What follows belongs to an exercise in optimizing a design on an open flow for small area and a short achievable clock period; a production flow would make more cautious choices. RTL that was checked went through simulation tests only; none was proved equivalent to the original. Some runs may be left out. An edit can pass the tests and still lose a function that they never use. Function not checked in runs 2 to 8 and 12: the RTL went through the layout flow alone. In runs 10 to 12 the design's own scripts or RTL, not TritonCTS, make the clock network. The flow treats the clock pin as an ideal source. Dropping or thinning the clock tree relies on that and would not hold on a real chip.

==> design/flow/run.sh <==
#!/bin/bash
# synth_recipe.tcl (not shown) runs the flow's synth.tcl, then flattens the netlist and writes it again
# the make line also repeats each setting of config.mk as NAME=value (left out here)
make -C /OpenROAD-flow-scripts/flow DESIGN_CONFIG=/design/flow/config.mk WORK_HOME=/design/flow/orfs CLKGATE_MAP_FILE= SYNTH_SCRIPT=/design/flow/synth_recipe.tcl finish
==> design/flow/config.mk <==
export PLATFORM = sky130hd
export DESIGN_NAME = syn_fifo
export DESIGN_NICKNAME = syn_fifo
export VERILOG_FILES = /design/flow/design.v
export SDC_FILE = /design/flow/constraint.sdc
export NUM_CORES = 8
export LEC_CHECK = 0
export CAP_MARGIN = 20
export CORE_MARGIN = 2
export CORE_UTILIZATION = 40
export SLEW_MARGIN = 20
export SYNTH_MEMORY_MAX_BITS = 4096
==> design/flow/constraint.sdc <==
create_clock -name core_clock -period 4.0 [get_ports {clk}]
set_input_delay 0.8000 -clock core_clock [delete_from_list [all_inputs] [get_ports {clk}]]
set_output_delay 0.8000 -clock core_clock [all_outputs]
set_load 0.01 [all_outputs]
==> design/flow/design.v <==
module ram_dp_ar_aw (
clk       ,  
address_0 ,  
data_0    ,  
cs_0      ,  
we_0      ,  
oe_0      ,  
address_1 ,  
data_1    ,  
cs_1      ,  
we_1      ,  
oe_1         
); 
parameter DATA_WIDTH = 8 ;
parameter ADDR_WIDTH = 8 ;
parameter RAM_DEPTH = 1 << ADDR_WIDTH;
input clk ;
input [ADDR_WIDTH-1:0] address_0 ;
input cs_0 ;
input we_0 ;
input oe_0 ; 
input [ADDR_WIDTH-1:0] address_1 ;
input cs_1 ;
input we_1 ;
input oe_1 ; 
input  [DATA_WIDTH-1:0] data_0 ; 
output [DATA_WIDTH-1:0] data_1 ;
reg [DATA_WIDTH-1:0] data_1_out ;
reg [DATA_WIDTH-1:0] mem [0:RAM_DEPTH-1];
always @ (posedge clk)
begin : MEM_WRITE
  if ( cs_0 && we_0 ) begin
     mem[address_0] <= data_0;
  end
end
assign data_1 = (cs_1 && oe_1 && !we_1) ? data_1_out : {DATA_WIDTH{1'b0}}; 
always @ (*)
begin : MEM_READ_1
  if (cs_1 && !we_1 && oe_1) begin
    data_1_out = mem[address_1]; 
  end else begin
    data_1_out = 0; 
  end
end
endmodule  
module syn_fifo (
clk      ,  
rst      ,  
wr_cs    ,  
rd_cs    ,  
data_in  ,  
rd_en    ,  
wr_en    ,  
data_out ,  
empty    ,  
full        
);    
parameter DATA_WIDTH = 8;
parameter ADDR_WIDTH = 8;
parameter RAM_DEPTH = (1 << ADDR_WIDTH);
input clk ;
input rst ;
input wr_cs ;
input rd_cs ;
input rd_en ;
input wr_en ;
input [DATA_WIDTH-1:0] data_in ;
output full ;
output empty ;
output [DATA_WIDTH-1:0] data_out ;
reg [ADDR_WIDTH-1:0] wr_pointer;
reg [ADDR_WIDTH-1:0] rd_pointer;
reg [ADDR_WIDTH :0] status_cnt;
reg [DATA_WIDTH-1:0] data_out ;
wire [DATA_WIDTH-1:0] data_ram ;
assign full = (status_cnt == (RAM_DEPTH-1));
assign empty = (status_cnt == 0);
always @ (posedge clk or posedge rst)
begin : WRITE_POINTER
  if (rst) 
   begin
    wr_pointer <= 0;
   end 
  else 
   if (wr_cs && wr_en )
    begin
     wr_pointer <= wr_pointer + 1;
    end
end
always @ (posedge clk or posedge rst)
begin : READ_POINTER
  if (rst) begin
    rd_pointer <= 0;
  end 
 else 
  if (rd_cs && rd_en ) 
   begin
    rd_pointer <= rd_pointer + 1;
   end
  end
always  @ (posedge clk or posedge rst)
begin : READ_DATA
  if (rst) 
   begin
    data_out <= 0;
   end 
 else 
  if (rd_cs && rd_en ) 
   begin
    data_out <= data_ram;
   end
  end
always @ (posedge clk or posedge rst)
begin : STATUS_COUNTER
  if (rst) begin
    status_cnt <= 0;
  end else if ((rd_cs && rd_en) && !(wr_cs && wr_en) 
                && (status_cnt != 0)) begin
    status_cnt <= status_cnt - 1;
  end else if ((wr_cs && wr_en) && !(rd_cs && rd_en) 
               && (status_cnt != RAM_DEPTH)) begin
    status_cnt <= status_cnt + 1;
  end
end 
ram_dp_ar_aw #(DATA_WIDTH,ADDR_WIDTH)DP_RAM (
.clk       (clk)        ,  
.address_0 (wr_pointer) ,  
.data_0    (data_in)    ,  
.cs_0      (wr_cs)      ,  
.we_0      (wr_en)      ,  
.oe_0      (1'b0)       ,  
.address_1 (rd_pointer) ,  
.data_1    (data_ram)   ,  
.cs_1      (rd_cs)      ,  
.we_1      (1'b0)       ,  
.oe_1      (rd_en)         
);     
endmodule
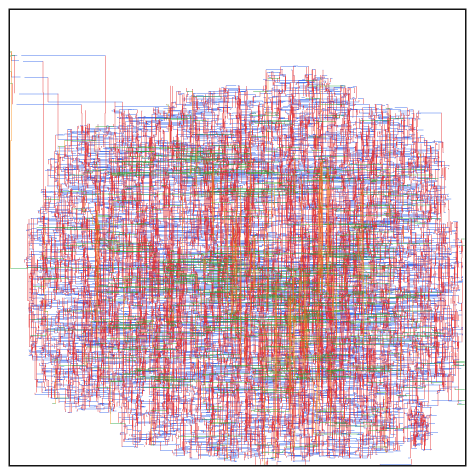
Run 1: routed metal, one color a layer
Scale: 1 px per µm.
| layer | color | wire length |
|---|---|---|
| met1 | blue | 89.0 mm |
| met2 | red | 102 mm |
| met3 | green | 17400 µm |
| met4 | orange | 7110 µm |

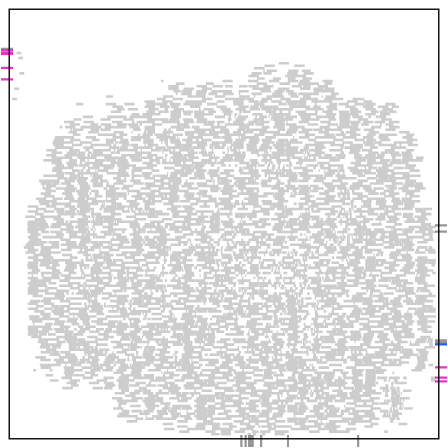
Run 1: pin map
Pins as bars across the die edge, other pins in gray.
| port | color | pins | direction | edge |
|---|---|---|---|---|
| `data_in` | magenta | 8 | input | 5 left, 3 right |
| `empty` | blue | 1 | output | right |
all pins by edge: 9 right, 9 bottom, 6 left

==> summary.txt, run 1 <==
Layout
  – Max FFs per register: 2048
  – Biggest register: DP_RAM.mem
  – Multi-input gates: 1532
  – Data buffer area share: 0.0451
  – Area grow syn2layout: 15.9%
  – Commonest non-fill, non-tap cell in the layout: edfxtp_1
  – Clk cell area share: 0.0698
  – Most frequent cells in the layout: edfxtp_1 (2048), mux4_2 (498), buf_4 (422), nor2_1 (286), clkbuf_16 (208)

Yosys
  – Seq/Total Area, Yosys: 0.766
  – Synth area leader: edfxtp_1
  – Largest family of logic cells by synthesized area: multiplexers
  – Synthesized instance count: 3850
  – Synthesis Warnings: 2
  – Adder-cell share of the synthesized area: 0.00209
  – Flops & latches, synth: 2081
  – Mux cell area share after synthesis: 0.160

GRT
  – Pin count of the biggest net entering global routing: 141
  – Initial antenna violation count: 7
  – Grt ovf: 0

Worst setup path
  – CP max stage delay: 0.85 ns
  – Worst R2R Start: rd_pointer[1]
  – Critical Path Stages: 9
  – CP startpoint kind: register
  – Flop2flop setup slack: about 0.24 ns
  – Worst R2R End: data_out[5]
  – Crit path to: data_out[5]

Floorplan
  – Starting Density: 0.403

Outcome
  – Status: no timing/DRC/antenna violations

Place
  – DPL Wire Length: 137 mm
  – Dpl ws: 0.304 ns

Clock network
  – Max clock buf depth: 3
  – CTS Hold Bufs: 0
  – Clk slew on worst S/H paths: 0.07 ns

Routing
  – Final wirelength: ~220 mm
  – Post-DRT Antenna Nets: 0

Timing
  – Slew headroom: 0.319
  – Final hold slack: 0.433 ns
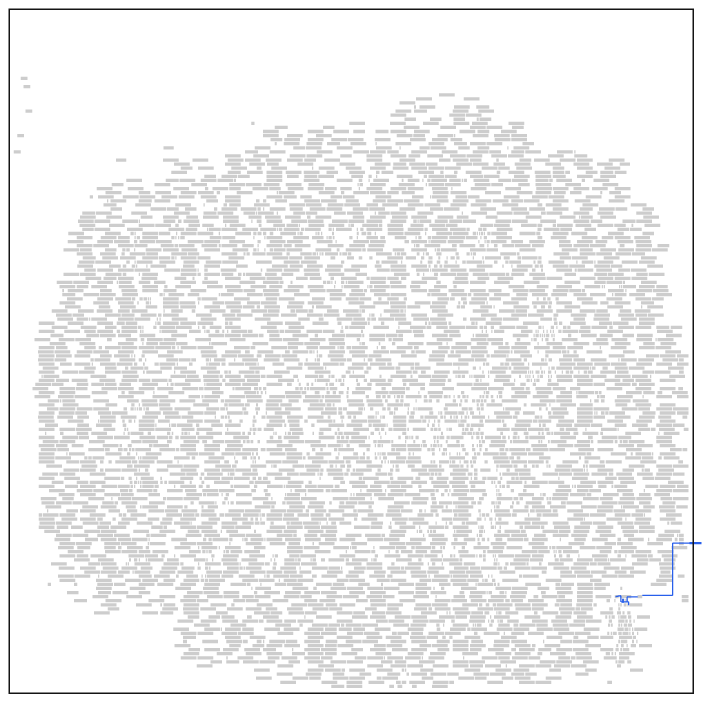
Run 1: I/O nets highlighted
Scale: 1.5 px per µm.
| port | color | bits | direction | edge | end cells | buffers | wire |
|---|---|---|---|---|---|---|---|
| `empty` | blue | 1 | output | right | 1 | 1 | 93.2 µm |

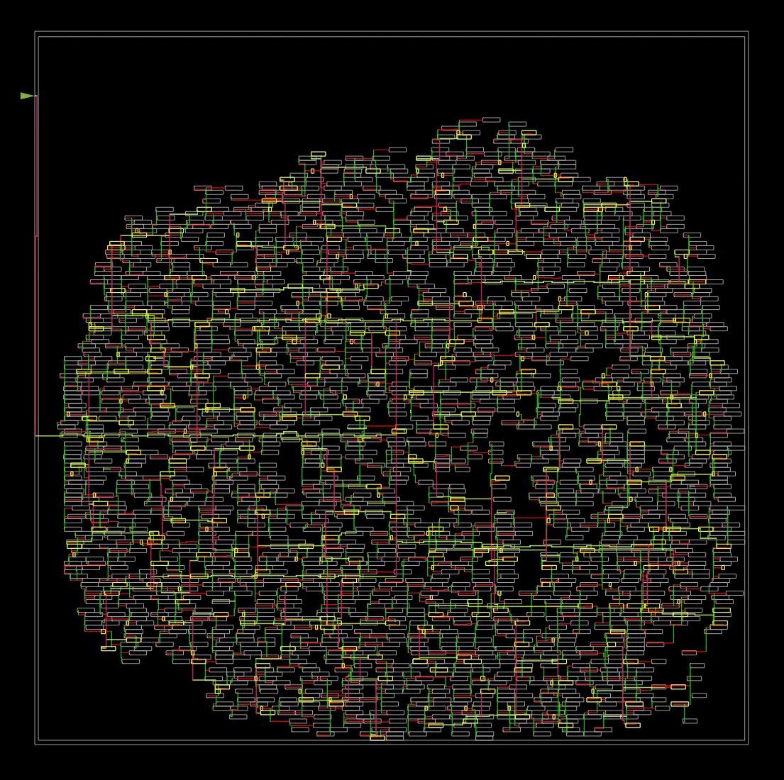
Run 1: clock routing
TritonCTS Buffers: 206
seq_cells: 2081
Worst Clk Skew: 0.0525 ns

==> run 1: routing by layer <==
layer | track usage | part of all wire | vias to the layer above
met5 | 0 | 0 | -
met4 | 0.0676 | 0.033 | 0
met3 | 0.0375 | 0.081 | 359
met2 | 0.327 | 0.47 | 1861
met1 | 0.297 | 0.41 | 22200
li1 | - | - | 17000
==> run 1: synthesized netlist by cell type, types with 30 or more instances <==
cell type and number:
mux4_2 498, a22oi_1 44, dfrtp_1 33, buf_6 37, nor2_1 288, nand3_1 47, a21oi_1 62, nand2_1 109
edfxtp_1 2048, buf_2 62, mux2i_1 166, clkbuf_1 84, o21ai_0 30
==> run 1: worst min-delay path by stage <==
stage,end,slack (ns),depth (start not counted)
global route,DP_RAM.mem[176][2],0.41,1
detailed placement,wr_pointer[5],0.53,1
floorplan,rd_pointer[7],0.48,1
finish,DP_RAM.mem[176][2],0.43,1
CTS,status_cnt[6],0.50,2
global placement,wr_pointer[5],0.52,1
==> run 1 -> run 2 <==
==> design/flow/design.v (replaced) <==
module ram_dp_ar_aw (
  input             clk,
  input             we,        
  input       [7:0] waddr,     
  input       [7:0] wdata,
  input      [15:0] rsel_hi,   
  input      [15:0] rsel_lo,   
  output reg  [7:0] rdata
);
reg [7:0] mem [0:255];
always @(posedge clk)
  if (we)
    mem[waddr] <= wdata;
integer g, l;
reg [7:0] grp;
always @(*) begin
  rdata = 8'd0;
  for (g = 0; g < 16; g = g + 1) begin
    grp = 8'd0;
    for (l = 0; l < 16; l = l + 1)
      grp = grp | (mem[g*16+l] & {8{rsel_lo[l]}});
    rdata = rdata | (grp & {8{rsel_hi[g]}});
  end
end
endmodule
module syn_fifo (
  input        clk,
  input        rst,
  input        wr_cs,
  input        rd_cs,
  input  [7:0] data_in,
  input        rd_en,
  input        wr_en,
  output reg [7:0] data_out,
  output reg   empty,
  output reg   full
);
wire wr = wr_cs & wr_en;
wire rd = rd_cs & rd_en;
reg  [7:0]  wr_pointer;
reg  [15:0] rd_hi, rd_lo;      
reg  [7:0]  status_cnt;        
wire [7:0]  data_ram;
always @(posedge clk or posedge rst)
  if (rst)
    wr_pointer <= 8'd0;
  else if (wr)
    wr_pointer <= wr_pointer + 8'd1;
always @(posedge clk or posedge rst)
  if (rst) begin
    rd_lo <= 16'd1;
    rd_hi <= 16'd1;
  end else if (rd) begin
    rd_lo <= {rd_lo[14:0], rd_lo[15]};
    if (rd_lo[15])
      rd_hi <= {rd_hi[14:0], rd_hi[15]};
  end
always @(posedge clk or posedge rst)
  if (rst)
    data_out <= 8'd0;
  else if (rd)
    data_out <= data_ram;
always @(posedge clk or posedge rst)
  if (rst) begin
    status_cnt <= 8'd0;
    empty      <= 1'b1;
    full       <= 1'b0;
  end else if (rd & ~wr) begin
    status_cnt <= status_cnt - 8'd1;
    empty      <= (status_cnt == 8'd1);
    full       <= 1'b0;
  end else if (wr & ~rd) begin
    status_cnt <= status_cnt + 8'd1;
    empty      <= 1'b0;
    full       <= (status_cnt == 8'd254);
  end
ram_dp_ar_aw DP_RAM (
  .clk     (clk),
  .we      (wr),
  .waddr   (wr_pointer),
  .wdata   (data_in),
  .rsel_hi (rd_hi),
  .rsel_lo (rd_lo),
  .rdata   (data_ram)
);
endmodule
==> run 2 against run 1 <==
Sequential cell count increased by 25. Critical path depth decreased by 2. Non-clock buffer count decreased by 113. Area after synthesis decreased by 5.7%. Maximum frequency increased by 12%. Critical path type unchanged. Still clean on timing, DRC and antenna. Via count increased by 3.9%.
==> summary.txt, run 2 <==
Outcome
  – Status: no timing/DRC/antenna violations

Worst setup path
  – Worst endpoint required time: 4.70 ns
  – CP startpoint kind: register
  – CP max stage delay: 0.83 ns (-0.02 ns)

Place
  – Dpl ws: 0.497 ns (+0.192 ns)
  – DPL Wire Length: 132 mm (-3.5%)

Clock network
  – Max clock buf depth: 3 (unchanged)
  – Clk slew on worst S/H paths: 0.06 ns (about the same)
  – TritonCTS Buffers: 207 (+0.49%)
  – CTS Hold Bufs: 0 (unchanged)

Layout
  – Area grow syn2layout: 15.8% (about the same)
  – Nets@finish: about 4.4k
  – Most frequent cells in the layout: edfxtp_1 (2048), a22o_1 (526), a221oi_1 (524), buf_4 (314), nor2_1 (270)
  – Max FFs per register: 2048 (unchanged)
  – Biggest register: DP_RAM.mem
  – Commonest non-fill, non-tap cell in the layout: edfxtp_1
  – Finished Layout Cells: slightly above 7k

Timing
  – Final hold slack: 0.399 ns (-0.0336 ns)
  – Slew headroom: 0.297 (-0.0223)
  – Worst Clk Skew: 0.0398 ns (-0.0127 ns)
  – Worst slew pin tran: 1.06 ns

GRT
  – Via count of the first global-routing pass: 41.7k
  – Grt ovf: 0 (unchanged)
  – Pin count of the biggest net entering global routing: 99 (-30%)
  – Initial antenna violation count: 2 (-5)

Yosys
  – Adder-cell share of the synthesized area: 0.00147 (-0.000624)
  – Synthesized instance count: 4068 (+5.7%)
  – Mux cell area share after synthesis: 0.00263 (-0.157)
  – Count leader, synth: edfxtp_1
  – Synthesis Warnings: 2 (unchanged)
  – Commonest cells post-synth: edfxtp_1 (2048), a22o_1 (526), a221oi_1 (524)
  – Flops & latches, synth: 2106 (+1.2%)

Routing
  – Post-DRT Antenna Nets: 0 (unchanged)

Floorplan
  – Die Height: 442 µm
  – Starting Density: 0.403 (about the same)
## run 2: area by class of cell
cell class | instances | area (µm²) | share of cell area
clock buffers | 256 | 5420 | 0.0610
diodes | 4 | 10.0 | 0.000113
inverters | 7 | 26.3 | 0.000296
flip-flops and latches | 2106 | 63000 | 0.709
multi-input cells | 1673 | 12500 | 0.141
well taps | 2511 | 3140 | 0.0354
clock inverters | 127 | 1380 | 0.0155
repair buffers | 373 | 3350 | 0.0377
## run 2: layer usage
metal / up-vias / wire length [µm] / track usage / share of wire
li1: 17900 / - / - / -
met1: 22500 / 88600 / 0.311 / 0.41
met2: 2299 / 102000 / 0.343 / 0.47
met3: 317 / 20300 / 0.0397 / 0.094
met4: 0 / 5550 / 0.0572 / 0.026
met5: - / 0 / 0 / 0
## run 2: final timing paths
check                      cells past startpoint                 end  startpoint  slack (ns)
hold / removal                                 1  DP_RAM.mem[169][0]  data_in[0]        0.40
max in group asynchronous                      3            rd_lo[0]         rst        2.69
setup reg to reg                               7         data_out[0]    rd_lo[9]        0.65
min in group asynchronous                      2       wr_pointer[0]         rst        0.48
setup / recovery                               7         data_out[0]    rd_lo[9]        0.65
hold reg to reg                                2               empty       empty        0.50
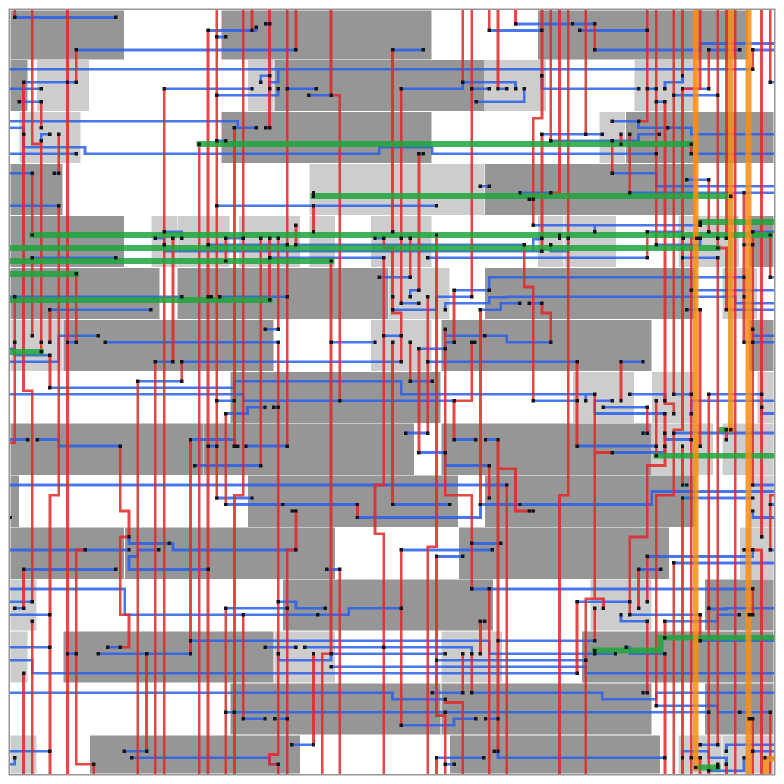
Run 2: a small window of the routed layout
Window x 201 to 241, y 289 to 329 µm. Cells in gray, sequential cells in the stronger gray; small squares are vias.
| layer | color |
|---|---|
| met3 | green |
| met4 | orange |
| met2 | red |
| met1 | blue |
most frequent: edfxtp_1 (29), a22o_1 (8), a221oi_1 (6)
netlist names of flops here include: `DP_RAM.mem` (29)
sequential cells in the window: 29
cells with their middle in the window: 57

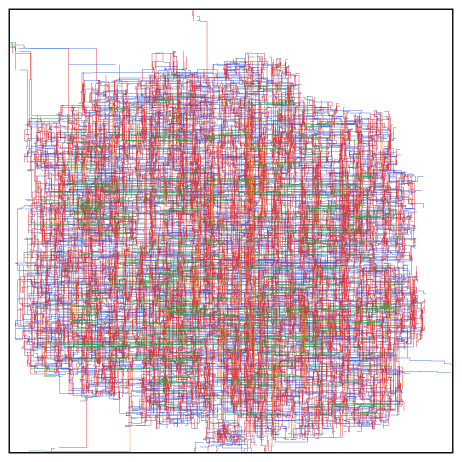
Run 2: routed metal, one color a layer
Scale: 1 px per µm.
vias: 43.0k
final wirelength: 217 mm
average routed wire per standard cell: 30.7 µm
gr usage total: 0.217

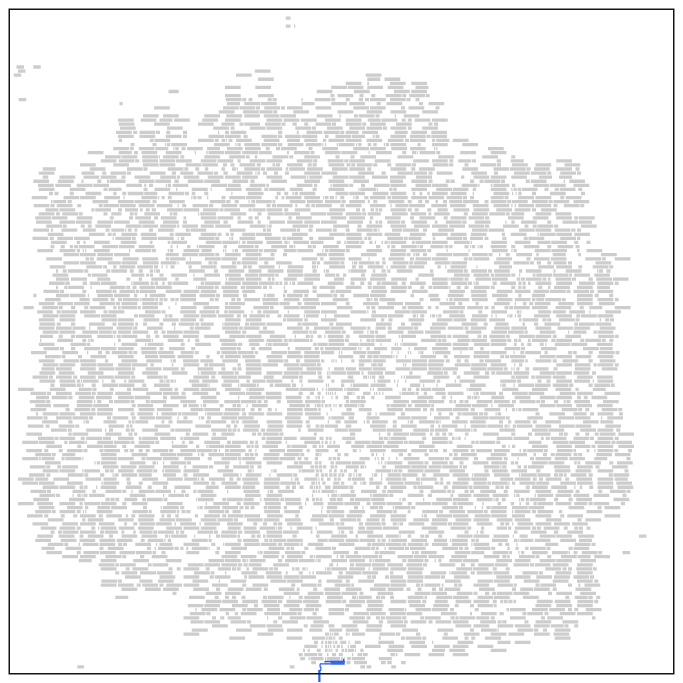
Run 2: I/O nets highlighted
Scale: 1.5 px per µm.
I/O Buffers: 23
IO Pins: 24

==> run 2 -> run 3 <==
--- a/design/flow/config.mk
+++ b/design/flow/config.mk
@@ -7,6 +7,7 @@
 export LEC_CHECK = 0
 export CAP_MARGIN = 20
 export CORE_MARGIN = 2
-export CORE_UTILIZATION = 40
+export CORE_UTILIZATION = 60
+export SETUP_SLACK_MARGIN = 2.0
 export SLEW_MARGIN = 20
 export SYNTH_MEMORY_MAX_BITS = 4096
==> run 3 against run 2 <==
Still clean on timing, DRC and antenna. Sequential cell count unchanged. Synthesized cell count stayed put. Clock-buffer cell count is 7 higher. Highest routed layer unchanged.
==> summary.txt, run 3 <==
Worst setup path
  – Flop2flop setup slack: 1.21 ns (+0.56 ns)
  – Worst R2R End: data_out[3]
  – R2R depth: 6 (-1)
  – Worst R2R Start: rd_lo[6]

Hold path
  – Hold depth: 1 (unchanged)
  – Hold endpoint: empty

Routing
  – Met2 WL: 113 mm (+11%)
  – Post-DRT Antenna Nets: 0 (unchanged)
  – Vias: 45.0k (+4.5%)
  – Final wirelength: 243 mm (+12%)
  – Met3 wire length: 28.9 mm (+42%)
  – Average routed wire per standard cell: 39.2 µm (+28%)

Place
  – I/O Buffers: 23 (unchanged)
  – DPL Wire Length: 137 mm (+4.1%)
  – Dpl ws: 0.465 ns (-0.0317 ns)

Floorplan
  – IO Pins: 24 (unchanged)
  – Starting Density: 0.603 (+0.200)

GRT
  – Pin count of the biggest net entering global routing: 86 (-13%)
  – Gr usage total: 0.369 (+0.151)
  – Grt ovf: 0 (unchanged)
  – Initial antenna violation count: 4 (+2)

Clock network
  – CTS Hold Bufs: 0 (unchanged)
  – Max clock buf depth: 3 (unchanged)
  – TritonCTS Buffers: 202 (-2.4%)

Layout
  – Area grow syn2layout: 20.7%
  – Multi-input gate area: 0.0162 mm² (+30%)
  – Max FFs per register: 2048 (unchanged)
  – Nets@finish: 4390 (-0.023%)

Yosys
  – Mux cell area share after synthesis: 0.00263 (unchanged)
  – Adder-cell share of the synthesized area: 0.00147 (unchanged)
  – Synthesis Warnings: 2 (unchanged)
  – Commonest cells post-synth: edfxtp_1 (2048), a22o_1 (526), a221oi_1 (524)

Timing
  – Worst Clk Skew: 0.0233 ns (-0.0165 ns)
  – Slew headroom: 0.362 (+0.0653)

Outcome
  – Status: no timing/DRC/antenna violations
[run 3: cell counts after synthesis]
No cell type changed its count.
[run 3: through the flow]
| step | cells | hold WS, ns |
|---|---|---|
| 6_report | 6199 | 0.483 |
| 4_1_cts | 6158 | 0.474 |
| 5_1_grt | 6194 | 0.521 |
| 3_5_place_dp | 5641 | 0.474 |
| 3_3_place_gp | 5641 | 0.475 |
| 2_1_floorplan | 4068 | 0.443 |
[run 3: final cells by class]
class	count	area share
diodes	6	0.000162
clock buffers	263	0.0594
clock inverters	105	0.00747
inverters	7	0.000608
multi-input cells	1674	0.175
flip-flops and latches	2106	0.681
well taps	1662	0.0225
repair buffers	376	0.0540
[run 3: worst max-delay path by stage]
stage,cells after the start,end,start
3_3_place_gp,6,DP_RAM.mem[37][5],wr_en
4_1_cts,9,data_out[7],rd_lo[2]
3_5_place_dp,6,DP_RAM.mem[37][5],wr_en
2_1_floorplan,4,DP_RAM.mem[127][0],wr_cs
6_report,6,data_out[3],rd_lo[6]
5_1_grt,8,data_out[0],rd_lo[9]
[run 3: routing by layer]
metal  up-vias  track usage
met1     23400        0.520
li1      18000            -
met4         0        0.154
met3       503       0.0801
met5         -            0
met2      3074        0.566
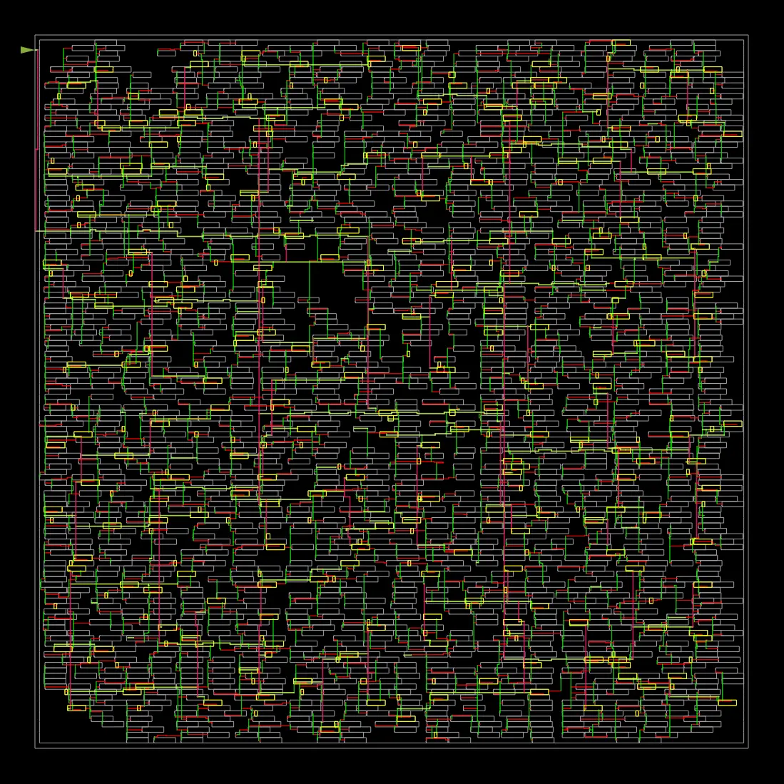
Run 3: clock routing
worst skew pair latency: 0.84 ns

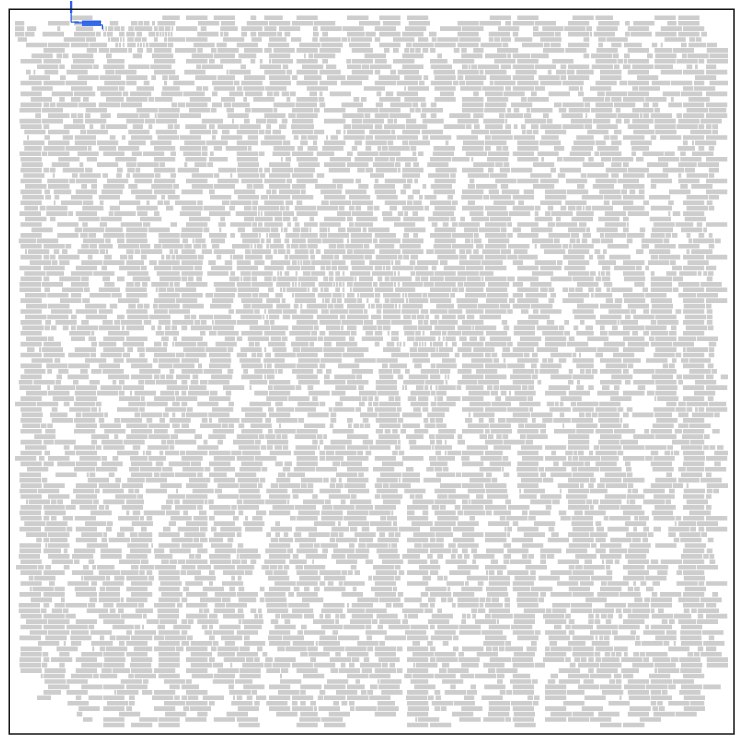
Run 3: I/O nets highlighted
Scale: 2 px per µm.
| port | color | bits | direction | edge | end cells | buffers | wire |
|---|---|---|---|---|---|---|---|
| `empty` | blue | 1 | output | top | 1 | 1 | 26.9 µm |

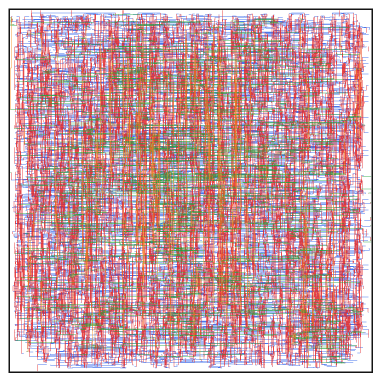
Run 3: routed metal, one color a layer
Scale: 1 px per µm.
| layer | color | wire length |
|---|---|---|
| met2 | red | 113 mm |
| met1 | blue | 89.7 mm |
| met4 | orange | 11200 µm |
| met3 | green | 28.9 mm |

==> run 3 -> run 4 <==
--- a/design/flow/config.mk
+++ b/design/flow/config.mk
@@ -5,9 +5,11 @@
 export SDC_FILE = /design/flow/constraint.sdc
 export NUM_CORES = 8
 export LEC_CHECK = 0
+export ABC_CLOCK_PERIOD_IN_PS = 1000
 export CAP_MARGIN = 20
 export CORE_MARGIN = 2
 export CORE_UTILIZATION = 60
-export SETUP_SLACK_MARGIN = 2.0
+export SETUP_SLACK_MARGIN = 2.2
 export SLEW_MARGIN = 20
 export SYNTH_MEMORY_MAX_BITS = 4096
+export TNS_END_PERCENT = 100
==> run 4 against run 3 <==
Synthesized cell count is the same. Area after synthesis is the same. Worst hold slack worse by 0.0079 ns. Sequential cell count unchanged. Setup slack lost 0.099 ns. Global-route usage increased by 1.5 points. Critical path depth is 2 higher. Cell count is 2.8% higher. Critical endpoint is now data_out[5]. Largest cell class unchanged.
==> summary.txt, run 4 <==
Floorplan
  – IO Pins: 24 (unchanged)
  – Starting Density: 0.603 (unchanged)

Yosys
  – Mux cell area share after synthesis: 0.00263 (unchanged)
  – Adder-cell share of the synthesized area: 0.00147 (unchanged)
  – Commonest cells post-synth: edfxtp_1 (2048), a22o_1 (526), a221oi_1 (524)

Worst setup path
  – CP startpoint kind: register
  – Crit path to: data_out[5]
  – Worst R2R Start: rd_lo[0]
  – Crit path from: rd_lo[0]
  – Flop2flop setup slack: 1.11 ns (-0.10 ns)
  – R2R depth: 8 (+2)

GRT
  – Grt ovf: 0 (unchanged)
  – Gr usage total: 0.384 (+0.0152)
  – Initial antenna violation count: 12 (+8)

Layout
  – Max FFs per register: 2048 (unchanged)
  – Multi-input gate area: 0.0168 mm² (+3.6%)
  – Finished Layout Cells: 6372 (+2.8%)
  – Area grow syn2layout: 25.6%
  – Nets@finish: 4572 (+4.1%)

Place
  – GP Congestion: 0.923
  – I/O Buffers: 23 (unchanged)
  – DPL Wire Length: 136 mm (-0.76%)
  – Post-Place Cells: 5626 (-0.27%)

Routing
  – Final wirelength: 254 mm (+4.6%)
  – Post-DRT Antenna Nets: 0 (unchanged)
  – Vias: 46.4k (+3.1%)
  – DRT iter0 DRCs: roughly 7.7k
  – Average routed wire per standard cell: 39.9 µm (+1.8%)

Clock network
  – Max clock buf depth: 3 (unchanged)
  – CTS Hold Bufs: 0 (unchanged)
  – CTS tree: done

Outcome
  – Status: no timing/DRC/antenna violations

Hold path
  – Hold endpoint: empty
  – Hold depth: 1 (unchanged)

Timing
  – Final hold slack: 0.476 ns (-0.00788 ns)
  – Slew headroom: 0.240 (-0.122)
run 4: cell counts after synthesis:
Identical to the previous run, type by type.
run 4: routing by layer:
layer	share of wire	wire length [µm]	track usage
met4	0.058	14800	0.173
met3	0.14	35400	0.108
met2	0.45	114000	0.575
met1	0.35	89800	0.531
met5	0.00042	107	0
run 4: layout make-up:
| type | instances | share of cell area |
|---|---|---|
| timing repair inverter | 1 | 0.000169 |
| clock inverter | 99 | 0.00848 |
| multi-input combinational | 1679 | 0.175 |
| inverter | 7 | 0.000585 |
| timing repair buffer | 556 | 0.0837 |
| antenna | 4 | 0.000104 |
| clock buffer | 258 | 0.0563 |
| sequential | 2106 | 0.654 |
| tap | 1662 | 0.0216 |
run 4: critical path, cell delays in order (launching register included):
cell	delay (ns)
dfstp_4	0.58
buf_12	0.19
buf_4	0.24
a22o_1	0.26
a221oi_1	0.40
nand4_1	0.21
a22oi_2	0.40
and4_1	0.25
a41oi_1	0.15
run 4: timing repair:
item	4_1_cts	5_1_grt
pin swaps	263	151
gates resized for setup	550	164
endpoints found under the setup margin	2092	2074
buffers inserted	292	68
gates cloned	18	7
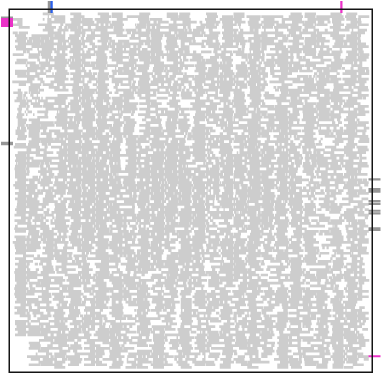
Run 4: pin map
Scale: 1 px per µm. Pins as bars across the die edge, other pins in gray.
| port | color | pins | direction | edge |
|---|---|---|---|---|
| `empty` | blue | 1 | output | top |
| `data_in` | magenta | 8 | input | 6 left, 1 right, 1 top |

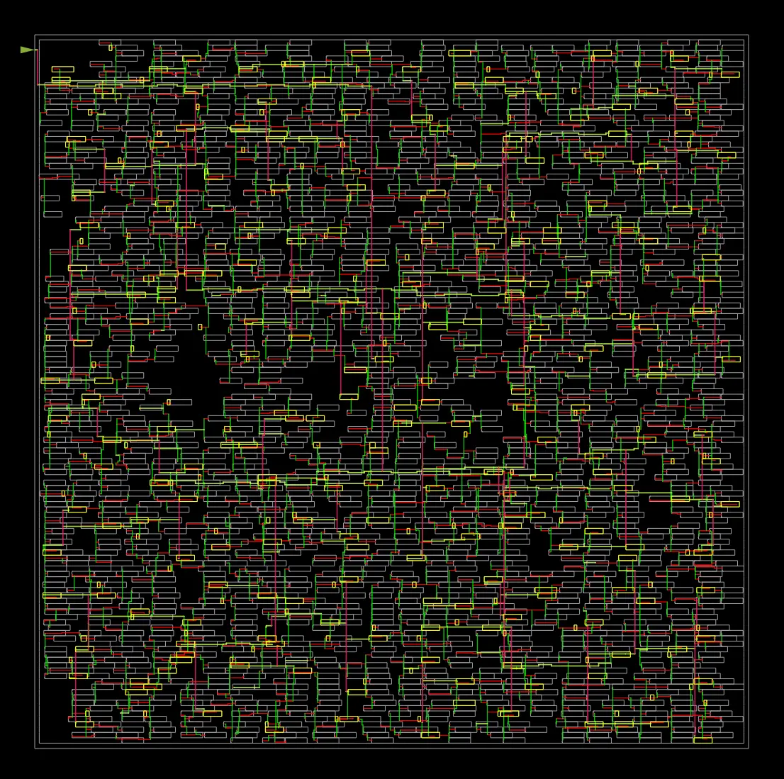
Run 4: clock routing
seq_cells: 2106
Worst Clk Skew: 0.0401 ns
clk sink count: 2106
worst skew pair latency: 0.85 ns

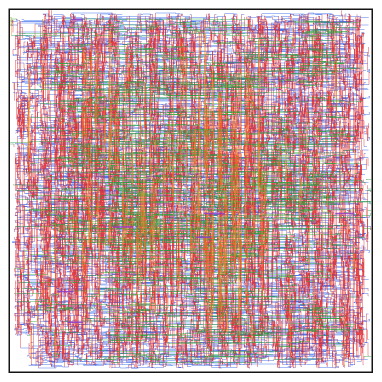
Run 4: routed metal, one color a layer
Scale: 1 px per µm.
| layer | color | wire length |
|---|---|---|
| met3 | green | 35.4 mm |
| met1 | blue | 89.8 mm |
| met4 | orange | 14800 µm |
| met2 | red | 114 mm |
| met5 | purple | 108 µm |

==> run 4 -> run 5 <==
==> design/flow/design.v (replaced) <==
module ram_dp_ar_aw (
  input             clk,
  input             we,         
  input       [7:0] waddr,      
  input       [7:0] wdata,
  input      [31:0] row_sel,    
  input      [31:0] row_sel0,   
  output reg [63:0] col_q       
);
reg [7:0] mem [0:255];
always @(posedge clk)
  if (we)
    mem[waddr] <= wdata;
integer r, c;
reg [63:0] col_d;
always @(*) begin
  col_d = 64'd0;
  for (c = 0; c < 8; c = c + 1)
    for (r = 0; r < 32; r = r + 1)
      col_d[8*c +: 8] = col_d[8*c +: 8] |
        (mem[8*r+c] & {8{(c == 0) ? row_sel0[r] : row_sel[r]}});
end
always @(posedge clk)
  col_q <= col_d;
endmodule
module syn_fifo (
  input        clk,
  input        rst,
  input        wr_cs,
  input        rd_cs,
  input  [7:0] data_in,
  input        rd_en,
  input        wr_en,
  output reg [7:0] data_out,
  output reg   empty,
  output reg   full
);
wire wr = wr_cs & wr_en;
wire rd = rd_cs & rd_en;
reg        wr_q;
reg  [7:0] din_q, din_qq;
reg  [7:0] wr_pointer;
always @(posedge clk or posedge rst)
  if (rst)
    wr_q <= 1'b0;
  else
    wr_q <= wr;
always @(posedge clk) begin
  din_q  <= data_in;
  din_qq <= din_q;
end
always @(posedge clk or posedge rst)
  if (rst)
    wr_pointer <= 8'd0;
  else if (wr_q)
    wr_pointer <= wr_pointer + 8'd1;
reg  [7:0]  rd_col;
reg  [31:0] rd_row;
always @(posedge clk or posedge rst)
  if (rst) begin
    rd_col <= 8'd1;
    rd_row <= 32'd1;
  end else if (rd) begin
    rd_col <= {rd_col[6:0], rd_col[7]};
    if (rd_col[7])
      rd_row <= {rd_row[30:0], rd_row[31]};
  end
wire [31:0] row_sel0 = rd_col[0] ? rd_row : {rd_row[30:0], rd_row[31]};
reg  [7:0] status_cnt;
reg        byp1, byp2;     
always @(posedge clk or posedge rst)
  if (rst) begin
    status_cnt <= 8'd0;
    empty      <= 1'b1;
    full       <= 1'b0;
  end else if (rd & ~wr) begin
    status_cnt <= status_cnt - 8'd1;
    empty      <= (status_cnt == 8'd1);
    full       <= 1'b0;
  end else if (wr & ~rd) begin
    status_cnt <= status_cnt + 8'd1;
    empty      <= 1'b0;
    full       <= (status_cnt == 8'd254);
  end
always @(posedge clk or posedge rst)
  if (rst) begin
    byp1 <= 1'b0;
    byp2 <= 1'b0;
  end else begin
    byp1 <= wr   & (rd ? (status_cnt == 8'd1) : (status_cnt == 8'd0));
    byp2 <= wr_q & (rd ? (status_cnt == 8'd2) : (status_cnt == 8'd1));
  end
wire [63:0] col_q;
reg  [7:0]  col_word;
integer c;
always @(*) begin
  col_word = 8'd0;
  for (c = 0; c < 8; c = c + 1)
    col_word = col_word | (col_q[8*c +: 8] & {8{rd_col[c]}});
end
wire [7:0] head = byp1 ? din_q : (byp2 ? din_qq : col_word);
always @(posedge clk or posedge rst)
  if (rst)
    data_out <= 8'd0;
  else if (rd)
    data_out <= head;
ram_dp_ar_aw DP_RAM (
  .clk      (clk),
  .we       (wr_q),
  .waddr    (wr_pointer),
  .wdata    (din_q),
  .row_sel  (rd_row),
  .row_sel0 (row_sel0),
  .col_q    (col_q)
);
endmodule
==> design/flow/config.mk (replaced) <==
export PLATFORM = sky130hd
export DESIGN_NAME = syn_fifo
export DESIGN_NICKNAME = syn_fifo
export VERILOG_FILES = /design/flow/design.v
export SDC_FILE = /design/flow/constraint.sdc
export NUM_CORES = 8
export LEC_CHECK = 0
export CAP_MARGIN = 20
export CORE_MARGIN = 2
export CORE_UTILIZATION = 60
export SETUP_SLACK_MARGIN = 2.0
export SLEW_MARGIN = 20
export SYNTH_MEMORY_MAX_BITS = 4096
==> run 5 against run 4 <==
Register-to-register slack better by 0.33 ns. Highest routed layer unchanged. Sequential share of layout area down 1.5 points. Synthesized cell count up 9.5%. Cell count up 12%. First-iteration DRC count up 51%. Critical endpoint is now data_out[6]. Critical path depth down 4. Still clean. Sequential cell count up 91. Non-clock buffer count up 266. Wire length up 28%.
==> summary.txt, run 5 <==
Yosys
  – Adder-cell share of the synthesized area: 0.00157 (+0.000106)
  – Mux cell area share after synthesis: 0.0111 (+0.00846)

GRT
  – Met1 Use GR: 0.638 (+0.108)
  – GR met2 Demand/Resource: 0.653 (+0.0774)
  – Gr usage total: 0.472 (+0.0882)
  – Grt ovf: 0 (unchanged)

Worst setup path
  – Crit-path most repeated cell: a21oi_1
  – Critical path's slowest cell: a222oi_1
  – Crit path from: rd_col[3]
  – R2R depth: 4 (-4)
  – Family with the most delay on the worst path: compound AO/OA/AOI/OAI gates
  – Crit path cell chain: a222oi_1 -> a311oi_1 -> a21oi_1 -> a21oi_1
  – Worst path bufs/invs: 0 (-2)
  – Crit path to: data_out[6]
  – Critical Path Stages: 4 (-4)
  – CP max stage delay: 1.20 ns (+0.62 ns)

Routing
  – Highest Signal Layer: met5
  – Final wirelength: 326 mm (+28%)
  – DRT iter0 DRCs: 11.7k (+51%)
  – Average routed wire per standard cell: 45.5 µm (+14%)
  – Met3 wire length: 58.0 mm (+64%)
  – Met2 WL: 136 mm (+19%)

Layout
  – Nets@finish: 5223 (+14%)
  – Max FFs per register: 2048 (unchanged)
  – Area grow syn2layout: 27.8%
  – Finished Layout Cells: 7161 (+12%)

Timing
  – Slew headroom: 0.0668 (-0.173)
  – Final hold slack: 0.304 ns (-0.172 ns)

Place
  – I/O Buffers: 23 (unchanged)
  – Post-Place Cells: 6220 (+11%)
  – GP Congestion: 0.941 (+1.9%)

Clock network
  – CTS Hold Bufs: 0 (unchanged)
  – CTS tree: done
  – Clk sink count: 2197 (+4.3%)

Outcome
  – Status: no timing/DRC/antenna violations
## run 5: how the worst min path moves through the flow
stage                       start               to  cells past startpoint
2_1_floorplan  DP_RAM.mem[232][2]  DP_RAM.col_q[2]                      2
3_3_place_gp        status_cnt[5]    status_cnt[5]                      1
3_5_place_dp        status_cnt[5]    status_cnt[5]                      1
4_1_cts                       rst    status_cnt[2]                      2
5_1_grt                       rst    status_cnt[2]                      2
6_report                      rst    status_cnt[2]                      2
## run 5: what timing repair did
| item | 4_1_cts | 5_1_grt |
|---|---|---|
| pin swaps | 240 | 119 |
| gates resized for setup | 844 | 195 |
| hold endpoints to repair | 0 | 0 |
| endpoints found under the setup margin | 2068 | 1095 |
| buffers inserted | 403 | 75 |
| gates cloned | 29 | 10 |
## run 5: area by class of cell
type                    instances  area [µm²]
well taps                    1755        2200
fillers                      7043       29900
inverters                       9        37.5
multi-input cells            1956       16700
flip-flops and latches       2197       65000
clock inverters               117        1110
repair buffers                822       10500
diodes                         17        42.5
clock buffers                 288        5950
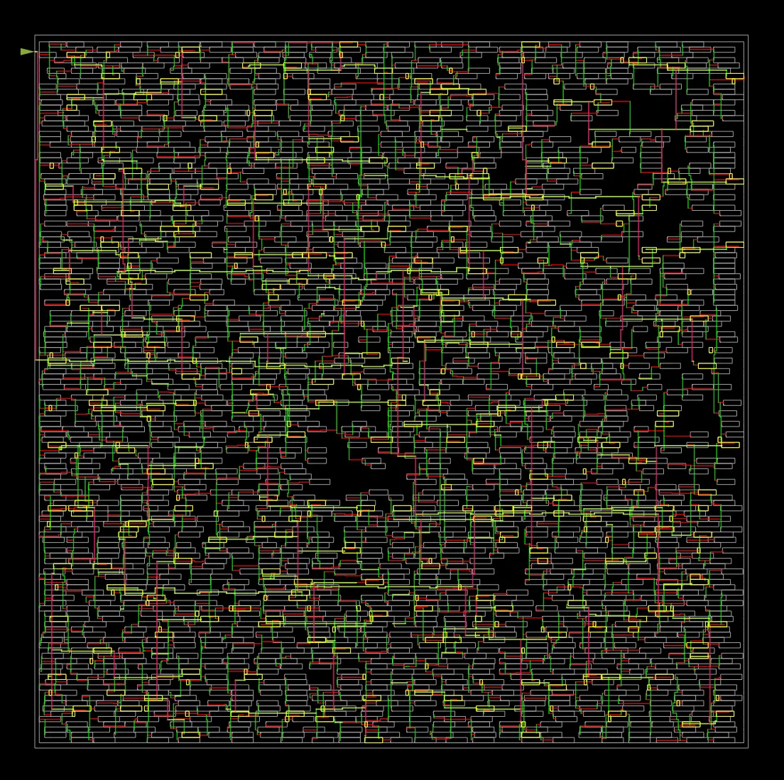
Run 5: clock routing
TritonCTS Buffers: 213
Worst Clk Skew: 0.0400 ns
seq_cells: 2197
worst skew pair latency: 0.86 ns
clkbuf count: 288

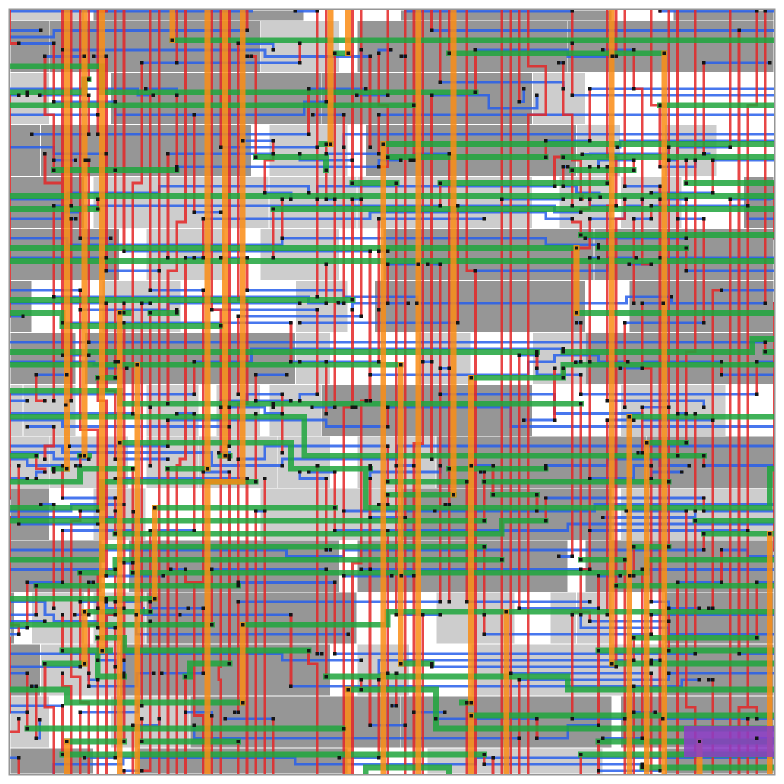
Run 5: a small window of the routed layout
Window x 164 to 204, y 238 to 278 µm. Cells in gray, sequential cells in the stronger gray; small squares are vias.
| layer | color |
|---|---|
| met1 | blue |
| met5 | purple |
| met2 | red |
| met4 | orange |
| met3 | green |
sequential cells in the window: 30
cells with their middle in the window: 73
most frequent: edfxtp_1 (30), a22oi_1 (13), nor2_4 (7)
netlist names of flops here include: `DP_RAM.mem` (30)

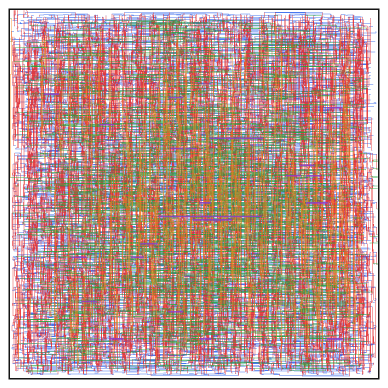
Run 5: routed metal, one color a layer
Scale: 1 px per µm.
| layer | color | wire length |
|---|---|---|
| met3 | green | 58.0 mm |
| met4 | orange | 24.7 mm |
| met2 | red | 136 mm |
| met5 | purple | 443 µm |
| met1 | blue | 107 mm |

==> run 5 -> run 6 <==
--- a/design/flow/config.mk
+++ b/design/flow/config.mk
@@ -8,6 +8,6 @@
 export CAP_MARGIN = 20
 export CORE_MARGIN = 2
 export CORE_UTILIZATION = 60
-export SETUP_SLACK_MARGIN = 2.0
+export SETUP_SLACK_MARGIN = 1.6
 export SLEW_MARGIN = 20
 export SYNTH_MEMORY_MAX_BITS = 4096
==> run 6 against run 5 <==
Highest routed layer unchanged. Global-route usage shrank 4.1 points. Wire length shrank 11%. First-iteration DRC count shrank 20%. Area after synthesis is the same. Sequential share of layout area grew 5.4 points. Still clean. Via count shrank 7.2%. Die area is the same. Register-to-register slack gained 0.02 ns.
==> summary.txt, run 6 <==
Layout
  – Max FFs per register: 2048 (unchanged)
  – Clk cell area share: 0.0754 (+0.00587)
  – Register Area: 0.0650 mm² (about the same)
  – Leading cell kind: sequential cells
  – # fillers: 8241 (+17%)
  – Clkbuf count: 288 (unchanged)
  – Multi-input gate area: 0.0146 mm² (-13%)
  – Register share of the cell area: 0.694 (+0.0539)
  – Multi-input gates: 1955 (-0.051%)
  – Area grow syn2layout: 17.9%
  – Non-clk bufs: 456 (-45%)
  – Nets@finish: 4856 (-7.0%)

Routing
  – Highest Signal Layer: met5

Timing
  – Slew headroom: 0.0952 (+0.0284)
  – Final hold slack: 0.302 ns (-0.00152 ns)
  – Worst Clk Skew: 0.0283 ns (-0.0118 ns)

Place
  – I/O Buffers: 23 (unchanged)

Worst setup path
  – Crit path cell chain: buf_12 -> buf_16 -> mux2_4 -> buf_12 -> a22oi_1 -> nand3_1 -> or4_1

Clock network
  – CTS Hold Bufs: 0 (unchanged)
  – Clk sink count: 2197 (unchanged)
  – TritonCTS Buffers: 213 (unchanged)

GRT
  – Met1 Use GR: 0.616 (-0.0222)

Floorplan
  – Num tapcells: 1755 (unchanged)

Outcome
  – Status: no timing/DRC/antenna violations
[run 6: cells by family after synthesis]
logic type / Yosys count / share of synthesized area
buffers and inverters: 301 / 0.0149
adder cells (fa/ha/maj): 10 / 0.00157
AO/OA/AOI/OAI: 1121 / 0.110
AND/OR/NAND/NOR: 733 / 0.0456
flip-flops: 2197 / 0.816
XOR/XNOR: 15 / 0.00165
multiplexers: 76 / 0.0111
[run 6: final timing paths]
check | from | cells past startpoint | endpoint | slack (ns)
setup / recovery | rd_col[0] | 7 | DP_RAM.col_q[7] | 1.46
hold / removal | rst | 2 | status_cnt[2] | 0.30
setup reg to reg | rd_col[0] | 7 | DP_RAM.col_q[7] | 1.46
hold reg to reg | status_cnt[5] | 1 | status_cnt[5] | 0.49
max in group asynchronous | rst | 3 | rd_row[10] | 2.78
min in group core_clock | data_in[3] | 1 | din_q[3] | 0.38
[run 6: what timing repair did]
item / CTS / global route
resized for setup: 240 / 96
setup buffers: 113 / 34
gates cloned: 2 / 1
setup endpoints to repair: 1242 / 1150
pin swaps: 6 / 17
hold endpoints to repair: 0 / 0
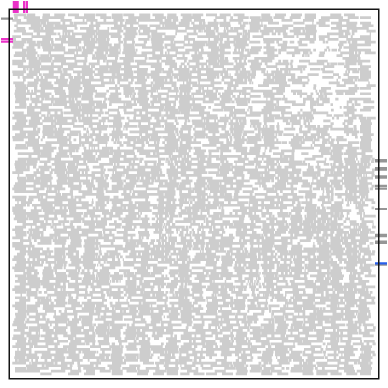
Run 6: pin map
Scale: 1 px per µm. Pins as bars across the die edge, other pins in gray.
| port | color | pins | direction | edge |
|---|---|---|---|---|
| `empty` | blue | 1 | output | right |
| `data_in` | magenta | 8 | input | 6 top, 2 left |

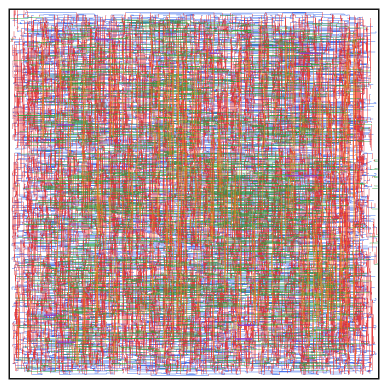
Run 6: routed metal, one color a layer
Scale: 1 px per µm.
vias: 50.4k
average routed wire per standard cell: 43.0 µm
gr usage total: 0.431
final wirelength: 292 mm

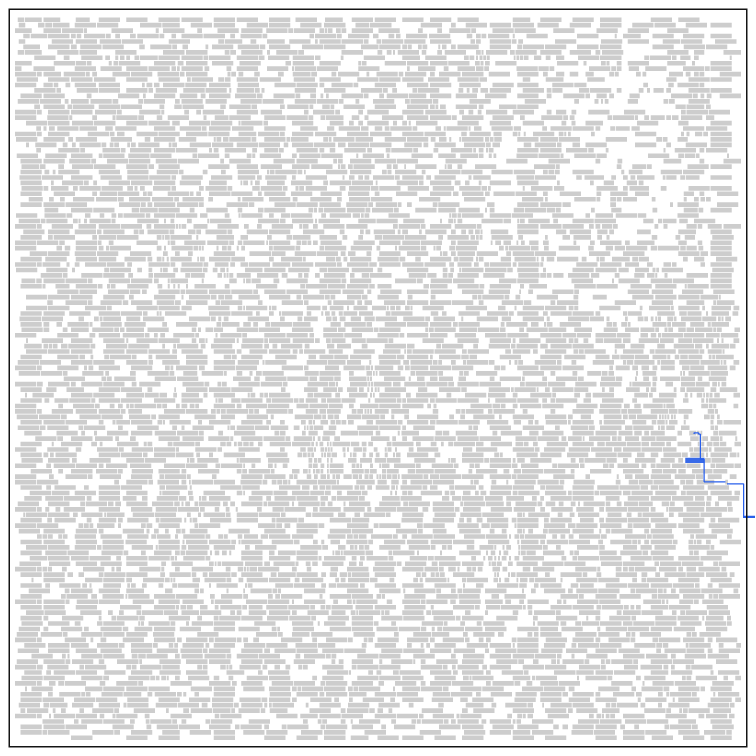
Run 6: I/O nets highlighted
Scale: 2 px per µm.
| port | color | bits | direction | edge | end cells | buffers | wire |
|---|---|---|---|---|---|---|---|
| `empty` | blue | 1 | output | right | 1 | 1 | 66.1 µm |

==> run 6 -> run 7 <==
==> design/flow/design.v (replaced) <==
module ram_dp_ar_aw (
  input             clk,
  input             we,         
  input       [7:0] wcol,       
  input       [4:0] wrow,       
  input       [7:0] wdata,
  input      [31:0] row_sel,    
  input      [31:0] row_sel0,   
  output reg [63:0] col_q       
);
reg [7:0] mem [0:255];
integer r, c;
always @(posedge clk)
  for (r = 0; r < 32; r = r + 1)
    for (c = 0; c < 8; c = c + 1)
      if (we && wcol[c] && wrow == r)
        mem[8*r+c] <= wdata;
reg [63:0] col_d;
always @(*) begin
  col_d = 64'd0;
  for (c = 0; c < 8; c = c + 1)
    for (r = 0; r < 32; r = r + 1)
      col_d[8*c +: 8] = col_d[8*c +: 8] |
        (mem[8*r+c] & {8{(c == 0) ? row_sel0[r] : row_sel[r]}});
end
always @(posedge clk)
  col_q <= col_d;
endmodule
module syn_fifo (
  input        clk,
  input        rst,
  input        wr_cs,
  input        rd_cs,
  input  [7:0] data_in,
  input        rd_en,
  input        wr_en,
  output [7:0] data_out,
  output       empty,
  output       full
);
wire wr = wr_cs & wr_en;
wire rd = rd_cs & rd_en;
reg        wr_q;
reg  [7:0] din_q, din_qq;
reg  [7:1] wr_col_h;           
reg        wr_col0_n;
reg  [4:0] wr_row;             
wire [7:0] wr_col = {wr_col_h, ~wr_col0_n};
always @(posedge clk or posedge rst)
  if (rst)
    wr_q <= 1'b0;
  else
    wr_q <= wr;
always @(posedge clk) begin
  din_q  <= data_in;
  din_qq <= din_q;
end
always @(posedge clk or posedge rst)
  if (rst) begin
    wr_col_h  <= 7'd0;
    wr_col0_n <= 1'b0;
    wr_row    <= 5'd0;
  end else if (wr_q) begin
    wr_col_h  <= wr_col[6:0];
    wr_col0_n <= ~wr_col[7];
    if (wr_col[7])
      wr_row <= wr_row + 5'd1;
  end
reg  [7:1]  rd_col_h;
reg         rd_col0_n;
reg  [31:1] rd_row_h;
reg         rd_row0_n;
reg  [31:1] rd_nrow_h;         
reg         rd_nrow0_n;
wire [7:0]  rd_col  = {rd_col_h, ~rd_col0_n};
wire [31:0] rd_row  = {rd_row_h, ~rd_row0_n};
wire [31:0] rd_row0 = {rd_nrow_h, ~rd_nrow0_n};
always @(posedge clk or posedge rst)
  if (rst) begin
    rd_col_h   <= 7'd0;
    rd_col0_n  <= 1'b0;
    rd_row_h   <= 31'd0;
    rd_row0_n  <= 1'b0;
    rd_nrow_h  <= 31'd0;
    rd_nrow0_n <= 1'b0;
  end else if (rd) begin
    rd_col_h  <= rd_col[6:0];
    rd_col0_n <= ~rd_col[7];
    if (rd_col[7]) begin
      rd_row_h  <= rd_row[30:0];
      rd_row0_n <= ~rd_row[31];
    end
    if (rd_col[0]) begin
      rd_nrow_h  <= rd_row0[30:0];
      rd_nrow0_n <= ~rd_row0[31];
    end
  end
reg  [7:0] status_cnt;
reg        not_empty, is1, is2, is254, full_r;
reg        byp1, byp2;     
wire       inc = wr & ~rd;
wire       dec = rd & ~wr;
always @(posedge clk or posedge rst)
  if (rst) begin
    status_cnt <= 8'd0;
    not_empty  <= 1'b0;
    is1        <= 1'b0;
    is2        <= 1'b0;
    is254      <= 1'b0;
    full_r     <= 1'b0;
  end else if (dec) begin
    status_cnt <= status_cnt - 8'd1;
    not_empty  <= ~is1;
    is1        <= is2;
    is2        <= (status_cnt == 8'd3);
    is254      <= full_r;
    full_r     <= 1'b0;
  end else if (inc) begin
    status_cnt <= status_cnt + 8'd1;
    not_empty  <= 1'b1;
    is1        <= ~not_empty;
    is2        <= is1;
    is254      <= (status_cnt == 8'd253);
    full_r     <= is254;
  end
always @(posedge clk or posedge rst)
  if (rst) begin
    byp1 <= 1'b0;
    byp2 <= 1'b0;
  end else begin
    byp1 <= wr   & (rd ? is1 : ~not_empty);
    byp2 <= wr_q & (rd ? is2 : is1);
  end
assign empty = ~not_empty;
assign full  = full_r;
wire [63:0] col_q;
reg  [7:0]  col_word;
integer c;
always @(*) begin
  col_word = 8'd0;
  for (c = 0; c < 8; c = c + 1)
    col_word = col_word | (col_q[8*c +: 8] & {8{rd_col[c]}});
end
wire [7:0] head = byp1 ? din_q : (byp2 ? din_qq : col_word);
reg [7:0] data_out_r;
always @(posedge clk or posedge rst)
  if (rst)
    data_out_r <= 8'd0;
  else if (rd)
    data_out_r <= head;
assign data_out = data_out_r;
ram_dp_ar_aw DP_RAM (
  .clk      (clk),
  .we       (wr_q),
  .wcol     (wr_col),
  .wrow     (wr_row),
  .wdata    (din_q),
  .row_sel  (rd_row),
  .row_sel0 (rd_row0),
  .col_q    (col_q)
);
endmodule
==> run 7 against run 6 <==
Still clean on timing, DRC and antenna. Die area up 0.73%. Clock skew down 0.0051 ns. Non-clock buffer count down 57. Via count down 1.4%. Cell count down 0.65%. Global-route usage down 0.51 points. Maximum frequency down 1.1%.
==> summary.txt, run 7 <==
Yosys
  – Synthesized cell area: 0.0801 mm²
  – Synthesis Warnings: 3
  – Main synth FF type: edfxtp_1
  – Mapped Nets: roughly 4.5k
  – Synth area leaders: edfxtp_1 (77%), a22oi_1 (9.5%), dfrtp_1 (3.4%), nand4_1 (2.0%), dfxtp_1 (2.0%)
  – Post-synth top area share: 0.768
  – Synthesized instance count: 4440

Floorplan
  – Starting Density: 0.602
  – Row count: 134
  – IO Pins: 24
  – Die area: roughly 0.14 mm²

Timing
  – Worst slew pin tran: 1.04 ns
  – Final hold slack: 0.369 ns (+0.0669 ns)
  – RSZ-0062 raised after global routing: true
  – Max-slew violations: 0
  – Maximum operating frequency: roughly 0.39 GHz
  – Slew headroom: 0.310 (+0.214)

Layout
  – Nets@finish: 4805 (-1.1%)
  – Biggest register: DP_RAM.mem
  – Area grow syn2layout: 15.3%
  – Cell area after layout: between 0.09 and 0.1 mm²
  – Max FFs per register: 2048 (unchanged)
  – Post-Route Utilization: 0.695

Worst setup path
  – Crit path from: wr_row[2]
  – Family with the most delay on the worst path: simple AND/OR/NAND/NOR gates
  – Crit path DAT: 3.12 ns
  – CP max stage delay: 0.56 ns
  – Worst R2R End: DP_RAM.mem[143][7]
  – R2R depth: 5 (-2)
  – CP startpoint kind: register
  – Critical setup path kind: reg -> reg
  – Worst R2R Start: wr_row[2]
  – Worst endpoint required time: 4.55 ns
  – Critical Path Stages: 5 (-2)
  – Crit path to: DP_RAM.mem[143][7]
  – Worst path bufs/invs: 2
  – Crit path cell chain: nor2_2 -> nand3_1 -> buf_4 -> nor2_1 -> buf_4
  – Flop2flop setup slack: 1.43 ns (-0.03 ns)
  – CP endpoint kind: register

Routing
  – Average routed wire per standard cell: 43.0 µm (about the same)
  – Drt via density: 7.37

Hold path
  – Min-delay worst type: in -> reg
  – Hold depth: 1
  – Hold_sp: data_in[7]
  – Hold endpoint: din_q[7]

Outcome
  – Status: no timing/DRC/antenna violations

Place
  – I/O Buffers: 23 (unchanged)

GRT
  – First-pass GRT wire length: around 390 mm
  – Via count of the first global-routing pass: 46.3k

Clock network
  – Clk slew on worst S/H paths: 0.06 ns
  – CTS Hold Bufs: 0 (unchanged)
  – H-tree Lvls: 4
[run 7: metal layers]
metal,track usage,wire length [µm]
met1,0.601,102000
met2,0.617,128000
met3,0.123,43800
met4,0.203,15900
met5,0.00499,391
[run 7: cells by family after synthesis]
family                     share of synthesized area
muxes                                        0.00955
AOI/OAI and AO/OA                              0.105
and+or+nand+nor                               0.0448
buffers and inverters                         0.0157
DFF                                            0.822
xor gates and xnor gates                    0.000547
adders and majority gates                    0.00228
[run 7: final cells by class]
cell class	instances	area, µm²
antenna	11	27.5
clock buffer	295	6010
clock inverter	106	781
fill	8637	40600
inverter	24	103
multi-input combinational	1901	13400
sequential	2237	66000
tap	1768	2210
timing repair buffer	399	3850
[run 7: repair_timing]
action | in CTS | in global routing
endpoints found under the hold margin | 0 | 0
resized for setup | 128 | 31
pin swaps | 0 | 1
endpoints found under the setup margin | 870 | 646
cloned | 0 | 0
buffers inserted | 42 | 17
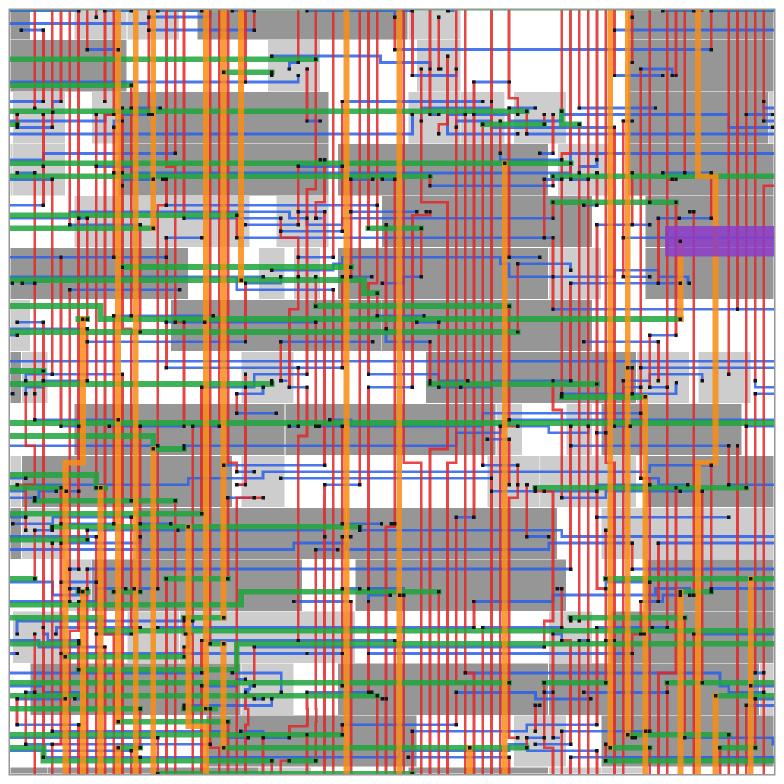
Run 7: a small window of the routed layout
Window x 165 to 205, y 239 to 279 µm. Cells in gray, sequential cells in the stronger gray; small squares are vias.

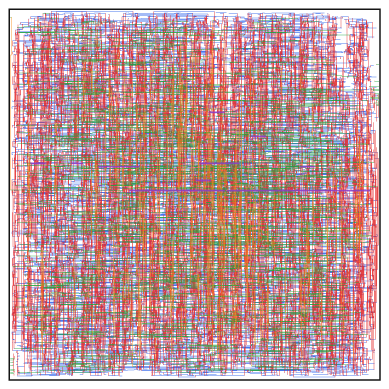
Run 7: routed metal, one color a layer
Scale: 1 px per µm.
final wirelength: 290 mm
gr usage total: 0.426
vias: 49.7k

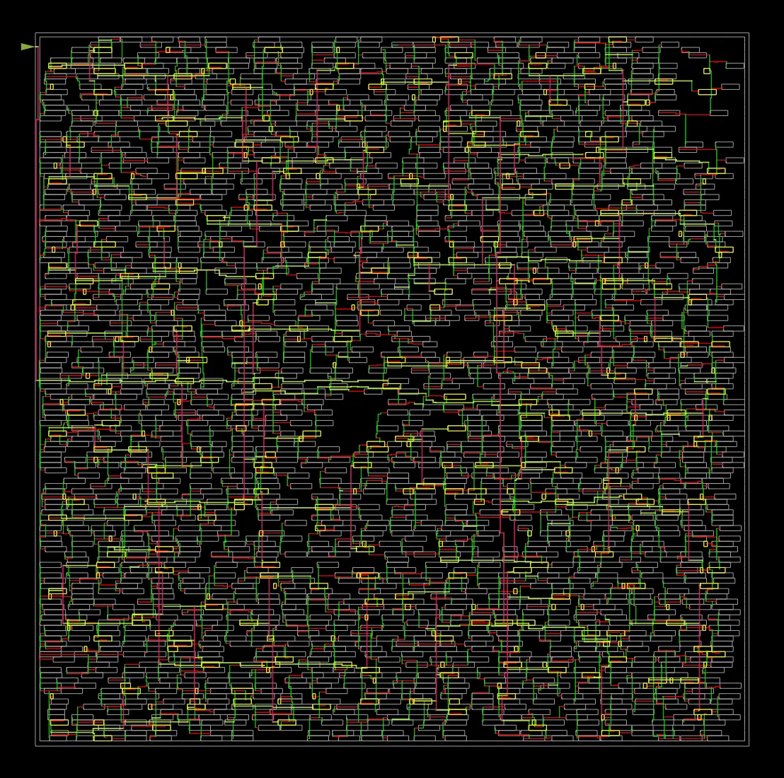
Run 7: clock routing
Worst Clk Skew: 0.0232 ns
TritonCTS Buffers: 214
seq_cells: 2237
clk sink count: 2237

==> run 7 -> run 8 <==
--- a/design/flow/config.mk
+++ b/design/flow/config.mk
@@ -8,6 +8,6 @@
 export CAP_MARGIN = 20
 export CORE_MARGIN = 2
 export CORE_UTILIZATION = 60
-export SETUP_SLACK_MARGIN = 1.6
+export SETUP_SLACK_MARGIN = 1.8
 export SLEW_MARGIN = 20
 export SYNTH_MEMORY_MAX_BITS = 4096
==> run 8 against run 7 <==
Still clean on timing, DRC and antenna. Clock-buffer cell count unchanged. Core utilization up 1.4 points. Cell count increased by 1.8%. Setup slack better by 0.21 ns. Via count rose by 2.8%. Critical path type unchanged. Largest cell class unchanged.
==> summary.txt, run 8 <==
Outcome
  – Status: no timing/DRC/antenna violations

Yosys
  – Mapped Nets: 4468 (unchanged)
  – Main synth FF type: edfxtp_1
  – Synthesized cell area: 0.0801 mm² (unchanged)
  – Mux cell area share after synthesis: 0.00955 (unchanged)

GRT
  – GR met2 Demand/Resource: 0.628 (+0.0117)
  – First-pass GRT wire length: 401 mm (+2.9%)
  – Via count of the first global-routing pass: 46.9k (+1.4%)
  – Gr usage total: 0.440 (+0.0148)
  – Met3 Track Usage GR: 0.157 (+0.0346)

Worst setup path
  – CP startpoint kind: register
  – Crit path DAT: 2.90 ns (-0.22 ns)
  – CP endpoint kind: register
  – CP max stage delay: 0.42 ns (-0.14 ns)
  – Critical setup path kind: reg -> reg
  – Family with the most delay on the worst path: buffers and inverters
  – Worst endpoint required time: 4.54 ns (about the same)
  – Worst path bufs/invs: 3 (+1)

Clock network
  – Post-CTS Setup Bufs: 148 (+250%)
  – Clk slew on worst S/H paths: 0.06 ns (about the same)
  – Cts repair resizes: 240 (+88%)
  – H-tree Lvls: 4 (unchanged)

Floorplan
  – Die area: 0.136 mm² (unchanged)
  – IO Pins: 24 (unchanged)
  – Row count: 134 (unchanged)

Timing
  – Worst slew pin tran: 1.01 ns (-0.0250 ns)
  – Max-slew violations: 0 (unchanged)
  – Worst Clk Skew: 0.0294 ns (+0.00619 ns)

Routing
  – Met3 wire length: 47.4 mm (+8.0%)
  – Drt via density: 7.45 (+1.0%)

Layout
  – Post-Route Utilization: 0.709 (+0.0140)
  – Area grow syn2layout: 17.7%
  – Biggest register: DP_RAM.mem
-- run 8: cell counts after synthesis --
Identical to the previous run, type by type.
-- run 8: final cells by class --
class	instances	share of cell area
clock inverters	106	0.00829
diodes	18	0.000478
repair buffers	511	0.0567
multi-input cells	1901	0.146
flip-flops and latches	2237	0.700
well taps	1768	0.0235
inverters	24	0.00121
clock buffers	295	0.0638
-- run 8: through the flow --
| stage | setup slack [ns] | cells |
|---|---|---|
| floorplan | 1.14 | 4440 |
| detailed placement | 0.855 | 6270 |
| finish | 1.64 | 6860 |
| CTS | 1.59 | 6819 |
| global route | 1.67 | 6842 |
| global placement | 0.815 | 6270 |
-- run 8: path summary, 6_finish.rpt --
check	from	to	slack (ns)
hold / removal	data_in[7]	din_q[7]	0.37
max in group asynchronous	rst	rd_row_h[20]	2.73
setup reg to reg	wr_row[1]	DP_RAM.mem[166][1]	1.64
hold reg to reg	wr_col0_n	wr_col0_n	0.50
setup / recovery	wr_row[1]	DP_RAM.mem[166][1]	1.64
min in group asynchronous	rst	data_out_r[2]	0.44
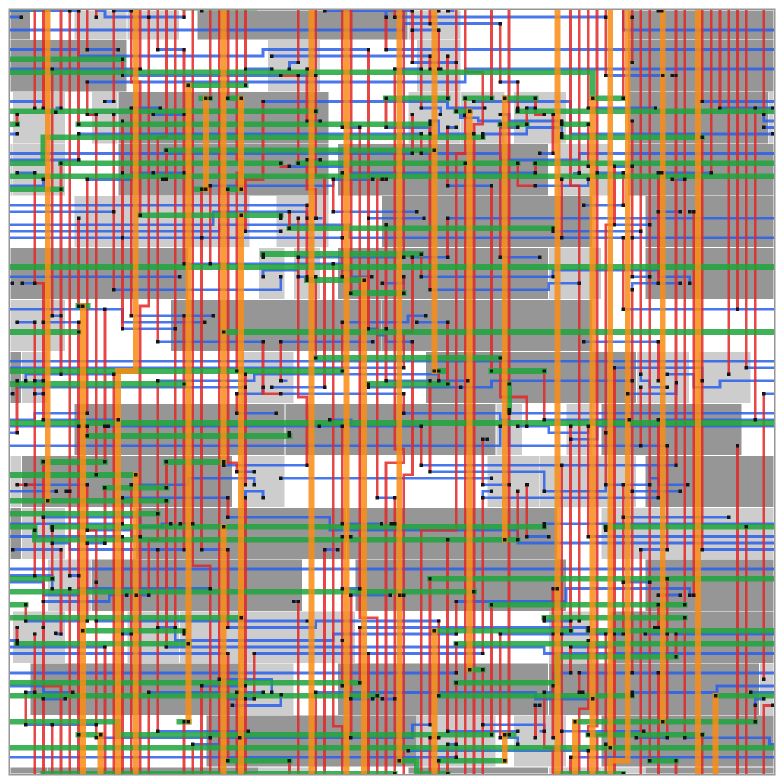
Run 8: a small window of the routed layout
Window x 165 to 205, y 239 to 279 µm. Cells in gray, sequential cells in the stronger gray; small squares are vias.
| layer | color |
|---|---|
| met1 | blue |
| met3 | green |
| met4 | orange |
| met2 | red |
most frequent: edfxtp_1 (31), a22oi_1 (12)
sequential cells in the window: 33
netlist names of flops here include: `DP_RAM.mem` (31), `DP_RAM.col_q` (2)
cells with their middle in the window: 70

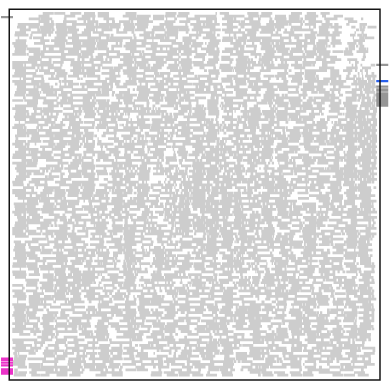
Run 8: pin map
Scale: 1 px per µm. Pins as bars across the die edge, other pins in gray.
| port | color | pins | direction | edge |
|---|---|---|---|---|
| `empty` | blue | 1 | output | right |
| `data_in` | magenta | 8 | input | left |

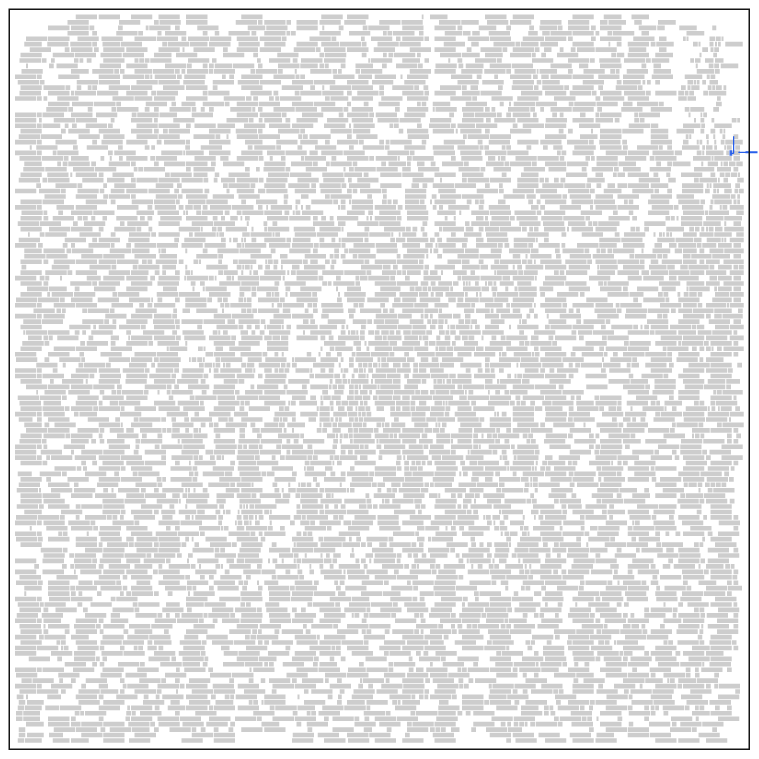
Run 8: I/O nets highlighted
Scale: 2 px per µm.

==> run 8 -> run 9 <==
--- a/design/flow/design.v
+++ b/design/flow/design.v
@@ -1,20 +1,23 @@
 module ram_dp_ar_aw (
   input             clk,
   input             we,         
-  input       [7:0] wcol,       
-  input       [4:0] wrow,       
+  input      [15:0] wlo,        
+  input      [15:0] whi,        
   input       [7:0] wdata,
   input      [31:0] row_sel,    
   input      [31:0] row_sel0,   
   output reg [63:0] col_q       
 );
 reg [7:0] mem [0:255];
+genvar wi;
+generate
+  for (wi = 0; wi < 256; wi = wi + 1) begin : wr_g
+    always @(posedge clk)
+      if (we && whi[wi/16] && wlo[wi%16])
+        mem[wi] <= wdata;
+  end
+endgenerate
 integer r, c;
-always @(posedge clk)
-  for (r = 0; r < 32; r = r + 1)
-    for (c = 0; c < 8; c = c + 1)
-      if (we && wcol[c] && wrow == r)
-        mem[8*r+c] <= wdata;
 reg [63:0] col_d;
 always @(*) begin
   col_d = 64'd0;
@@ -42,10 +45,12 @@
 wire rd = rd_cs & rd_en;
 reg        wr_q;
 reg  [7:0] din_q, din_qq;
-reg  [7:1] wr_col_h;           
-reg        wr_col0_n;
-reg  [4:0] wr_row;             
-wire [7:0] wr_col = {wr_col_h, ~wr_col0_n};
+reg  [15:1] wr_lo_h;           
+reg         wr_lo0_n;          
+reg  [15:1] wr_hi_h;           
+reg         wr_hi0_n;
+wire [15:0] wr_lo = {wr_lo_h, ~wr_lo0_n};
+wire [15:0] wr_hi = {wr_hi_h, ~wr_hi0_n};
 always @(posedge clk or posedge rst)
   if (rst)
     wr_q <= 1'b0;
@@ -57,14 +62,17 @@
 end
 always @(posedge clk or posedge rst)
   if (rst) begin
-    wr_col_h  <= 7'd0;
-    wr_col0_n <= 1'b0;
-    wr_row    <= 5'd0;
+    wr_lo_h  <= 15'd0;
+    wr_lo0_n <= 1'b0;
+    wr_hi_h  <= 15'd0;
+    wr_hi0_n <= 1'b0;
   end else if (wr_q) begin
-    wr_col_h  <= wr_col[6:0];
-    wr_col0_n <= ~wr_col[7];
-    if (wr_col[7])
-      wr_row <= wr_row + 5'd1;
+    wr_lo_h  <= wr_lo[14:0];
+    wr_lo0_n <= ~wr_lo[15];
+    if (wr_lo[15]) begin
+      wr_hi_h  <= wr_hi[14:0];
+      wr_hi0_n <= ~wr_hi[15];
+    end
   end
 reg  [7:1]  rd_col_h;
 reg         rd_col0_n;
@@ -95,32 +103,43 @@
       rd_nrow0_n <= ~rd_row0[31];
     end
   end
-reg  [7:0] status_cnt;
+reg  [7:0] cnt_q;
+reg        inc_q, dec_q;
 reg        not_empty, is1, is2, is254, full_r;
 reg        byp1, byp2;     
 wire       inc = wr & ~rd;
 wire       dec = rd & ~wr;
+wire [7:0] cnt = cnt_q + {{7{dec_q}}, dec_q | inc_q};
+wire       cnt_is3   = inc_q ? (cnt_q == 8'd2)   : dec_q ? (cnt_q == 8'd4)   : (cnt_q == 8'd3);
+wire       cnt_is253 = inc_q ? (cnt_q == 8'd252) : dec_q ? (cnt_q == 8'd254) : (cnt_q == 8'd253);
 always @(posedge clk or posedge rst)
   if (rst) begin
-    status_cnt <= 8'd0;
+    cnt_q <= 8'd0;
+    inc_q <= 1'b0;
+    dec_q <= 1'b0;
+  end else begin
+    cnt_q <= cnt;
+    inc_q <= inc;
+    dec_q <= dec;
+  end
+always @(posedge clk or posedge rst)
+  if (rst) begin
     not_empty  <= 1'b0;
     is1        <= 1'b0;
     is2        <= 1'b0;
     is254      <= 1'b0;
     full_r     <= 1'b0;
   end else if (dec) begin
-    status_cnt <= status_cnt - 8'd1;
     not_empty  <= ~is1;
     is1        <= is2;
-    is2        <= (status_cnt == 8'd3);
+    is2        <= cnt_is3;
     is254      <= full_r;
     full_r     <= 1'b0;
   end else if (inc) begin
-    status_cnt <= status_cnt + 8'd1;
     not_empty  <= 1'b1;
     is1        <= ~not_empty;
     is2        <= is1;
-    is254      <= (status_cnt == 8'd253);
+    is254      <= cnt_is253;
     full_r     <= is254;
   end
 always @(posedge clk or posedge rst)
@@ -152,8 +171,8 @@
 ram_dp_ar_aw DP_RAM (
   .clk      (clk),
   .we       (wr_q),
-  .wcol     (wr_col),
-  .wrow     (wr_row),
+  .wlo      (wr_lo),
+  .whi      (wr_hi),
   .wdata    (din_q),
   .row_sel  (rd_row),
   .row_sel0 (rd_row0),
==> run 9 against run 8 <==
Sequential share of layout area increased by 1.9 points. Setup slack improved by 0.087 ns. Cell count decreased by 3.9%. Register-to-register slack improved by 0.11 ns. Die area increased by 1.4%.
==> summary.txt, run 9 <==
Worst setup path
  – CP endpoint kind: primary output
  – Crit path DAT: 1.47 ns (-1.43 ns)
  – CP max stage delay: 0.48 ns (+0.06 ns)
  – Crit path from: data_out_r[3]
  – Worst endpoint required time: 3.20 ns (-1.34 ns)
  – Worst R2R Start: rd_row_h[16]

Timing
  – Max-slew violations: 0 (unchanged)
  – Worst Slack Setup Final: 1.73 ns (+0.0874 ns)

GRT
  – Via count of the first global-routing pass: 45.5k (-3.0%)
  – First-pass GRT wire length: 381 mm (-4.9%)

Clock network
  – Clk slew on worst S/H paths: 0.07 ns (about the same)

Outcome
  – Status: no timing/DRC/antenna violations

Place
  – Post-Place Cells: 6053 (-3.5%)
  – Dpl ws: 0.884 ns (+0.0296 ns)

Floorplan
  – Row count: 134 (unchanged)
  – IO Pins: 24 (unchanged)

Yosys
  – Synthesized cell area: 0.0812 mm² (+1.4%)
  – Mapped Nets: 4498 (+0.67%)

Routing
  – Met3 wire length: 40.7 mm (-14%)
  – Drt via density: 7.46 (+0.13%)

Layout
  – Finished Layout Cells: 6593 (-3.9%)
  – Area grow syn2layout: 13.8%
  – Biggest register: DP_RAM.mem
==> run 9: cell type report <==
| class | instances | area (µm²) |
|---|---|---|
| Fill cell | 8635 | 41500 |
| Timing Repair Buffer | 242 | 3060 |
| Multi-Input combinational cell | 1879 | 13700 |
| Inverter | 32 | 136 |
| Antenna cell | 5 | 12.5 |
| Tap cell | 1768 | 2210 |
| Clock buffer | 313 | 6160 |
| Sequential cell | 2258 | 66500 |
| Clock inverter | 96 | 684 |
==> run 9: final timing paths <==
| path | to | slack, ns | depth (start not counted) |
|---|---|---|---|
| setup / recovery | data_out[3] | 1.73 | 1 |
| hold / removal | din_q[5] | 0.39 | 1 |
| setup reg to reg | DP_RAM.col_q[14] | 1.75 | 4 |
| hold reg to reg | rd_nrow_h[1] | 0.51 | 1 |
| max in group asynchronous | rd_row_h[7] | 2.61 | 3 |
| min in group asynchronous | not_empty | 0.51 | 2 |
==> run 9: repair_timing <==
item | 4_1_cts | 5_1_grt
pin swaps | 0 | 7
setup buffers | 105 | 20
setup endpoints to repair | 1620 | 247
gates resized for setup | 167 | 42
==> run 9: layer usage <==
layer	vias up	global-route usage
met1	25400	0.584
met5	-	0
met2	3974	0.597
met3	764	0.119
met4	20	0.182
li1	19000	-
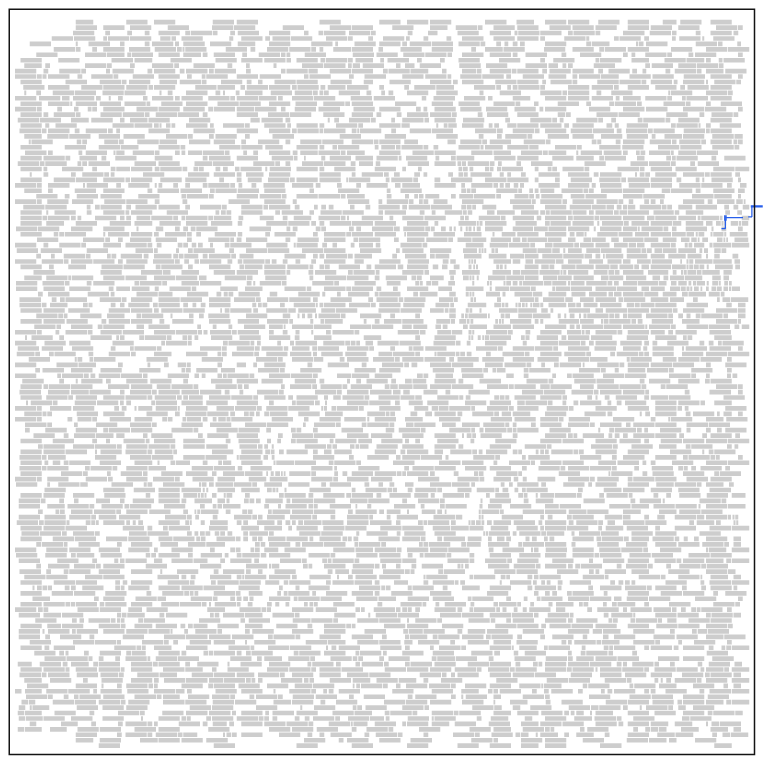
Run 9: I/O nets highlighted
Scale: 2 px per µm.
| port | color | bits | direction | edge | end cells | buffers | wire |
|---|---|---|---|---|---|---|---|
| `empty` | blue | 1 | output | right | 1 | 1 | 22.3 µm |

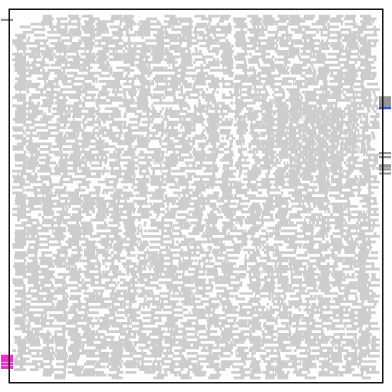
Run 9: pin map
Scale: 1 px per µm. Pins as bars across the die edge, other pins in gray.
| port | color | pins | direction | edge |
|---|---|---|---|---|
| `data_in` | magenta | 8 | input | left |
| `empty` | blue | 1 | output | right |
all pins by edge: 15 right, 9 left

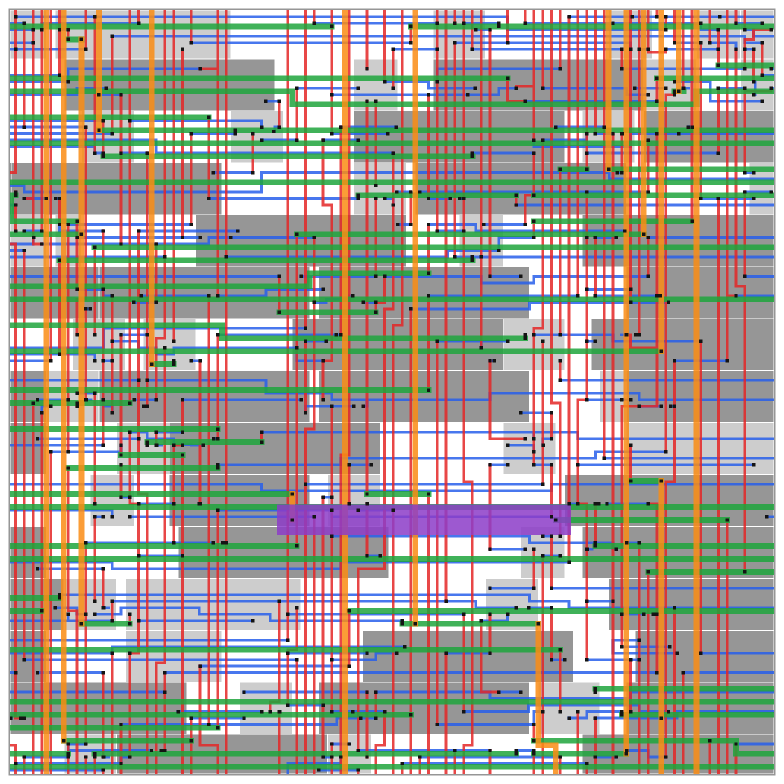
Run 9: a small window of the routed layout
Window x 166 to 206, y 240 to 280 µm. Cells in gray, sequential cells in the stronger gray; small squares are vias.

==> run 9 -> run 10 <==
==> design/flow/flow/run.sh (new file) <==
#!/bin/bash
# Own flow: the standard layout, except that the clock tree is built by
# flow/mcts.tcl (a shallow H-like tree of clkbuf_16) instead of TritonCTS.
# Every tool's output goes to the ORFS logs under orfs/logs; this script's
# own output goes to run.log.
set -euo pipefail
cd "$(dirname "$0")/.."
exec > >(tee run.log) 2>&1
bash standard.sh PRE_CTS_TCL="$PWD/flow/cts_hook.tcl" finish
==> design/flow/flow/cts_hook.tcl (new file) <==
# PRE_CTS_TCL hook: build the clock tree by hand (flow/mcts.tcl) in place of
# TritonCTS, then let the rest of ORFS's CTS step (legalisation, timing
# repair) run as usual.
source [file join [file dirname [info script]] mcts.tcl]
set mcts_grids {{12 12} {4 4} {2 2}}
if {[info exists ::env(MCTS_GRIDS)]} { set mcts_grids $::env(MCTS_GRIDS) }
mcts_build $mcts_grids
rename clock_tree_synthesis tritoncts_unused
proc clock_tree_synthesis {args} {
  puts "clock tree built by flow/mcts.tcl"
  set_propagated_clock [all_clocks]
}
==> design/flow/flow/mcts.tcl (new file) <==
proc mcts_centroid {insts} {
  set sx 0; set sy 0
  foreach b $insts { set l [$b getLocation]; set sx [expr {$sx+[lindex $l 0]}]; set sy [expr {$sy+[lindex $l 1]}] }
  return [list [expr {int($sx/[llength $insts])}] [expr {int($sy/[llength $insts])}]]
}
proc mcts_build {grids {bufname sky130_fd_sc_hd__clkbuf_16}} {
  set block [ord::get_db_block]
  set buf [[ord::get_db] findMaster $bufname]
  set clknet [$block findNet clk]
  set core [$block getCoreArea]
  set x0 [$core xMin]; set y0 [$core yMin]
  set w [expr {double([$core xMax]-$x0)}]; set h [expr {double([$core yMax]-$y0)}]
  # items: list of {iterm x y}
  set items {}
  foreach it [$clknet getITerms] {
    set l [[$it getInst] getLocation]
    lappend items [list $it [lindex $l 0] [lindex $l 1]]
  }
  set lvl 0
  foreach g $grids {
    lassign $g gx gy
    array unset cl
    foreach item $items {
      lassign $item it x y
      set i [expr {max(0,min($gx-1, int(($x-$x0)/$w*$gx)))}]
      set j [expr {max(0,min($gy-1, int(($y-$y0)/$h*$gy)))}]
      lappend cl($i,$j) $item
    }
    set next {}
    foreach key [lsort [array names cl]] {
      lassign [split $key ,] i j
      set sx 0; set sy 0
      foreach item $cl($key) { set sx [expr {$sx+[lindex $item 1]}]; set sy [expr {$sy+[lindex $item 2]}] }
      set n [llength $cl($key)]
      set cx [expr {int($sx/$n)}]; set cy [expr {int($sy/$n)}]
      set bi [odb::dbInst_create $block $buf "ctsbuf_L${lvl}_${i}_${j}"]
      $bi setLocation $cx $cy
      $bi setPlacementStatus PLACED
      set net [odb::dbNet_create $block "clknet_L${lvl}_${i}_${j}"]
      $net setSigType CLOCK
      foreach item $cl($key) { set it [lindex $item 0]; $it disconnect; $it connect $net }
      [$bi findITerm X] connect $net
      lappend next [list [$bi findITerm A] $cx $cy]
    }
    puts "mcts: level $lvl: [llength $next] buffers for [llength $items] loads"
    set items $next
    incr lvl
  }
  foreach item $items { [lindex $item 0] connect $clknet }
}
==> design/flow/standard.sh (new file) <==
#!/bin/bash
# synth_recipe.tcl (not shown) runs the flow's synth.tcl, then flattens the netlist and writes it again
# the make line also repeats each setting of config.mk as NAME=value (left out here)
make -C /OpenROAD-flow-scripts/flow DESIGN_CONFIG=/design/flow/config.mk WORK_HOME=/design/flow/orfs CLKGATE_MAP_FILE= SYNTH_SCRIPT=/design/flow/synth_recipe.tcl "${@:-finish}"
--- a/design/flow/config.mk
+++ b/design/flow/config.mk
@@ -8,6 +8,6 @@
 export CAP_MARGIN = 20
 export CORE_MARGIN = 2
 export CORE_UTILIZATION = 60
-export SETUP_SLACK_MARGIN = 1.8
+export SETUP_SLACK_MARGIN = 2.1
 export SLEW_MARGIN = 20
 export SYNTH_MEMORY_MAX_BITS = 4096
removed: design/flow/run.sh
==> run 10 against run 9 <==
Still clean on timing, DRC and antenna. Setup slack gained 0.075 ns. Die area is the same. Clock skew grew 0.011 ns. Global-route usage grew 2.0 points. Wire length grew 8.5%. Critical endpoint is now DP_RAM.col_q[28].
==> summary.txt, run 10 <==
Outcome
  – Status: no timing/DRC/antenna violations

Floorplan
  – Die area: approximately 0.14 mm²
  – Row count: 134 (unchanged)
  – Die W: 372 µm
  – IO Pins: 24 (unchanged)

Worst setup path
  – CP max stage delay: 0.63 ns (+0.15 ns)
  – Crit path DAT: 2.64 ns (+1.17 ns)
  – R2R depth: 5 (+1)
  – Crit path to: DP_RAM.col_q[28]
  – CP startpoint kind: register
  – Worst R2R End: DP_RAM.col_q[28]
  – Flop2flop setup slack: 1.80 ns (+0.05 ns)
  – Critical Path Stages: 5 (+4)
  – Crit path from: rd_row_h[4]
  – CP endpoint kind: register
  – Worst endpoint required time: 4.44 ns (+1.24 ns)
  – Crit path cell chain: buf_12 -> buf_16 -> a22oi_2 -> nand4_1 -> or4_1
  – Worst R2R Start: rd_row_h[4]

Yosys
  – Synthesized cell area: 0.0812 mm² (unchanged)
  – Commonest cells post-synth: edfxtp_1 (2048), a22oi_1 (1008), nand4_1 (257)
  – Mapped Nets: 4498 (unchanged)
  – Main synth FF type: edfxtp_1
  – Flops & latches, synth: about 2.3k
  – Number of flops mapped to enable cells by yosys: 2048

Layout
  – Finished Layout Cells: 6520 (-1.1%)
  – Area grow syn2layout: 15.8%
  – Biggest register: DP_RAM.mem
  – Commonest non-fill, non-tap cell in the layout: edfxtp_1
  – Post-Route Utilization: 0.702
  – Multi-input gate area: 0.0149 mm² (+8.6%)
  – # fillers: 8311 (-3.8%)
  – Register Area: 0.0665 mm² (about the same)
  – Layout cell share with drive strength beyond 1: 0.234
  – Cell area after layout: 0.0940 mm²

Hold path
  – Hold depth: 2 (+1)
  – Hold endpoint: is254

Clock network
  – Clk slew on worst S/H paths: 0.08 ns (about the same)

GRT
  – GRT busiest layer: met2
  – Met3 Track Usage GR: 0.130 (+0.0102)
  – GR met2 Demand/Resource: 0.618 (+0.0214)
  – Via count of the first global-routing pass: 45.8k (+0.58%)
  – First-pass GRT wire length: 399 mm (+4.5%)

Timing
  – Worst Slack Setup Final: 1.80 ns (+0.0747 ns)
  – Setup TNS Final: 0 ns

Place
  – Dpl ws: 0.884 ns (unchanged)
  – Post-Place Cells: 6053 (unchanged)

Routing
  – Drt via density: 7.80 (+4.6%)
run 10: cell counts after synthesis:
Identical to the previous run, type by type.
run 10: timing repair:
| action | in CTS | in global routing |
|---|---|---|
| gates cloned | 29 | 17 |
| buffers inserted | 182 | 47 |
| setup endpoints to repair | 2170 | 478 |
| resized for setup | 470 | 207 |
| pin swaps | 96 | 113 |
run 10: layout make-up:
class,count,share of cell area
Timing Repair Buffer,391,0.0647
Buffer,164,0.0436
Antenna cell,27,0.000719
Tap cell,1768,0.0235
Multi-Input combinational cell,1879,0.158
Timing Repair inverter,1,0.0000932
Sequential cell,2258,0.708
Inverter,32,0.00154
run 10: worst min-delay path, stage by stage, from the launching register on:
cell and delay [ns]:
dfrtp_1 0.35, inv_1 0.08, a21oi_1 0.07
run 10: kinds of logic after synthesis:
group                      after synthesis  synth area share
muxes                                   62           0.00857
buffers and inverters                  337            0.0171
DFF                                   2258             0.817
xor gates and xnor gates                 6          0.000647
adders and majority gates               10           0.00163
AOI/OAI and AO/OA                     1137             0.105
and+or+nand+nor                        664            0.0498
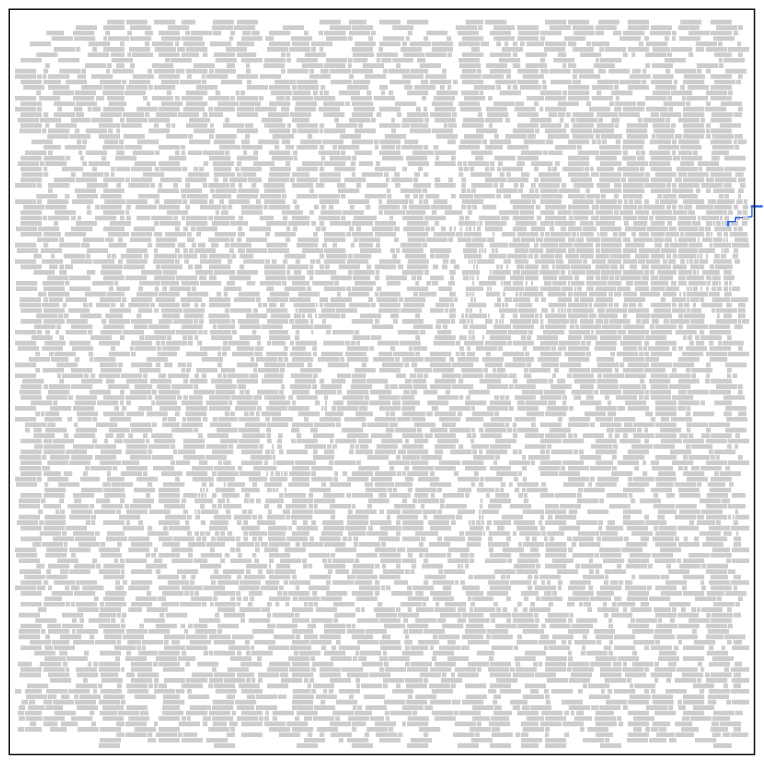
Run 10: I/O nets highlighted
Scale: 2 px per µm.
| port | color | bits | direction | edge | end cells | buffers | wire |
|---|---|---|---|---|---|---|---|
| `empty` | blue | 1 | output | right | 1 | 1 | 16.7 µm |

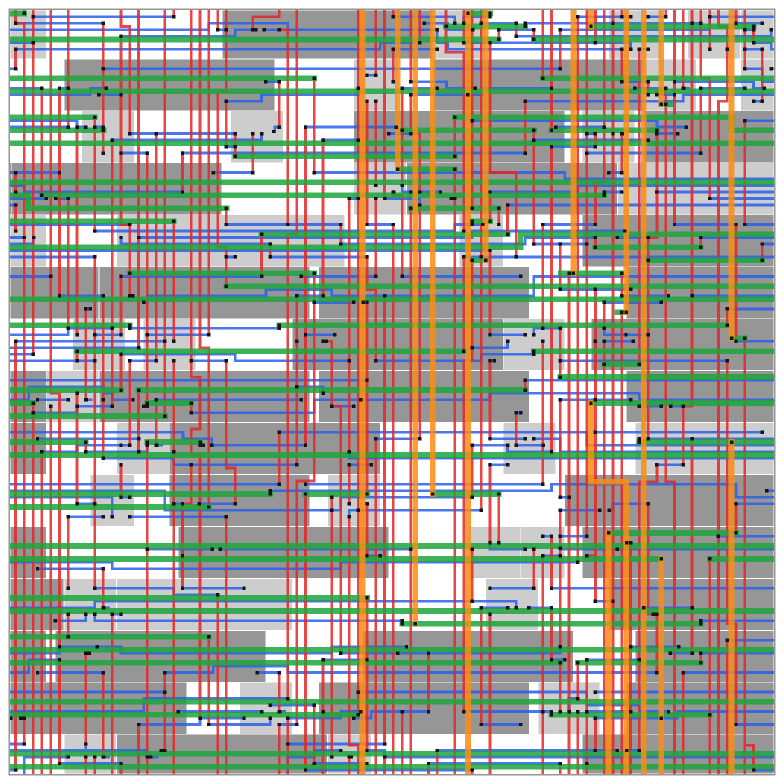
Run 10: a small window of the routed layout
Window x 166 to 206, y 240 to 280 µm. Cells in gray, sequential cells in the stronger gray; small squares are vias.
| layer | color |
|---|---|
| met2 | red |
| met4 | orange |
| met3 | green |
| met1 | blue |
most frequent: edfxtp_1 (29), a22oi_1 (15)
cells with their middle in the window: 64
sequential cells in the window: 30
netlist names of flops here include: `DP_RAM.mem` (29), `DP_RAM.col_q` (1)

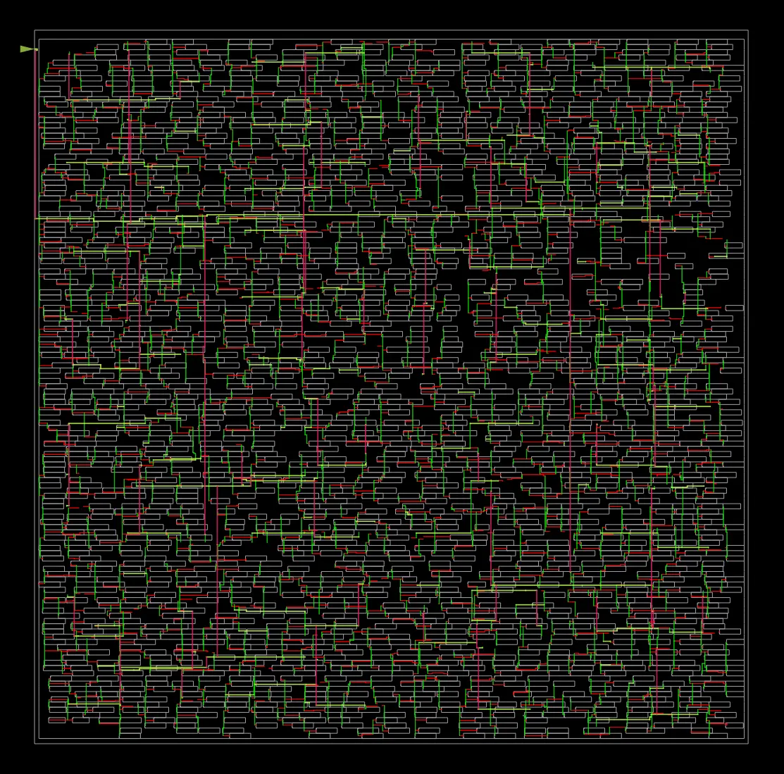
Run 10: clock routing
worst skew pair latency: 0.58 ns
Worst Clk Skew: 0.0375 ns
seq_cells: 2258

==> run 10 -> run 11 <==
--- a/design/flow/design.v
+++ b/design/flow/design.v
@@ -4,9 +4,9 @@
   input      [15:0] wlo,        
   input      [15:0] whi,        
   input       [7:0] wdata,
-  input      [31:0] row_sel,    
-  input      [31:0] row_sel0,   
-  output reg [63:0] col_q       
+  input      [15:0] row_sel,    
+  input      [15:0] row_sel0,   
+  output reg [127:0] col_q      
 );
 reg [7:0] mem [0:255];
 genvar wi;
@@ -18,13 +18,13 @@
   end
 endgenerate
 integer r, c;
-reg [63:0] col_d;
+reg [127:0] col_d;
 always @(*) begin
-  col_d = 64'd0;
-  for (c = 0; c < 8; c = c + 1)
-    for (r = 0; r < 32; r = r + 1)
+  col_d = 128'd0;
+  for (c = 0; c < 16; c = c + 1)
+    for (r = 0; r < 16; r = r + 1)
       col_d[8*c +: 8] = col_d[8*c +: 8] |
-        (mem[8*r+c] & {8{(c == 0) ? row_sel0[r] : row_sel[r]}});
+        (mem[16*r+c] & {8{(c == 0) ? row_sel0[r] : row_sel[r]}});
 end
 always @(posedge clk)
   col_q <= col_d;
@@ -74,33 +74,33 @@
       wr_hi0_n <= ~wr_hi[15];
     end
   end
-reg  [7:1]  rd_col_h;
+reg  [15:1] rd_col_h;
 reg         rd_col0_n;
-reg  [31:1] rd_row_h;
+reg  [15:1] rd_row_h;
 reg         rd_row0_n;
-reg  [31:1] rd_nrow_h;         
+reg  [15:1] rd_nrow_h;         
 reg         rd_nrow0_n;
-wire [7:0]  rd_col  = {rd_col_h, ~rd_col0_n};
-wire [31:0] rd_row  = {rd_row_h, ~rd_row0_n};
-wire [31:0] rd_row0 = {rd_nrow_h, ~rd_nrow0_n};
+wire [15:0] rd_col  = {rd_col_h, ~rd_col0_n};
+wire [15:0] rd_row  = {rd_row_h, ~rd_row0_n};
+wire [15:0] rd_row0 = {rd_nrow_h, ~rd_nrow0_n};
 always @(posedge clk or posedge rst)
   if (rst) begin
-    rd_col_h   <= 7'd0;
+    rd_col_h   <= 15'd0;
     rd_col0_n  <= 1'b0;
-    rd_row_h   <= 31'd0;
+    rd_row_h   <= 15'd0;
     rd_row0_n  <= 1'b0;
-    rd_nrow_h  <= 31'd0;
+    rd_nrow_h  <= 15'd0;
     rd_nrow0_n <= 1'b0;
   end else if (rd) begin
-    rd_col_h  <= rd_col[6:0];
-    rd_col0_n <= ~rd_col[7];
-    if (rd_col[7]) begin
-      rd_row_h  <= rd_row[30:0];
-      rd_row0_n <= ~rd_row[31];
+    rd_col_h  <= rd_col[14:0];
+    rd_col0_n <= ~rd_col[15];
+    if (rd_col[15]) begin
+      rd_row_h  <= rd_row[14:0];
+      rd_row0_n <= ~rd_row[15];
     end
     if (rd_col[0]) begin
-      rd_nrow_h  <= rd_row0[30:0];
-      rd_nrow0_n <= ~rd_row0[31];
+      rd_nrow_h  <= rd_row0[14:0];
+      rd_nrow0_n <= ~rd_row0[15];
     end
   end
 reg  [7:0] cnt_q;
@@ -152,12 +152,12 @@
   end
 assign empty = ~not_empty;
 assign full  = full_r;
-wire [63:0] col_q;
+wire [127:0] col_q;
 reg  [7:0]  col_word;
 integer c;
 always @(*) begin
   col_word = 8'd0;
-  for (c = 0; c < 8; c = c + 1)
+  for (c = 0; c < 16; c = c + 1)
     col_word = col_word | (col_q[8*c +: 8] & {8{rd_col[c]}});
 end
 wire [7:0] head = byp1 ? din_q : (byp2 ? din_qq : col_word);
--- a/design/flow/flow/cts_hook.tcl
+++ b/design/flow/flow/cts_hook.tcl
@@ -2,7 +2,7 @@
 # TritonCTS, then let the rest of ORFS's CTS step (legalisation, timing
 # repair) run as usual.
 source [file join [file dirname [info script]] mcts.tcl]
-set mcts_grids {{12 12} {4 4} {2 2}}
+set mcts_grids {{12 12 sky130_fd_sc_hd__clkbuf_8} {4 4} {2 2}}
 if {[info exists ::env(MCTS_GRIDS)]} { set mcts_grids $::env(MCTS_GRIDS) }
 mcts_build $mcts_grids
 rename clock_tree_synthesis tritoncts_unused
--- a/design/flow/flow/mcts.tcl
+++ b/design/flow/flow/mcts.tcl
@@ -4,8 +4,8 @@
   return [list [expr {int($sx/[llength $insts])}] [expr {int($sy/[llength $insts])}]]
 }
 proc mcts_build {grids {bufname sky130_fd_sc_hd__clkbuf_16}} {
+  set db [ord::get_db]
   set block [ord::get_db_block]
-  set buf [[ord::get_db] findMaster $bufname]
   set clknet [$block findNet clk]
   set core [$block getCoreArea]
   set x0 [$core xMin]; set y0 [$core yMin]
@@ -18,7 +18,9 @@
   }
   set lvl 0
   foreach g $grids {
-    lassign $g gx gy
+    lassign $g gx gy bn
+    if {$bn eq ""} { set bn $bufname }
+    set buf [$db findMaster $bn]
     array unset cl
     foreach item $items {
       lassign $item it x y
==> run 11 against run 10 <==
Still clean on timing, DRC and antenna. Global-route usage fell by 7.6 points. First-iteration DRC count fell by 27%. Critical path depth fell by 1. Core utilization fell by 3.6 points. Sequential cell count rose by 40. Critical endpoint is now data_out_r[6].
==> summary.txt, run 11 <==
Worst setup path
  – CP max stage delay: 0.77 ns (+0.14 ns)
  – CP endpoint kind: register
  – Worst R2R End: data_out_r[6]
  – Crit path from: rd_col_h[3]
  – Crit path to: data_out_r[6]
  – Crit path cell chain: a222oi_1 -> nand3_1 -> a2111oi_4 -> o31ai_1
  – Worst endpoint required time: 4.46 ns (+0.02 ns)
  – Flop2flop setup slack: 1.72 ns (-0.08 ns)
  – R2R depth: 4 (-1)

Layout
  – Leading cell kind: sequential cells
  – Post-Route Utilization: 0.666 (-0.0362)
  – Register Area: 0.0672 mm² (+1.0%)
  – Multi-input gate area: 0.0144 mm² (-2.9%)
  – Biggest register: DP_RAM.mem
  – Seq_cells: 2298 (+1.8%)
  – Area grow syn2layout: 9.86%
  – Multi-input gates: 1816 (-3.4%)

GRT
  – Via count of the first global-routing pass: 44.3k (-3.4%)
  – GRT busiest layer: met2
  – Met3 Track Usage GR: 0.0658 (-0.0637)

Clock network
  – Worst skew pair latency: 0.58 ns (about the same)

Timing
  – Worst Slack Setup Final: 1.72 ns (-0.0785 ns)
  – Worst Clk Skew: 0.0589 ns (+0.0214 ns)

Hold path
  – Hold endpoint: DP_RAM.col_q[116]

Yosys
  – Synthesized cell area: 0.0823 mm² (+1.3%)
  – Main synth FF type: edfxtp_1
  – Mapped Nets: 4627 (+2.9%)

Floorplan
  – Die W: 374 µm (+0.65%)

Outcome
  – Status: no timing/DRC/antenna violations
==> run 11: changes by cell type after synthesis, sizes merged, moves of 63 or more <==
cell	before	now
dfxtp	80	144
clkbuf	195	272
nand2	50	173
nand4	257	140
inv	31	162
a221oi	10	513
a22o	8	384
o21ai	22	158
a22oi	1024	40
or4	64	1
==> run 11: stage by stage <==
stage	instances
detailed placement	6202
finish	6525
floorplan	4603
global route	6497
global placement	6202
CTS	6452
==> run 11: cells by family (layout without fill, tap and decap cells) <==
family	Yosys count	after routing	share of synthesized area
flops	2298	2298	0.815
compound gates	1159	1159	0.115
simple gates	596	596	0.0396
buf+inv	489	602	0.0227
mux	44	44	0.00599
fa+ha+maj	10	10	0.00161
xor+xnor	7	7	0.000745
other cells	0	28	0
==> run 11: what timing repair did <==
action | in CTS | in global routing
gates cloned | 2 | 6
resized for setup | 241 | 145
buffers inserted | 84 | 37
endpoints found under the setup margin | 2116 | 327
pin swaps | 24 | 27
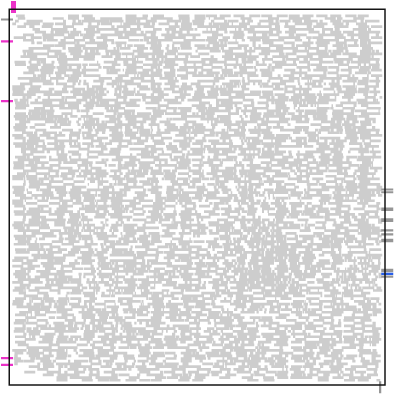
Run 11: pin map
Scale: 1 px per µm. Pins as bars across the die edge, other pins in gray.
| port | color | pins | direction | edge |
|---|---|---|---|---|
| `data_in` | magenta | 8 | input | 4 left, 4 top |
| `empty` | blue | 1 | output | right |

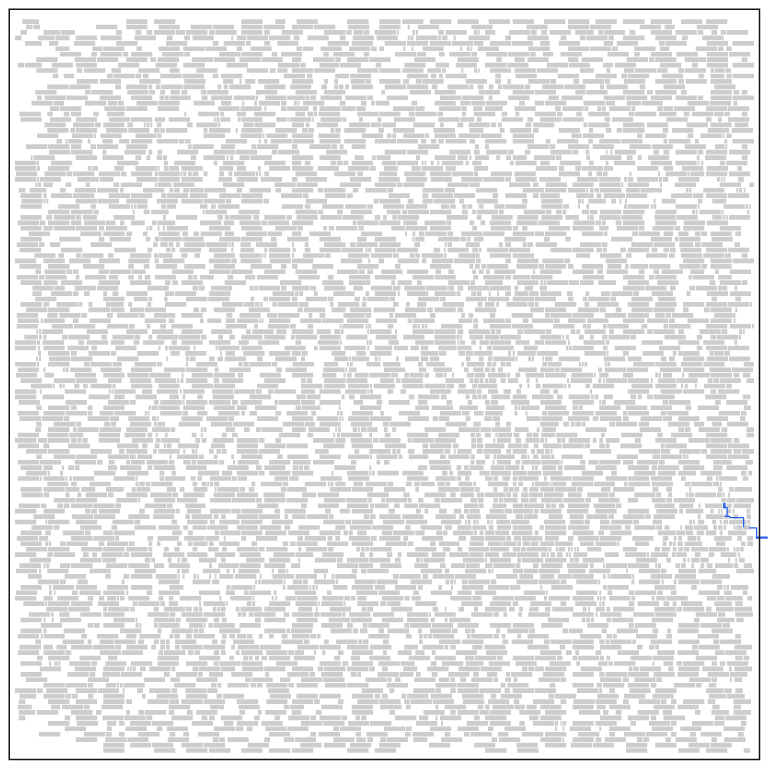
Run 11: I/O nets highlighted
Scale: 2 px per µm.

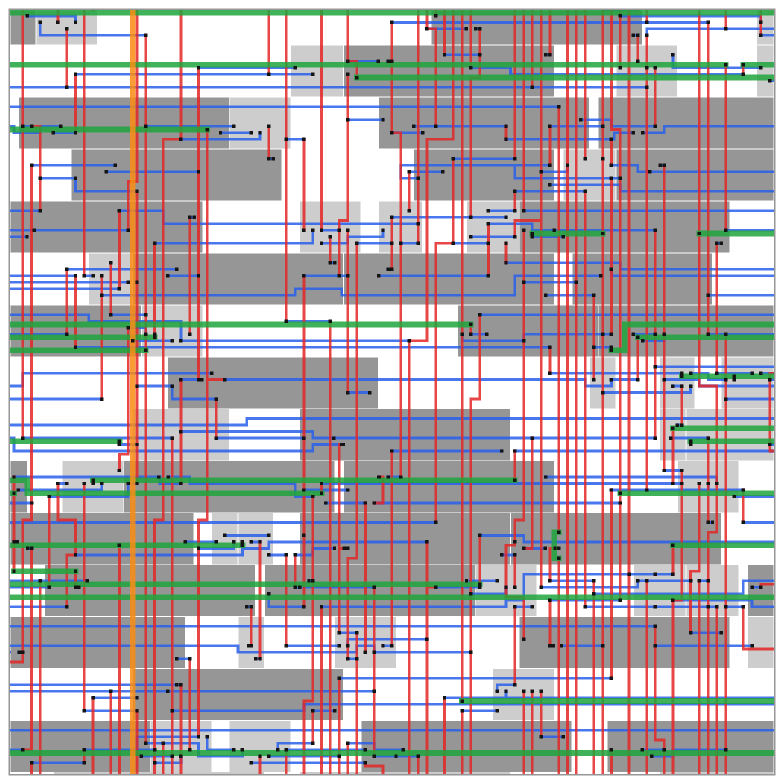
Run 11: a small window of the routed layout
Window x 167 to 207, y 242 to 282 µm. Cells in gray, sequential cells in the stronger gray; small squares are vias.
| layer | color |
|---|---|
| met4 | orange |
| met1 | blue |
| met2 | red |
| met3 | green |
netlist names of flops here include: `DP_RAM.mem` (28), `DP_RAM.col_q` (3)
cells with their middle in the window: 59
most frequent: edfxtp_1 (28), a22o_1 (7), a221oi_1 (6)
sequential cells in the window: 31

==> run 11 -> run 12 <==
--- a/design/flow/design.v
+++ b/design/flow/design.v
@@ -105,7 +105,8 @@
   end
 reg  [7:0] cnt_q;
 reg        inc_q, dec_q;
-reg        not_empty, is1, is2, is254, full_r;
+reg        empty_r, is1, is2, is254, full_r;
+wire       not_empty = ~empty_r;
 reg        byp1, byp2;     
 wire       inc = wr & ~rd;
 wire       dec = rd & ~wr;
@@ -124,22 +125,27 @@
   end
 always @(posedge clk or posedge rst)
   if (rst) begin
-    not_empty  <= 1'b0;
     is1        <= 1'b0;
     is2        <= 1'b0;
     is254      <= 1'b0;
-    full_r     <= 1'b0;
   end else if (dec) begin
-    not_empty  <= ~is1;
     is1        <= is2;
     is2        <= cnt_is3;
     is254      <= full_r;
-    full_r     <= 1'b0;
   end else if (inc) begin
-    not_empty  <= 1'b1;
     is1        <= ~not_empty;
     is2        <= is1;
     is254      <= cnt_is253;
+  end
+always @(posedge clk)
+  if (rst) begin
+    empty_r    <= 1'b1;
+    full_r     <= 1'b0;
+  end else if (dec) begin
+    empty_r    <= is1;
+    full_r     <= 1'b0;
+  end else if (inc) begin
+    empty_r    <= 1'b0;
     full_r     <= is254;
   end
 always @(posedge clk or posedge rst)
@@ -150,7 +156,7 @@
     byp1 <= wr   & (rd ? is1 : ~not_empty);
     byp2 <= wr_q & (rd ? is2 : is1);
   end
-assign empty = ~not_empty;
+assign empty = empty_r;
 assign full  = full_r;
 wire [127:0] col_q;
 reg  [7:0]  col_word;
@@ -162,7 +168,7 @@
 end
 wire [7:0] head = byp1 ? din_q : (byp2 ? din_qq : col_word);
 reg [7:0] data_out_r;
-always @(posedge clk or posedge rst)
+always @(posedge clk)
   if (rst)
     data_out_r <= 8'd0;
   else if (rd)
==> design/flow/flow/run.sh (replaced) <==
#!/bin/bash
# Own flow: the standard layout, except that
#  - the clock tree is built by flow/mcts.tcl (a shallow tree of clock
#    buffers over a grid of flip-flop clusters) instead of TritonCTS, and
#  - sky130_fd_sc_hd__a222oi_1, which comes in one weak size only, is added
#    to the platform's don't-use list, so that synthesis does not put it on
#    paths that the resizer then cannot speed up.
# Every tool's output goes to the ORFS logs under orfs/logs; this script's
# own output goes to run.log.
set -euo pipefail
cd "$(dirname "$0")/.."
exec > >(tee run.log) 2>&1
DU="sky130_fd_sc_hd__probe_p_8 sky130_fd_sc_hd__probec_p_8 sky130_fd_sc_hd__lpflow_bleeder_1 sky130_fd_sc_hd__lpflow_clkbufkapwr_1 sky130_fd_sc_hd__lpflow_clkbufkapwr_16 sky130_fd_sc_hd__lpflow_clkbufkapwr_2 sky130_fd_sc_hd__lpflow_clkbufkapwr_4 sky130_fd_sc_hd__lpflow_clkbufkapwr_8 sky130_fd_sc_hd__lpflow_clkinvkapwr_1 sky130_fd_sc_hd__lpflow_clkinvkapwr_16 sky130_fd_sc_hd__lpflow_clkinvkapwr_2 sky130_fd_sc_hd__lpflow_clkinvkapwr_4 sky130_fd_sc_hd__lpflow_clkinvkapwr_8 sky130_fd_sc_hd__lpflow_decapkapwr_12 sky130_fd_sc_hd__lpflow_decapkapwr_3 sky130_fd_sc_hd__lpflow_decapkapwr_4 sky130_fd_sc_hd__lpflow_decapkapwr_6 sky130_fd_sc_hd__lpflow_decapkapwr_8 sky130_fd_sc_hd__lpflow_inputiso0n_1 sky130_fd_sc_hd__lpflow_inputiso0p_1 sky130_fd_sc_hd__lpflow_inputiso1n_1 sky130_fd_sc_hd__lpflow_inputiso1p_1 sky130_fd_sc_hd__lpflow_inputisolatch_1 sky130_fd_sc_hd__lpflow_isobufsrc_1 sky130_fd_sc_hd__lpflow_isobufsrc_16 sky130_fd_sc_hd__lpflow_isobufsrc_2 sky130_fd_sc_hd__lpflow_isobufsrc_4 sky130_fd_sc_hd__lpflow_isobufsrc_8 sky130_fd_sc_hd__lpflow_isobufsrckapwr_16 sky130_fd_sc_hd__lpflow_lsbuf_lh_hl_isowell_tap_1 sky130_fd_sc_hd__lpflow_lsbuf_lh_hl_isowell_tap_2 sky130_fd_sc_hd__lpflow_lsbuf_lh_hl_isowell_tap_4 sky130_fd_sc_hd__lpflow_lsbuf_lh_isowell_4 sky130_fd_sc_hd__lpflow_lsbuf_lh_isowell_tap_1 sky130_fd_sc_hd__lpflow_lsbuf_lh_isowell_tap_2 sky130_fd_sc_hd__lpflow_lsbuf_lh_isowell_tap_4 sky130_fd_sc_hd__a222oi_1"
bash standard.sh DONT_USE_CELLS="$DU" PRE_CTS_TCL="$PWD/flow/cts_hook.tcl" finish
--- a/design/flow/flow/cts_hook.tcl
+++ b/design/flow/flow/cts_hook.tcl
@@ -2,7 +2,7 @@
 # TritonCTS, then let the rest of ORFS's CTS step (legalisation, timing
 # repair) run as usual.
 source [file join [file dirname [info script]] mcts.tcl]
-set mcts_grids {{12 12 sky130_fd_sc_hd__clkbuf_8} {4 4} {2 2}}
+set mcts_grids {{14 14 sky130_fd_sc_hd__clkbuf_8} {4 4} {2 2}}
 if {[info exists ::env(MCTS_GRIDS)]} { set mcts_grids $::env(MCTS_GRIDS) }
 mcts_build $mcts_grids
 rename clock_tree_synthesis tritoncts_unused
--- a/design/flow/config.mk
+++ b/design/flow/config.mk
@@ -8,6 +8,6 @@
 export CAP_MARGIN = 20
 export CORE_MARGIN = 2
 export CORE_UTILIZATION = 60
-export SETUP_SLACK_MARGIN = 2.1
+export SETUP_SLACK_MARGIN = 2.0
 export SLEW_MARGIN = 20
 export SYNTH_MEMORY_MAX_BITS = 4096
==> run 12 against run 11 <==
Critical path depth up 1. Core utilization decreased by 1.0 points. Via count shrank 2.0%. Wire length down 2.1%.
==> summary.txt, run 12 <==
Outcome
  – Status: no timing/DRC/antenna violations

Yosys
  – Adder-cell share of the synthesized area: 0.00160 (-0.0000158)
  – Main synth FF type: edfxtp_1

Timing
  – Worst Clk Skew: 0.0594 ns (+0.000540 ns)

Clock network
  – Worst skew pair latency: 0.58 ns (about the same)

GRT
  – Met3 Track Usage GR: 0.0645 (-0.00130)

Worst setup path
  – Flop2flop setup slack: 1.92 ns (+0.20 ns)
  – Worst R2R End: data_out_r[1]
[run 12: metrics by stage]
| stage | worst slack, ns | std cells | cell area, µm² |
|---|---|---|---|
| final | 1.92 | 6550 | 90100 |
| after global routing | 1.99 | 6539 | 90100 |
| after CTS | 1.82 | 6533 | 89700 |
| after detailed placement | 1.18 | 6265 | 85400 |
| after global placement | 1.19 | 6265 | 85400 |
| after floorplan | 1.78 | 4643 | 83100 |
[run 12: final cells by class]
class	count	area (µm²)
multi-input cells	1864	14400
diodes	11	27.5
plain buffers	216	3200
flip-flops and latches	2298	67200
fillers	9444	47400
inverters	154	587
repair buffers	213	2510
well taps	1794	2240
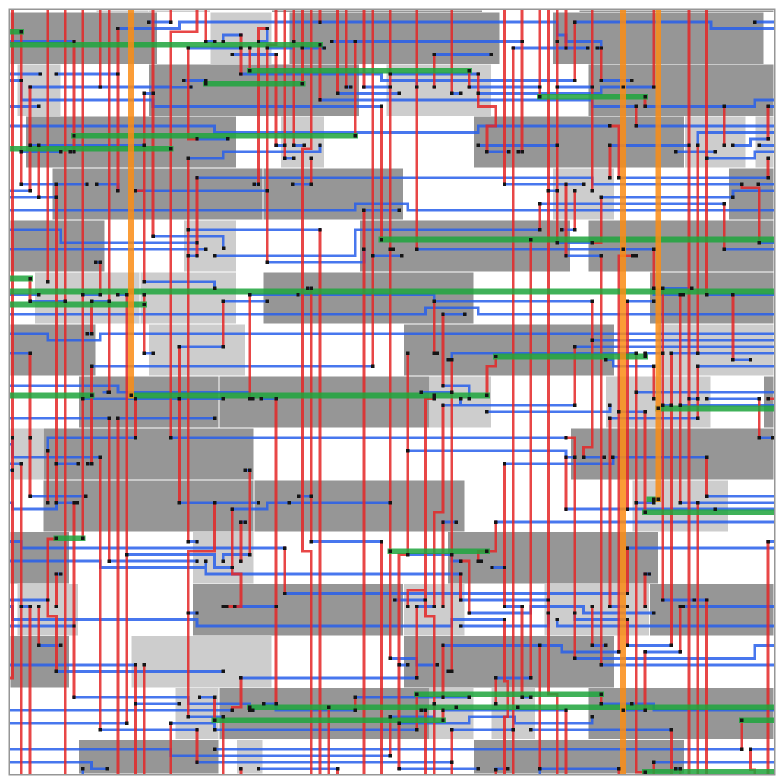
Run 12: a small window of the routed layout
Window x 168 to 208, y 243 to 283 µm. Cells in gray, sequential cells in the stronger gray; small squares are vias.

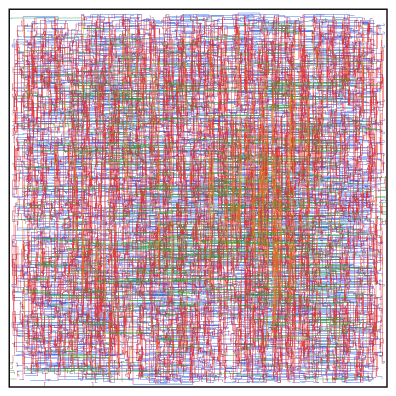
Run 12: routed metal, one color a layer
Scale: 1 px per µm.
| layer | color | wire length |
|---|---|---|
| met3 | green | 26.3 mm |
| met2 | red | 114 mm |
| met5 | purple | 13.8 µm |
| met4 | orange | 9310 µm |
| met1 | blue | 100 mm |

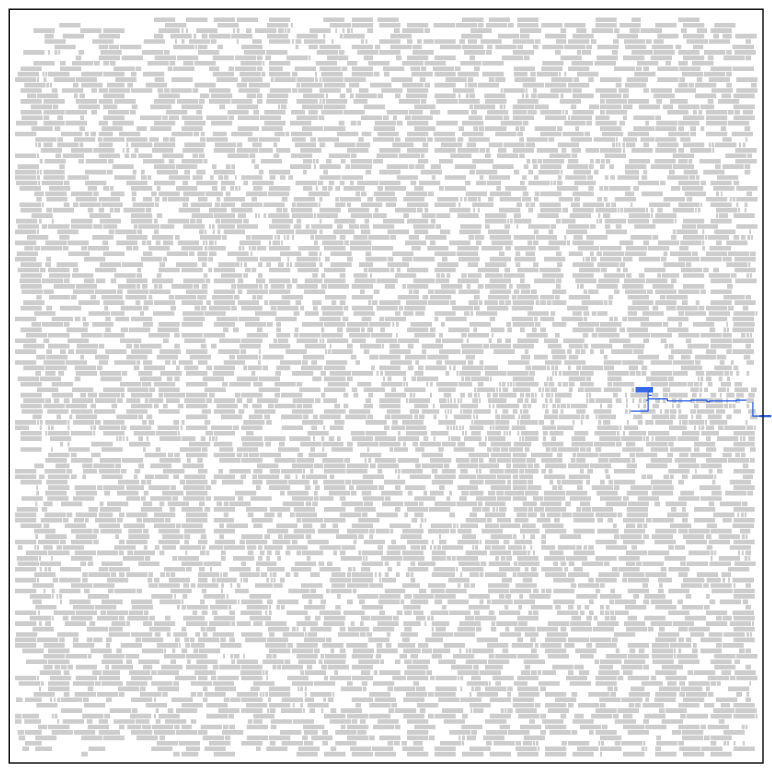
Run 12: I/O nets highlighted
Scale: 2 px per µm.


==> layout pictures side by side <==
I/O nets highlighted.
Scale: 2 px per µm.
panel A
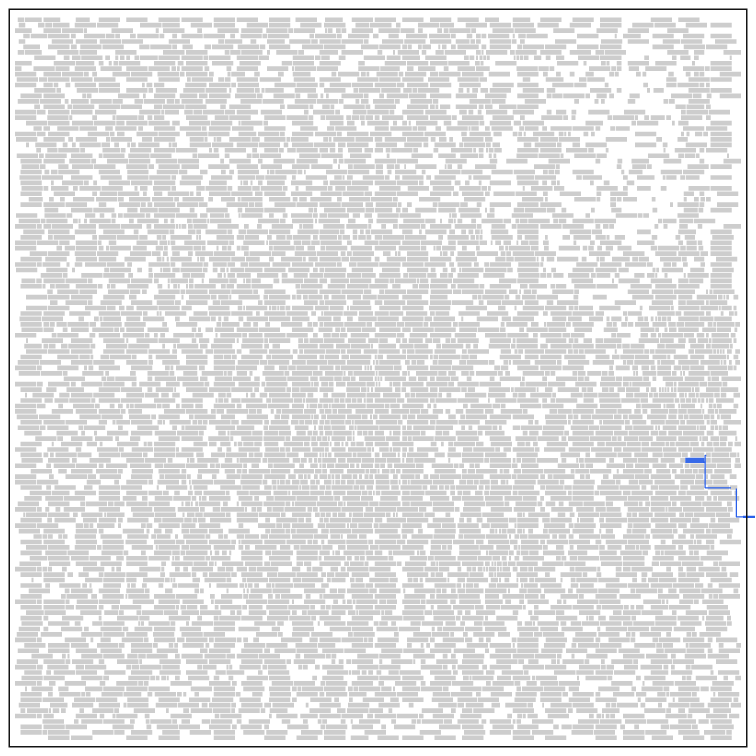
panel B
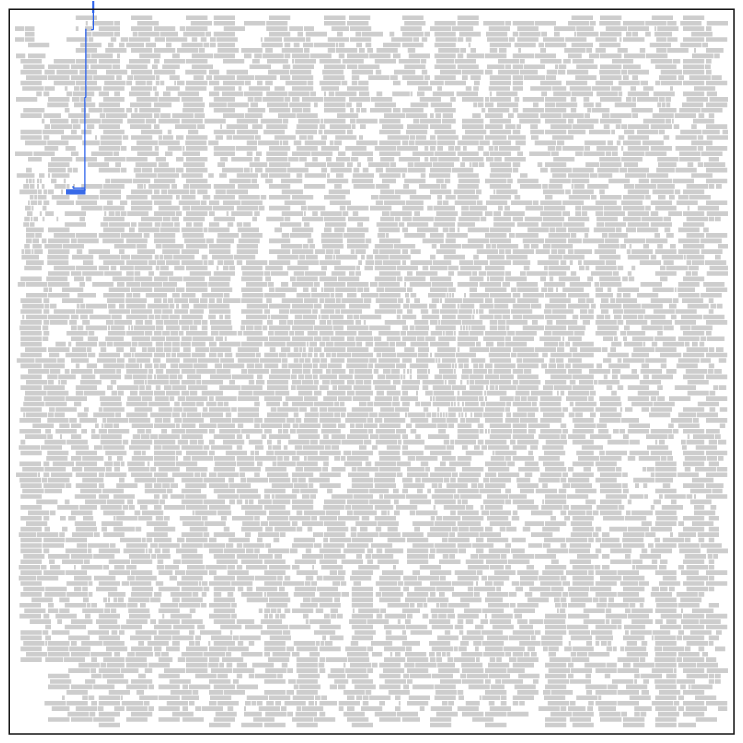
panel C
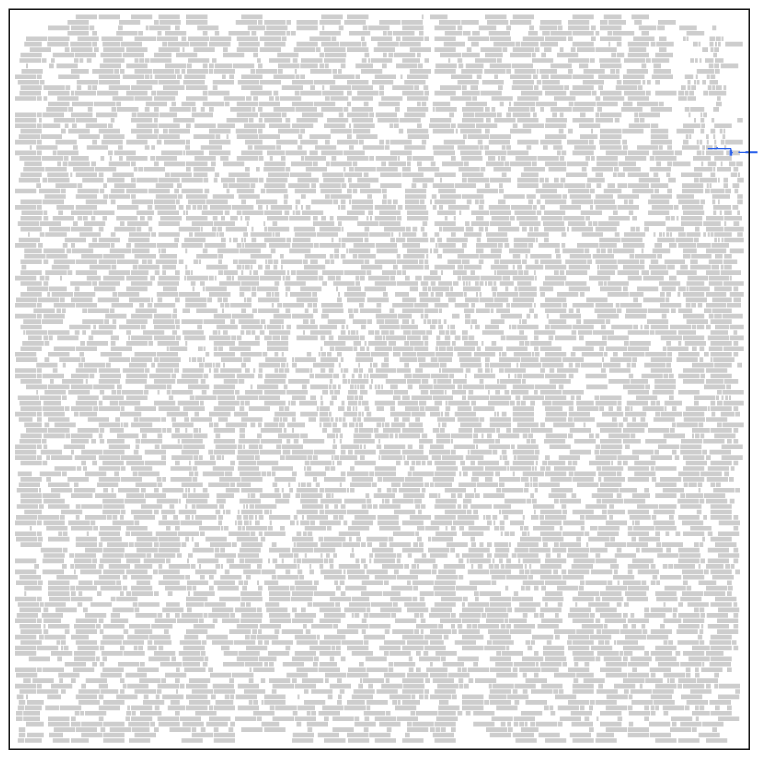
panel C: run 7
panel B: run 4
panel A: run 5

Key to panel B:
| port | color | bits | direction | edge | end cells | buffers | wire |
|---|---|---|---|---|---|---|---|
| `empty` | blue | 1 | output | top | 1 | 1 | 99.0 µm |

[separate check: timing with driven ports]
No port has a modelled driver above. Below, the same layouts with a new extraction and two added sets of constraints. Step 1 assumes that a clkbuf_16 drives the clock port and a buf_2 every other input. Step 2, shift: input delay + t, output delay - t, t = (earliest + latest rising clock arrival at the registers) / 2. This alone moves slack from input paths to output paths. Three values: ideal, step 1, step 2; two values: the first two.
run	t (ns)	slack for setup (ns)	worst setup path after step 2
run 1	0.911	0.243 / 0.243 / 0.243	register to register
run 2	0.920	0.650 / 0.650 / 0.487	input to register
run 3	0.913	1.213 / 1.213 / 1.146	input to register
run 4	0.911	1.114 / 1.114 / 1.114	register to register
run 5	0.923	1.441 / 1.441 / 1.185	input to register
run 6	0.923	1.463 / 1.463 / 0.948	input to register
run 7	0.929	1.433 / 1.433 / 0.924	input to register
run 8	0.929	1.638 / 1.638 / 1.031	input to register
run 9	0.924	1.726 / 1.637 / 1.053	input to register
run 10	0.758	1.801 / 1.801 / 1.534	input to register
run 11	0.744	1.722 / 1.722 / 1.620	input to register
run 12	0.746	1.919 / 1.815 / 1.416	input to register
After both steps setup and hold are still met in every run listed. For run 9, which loses most, drivers alone change the setup slack by -0.089 ns; drivers and shift together by -0.673 ns.
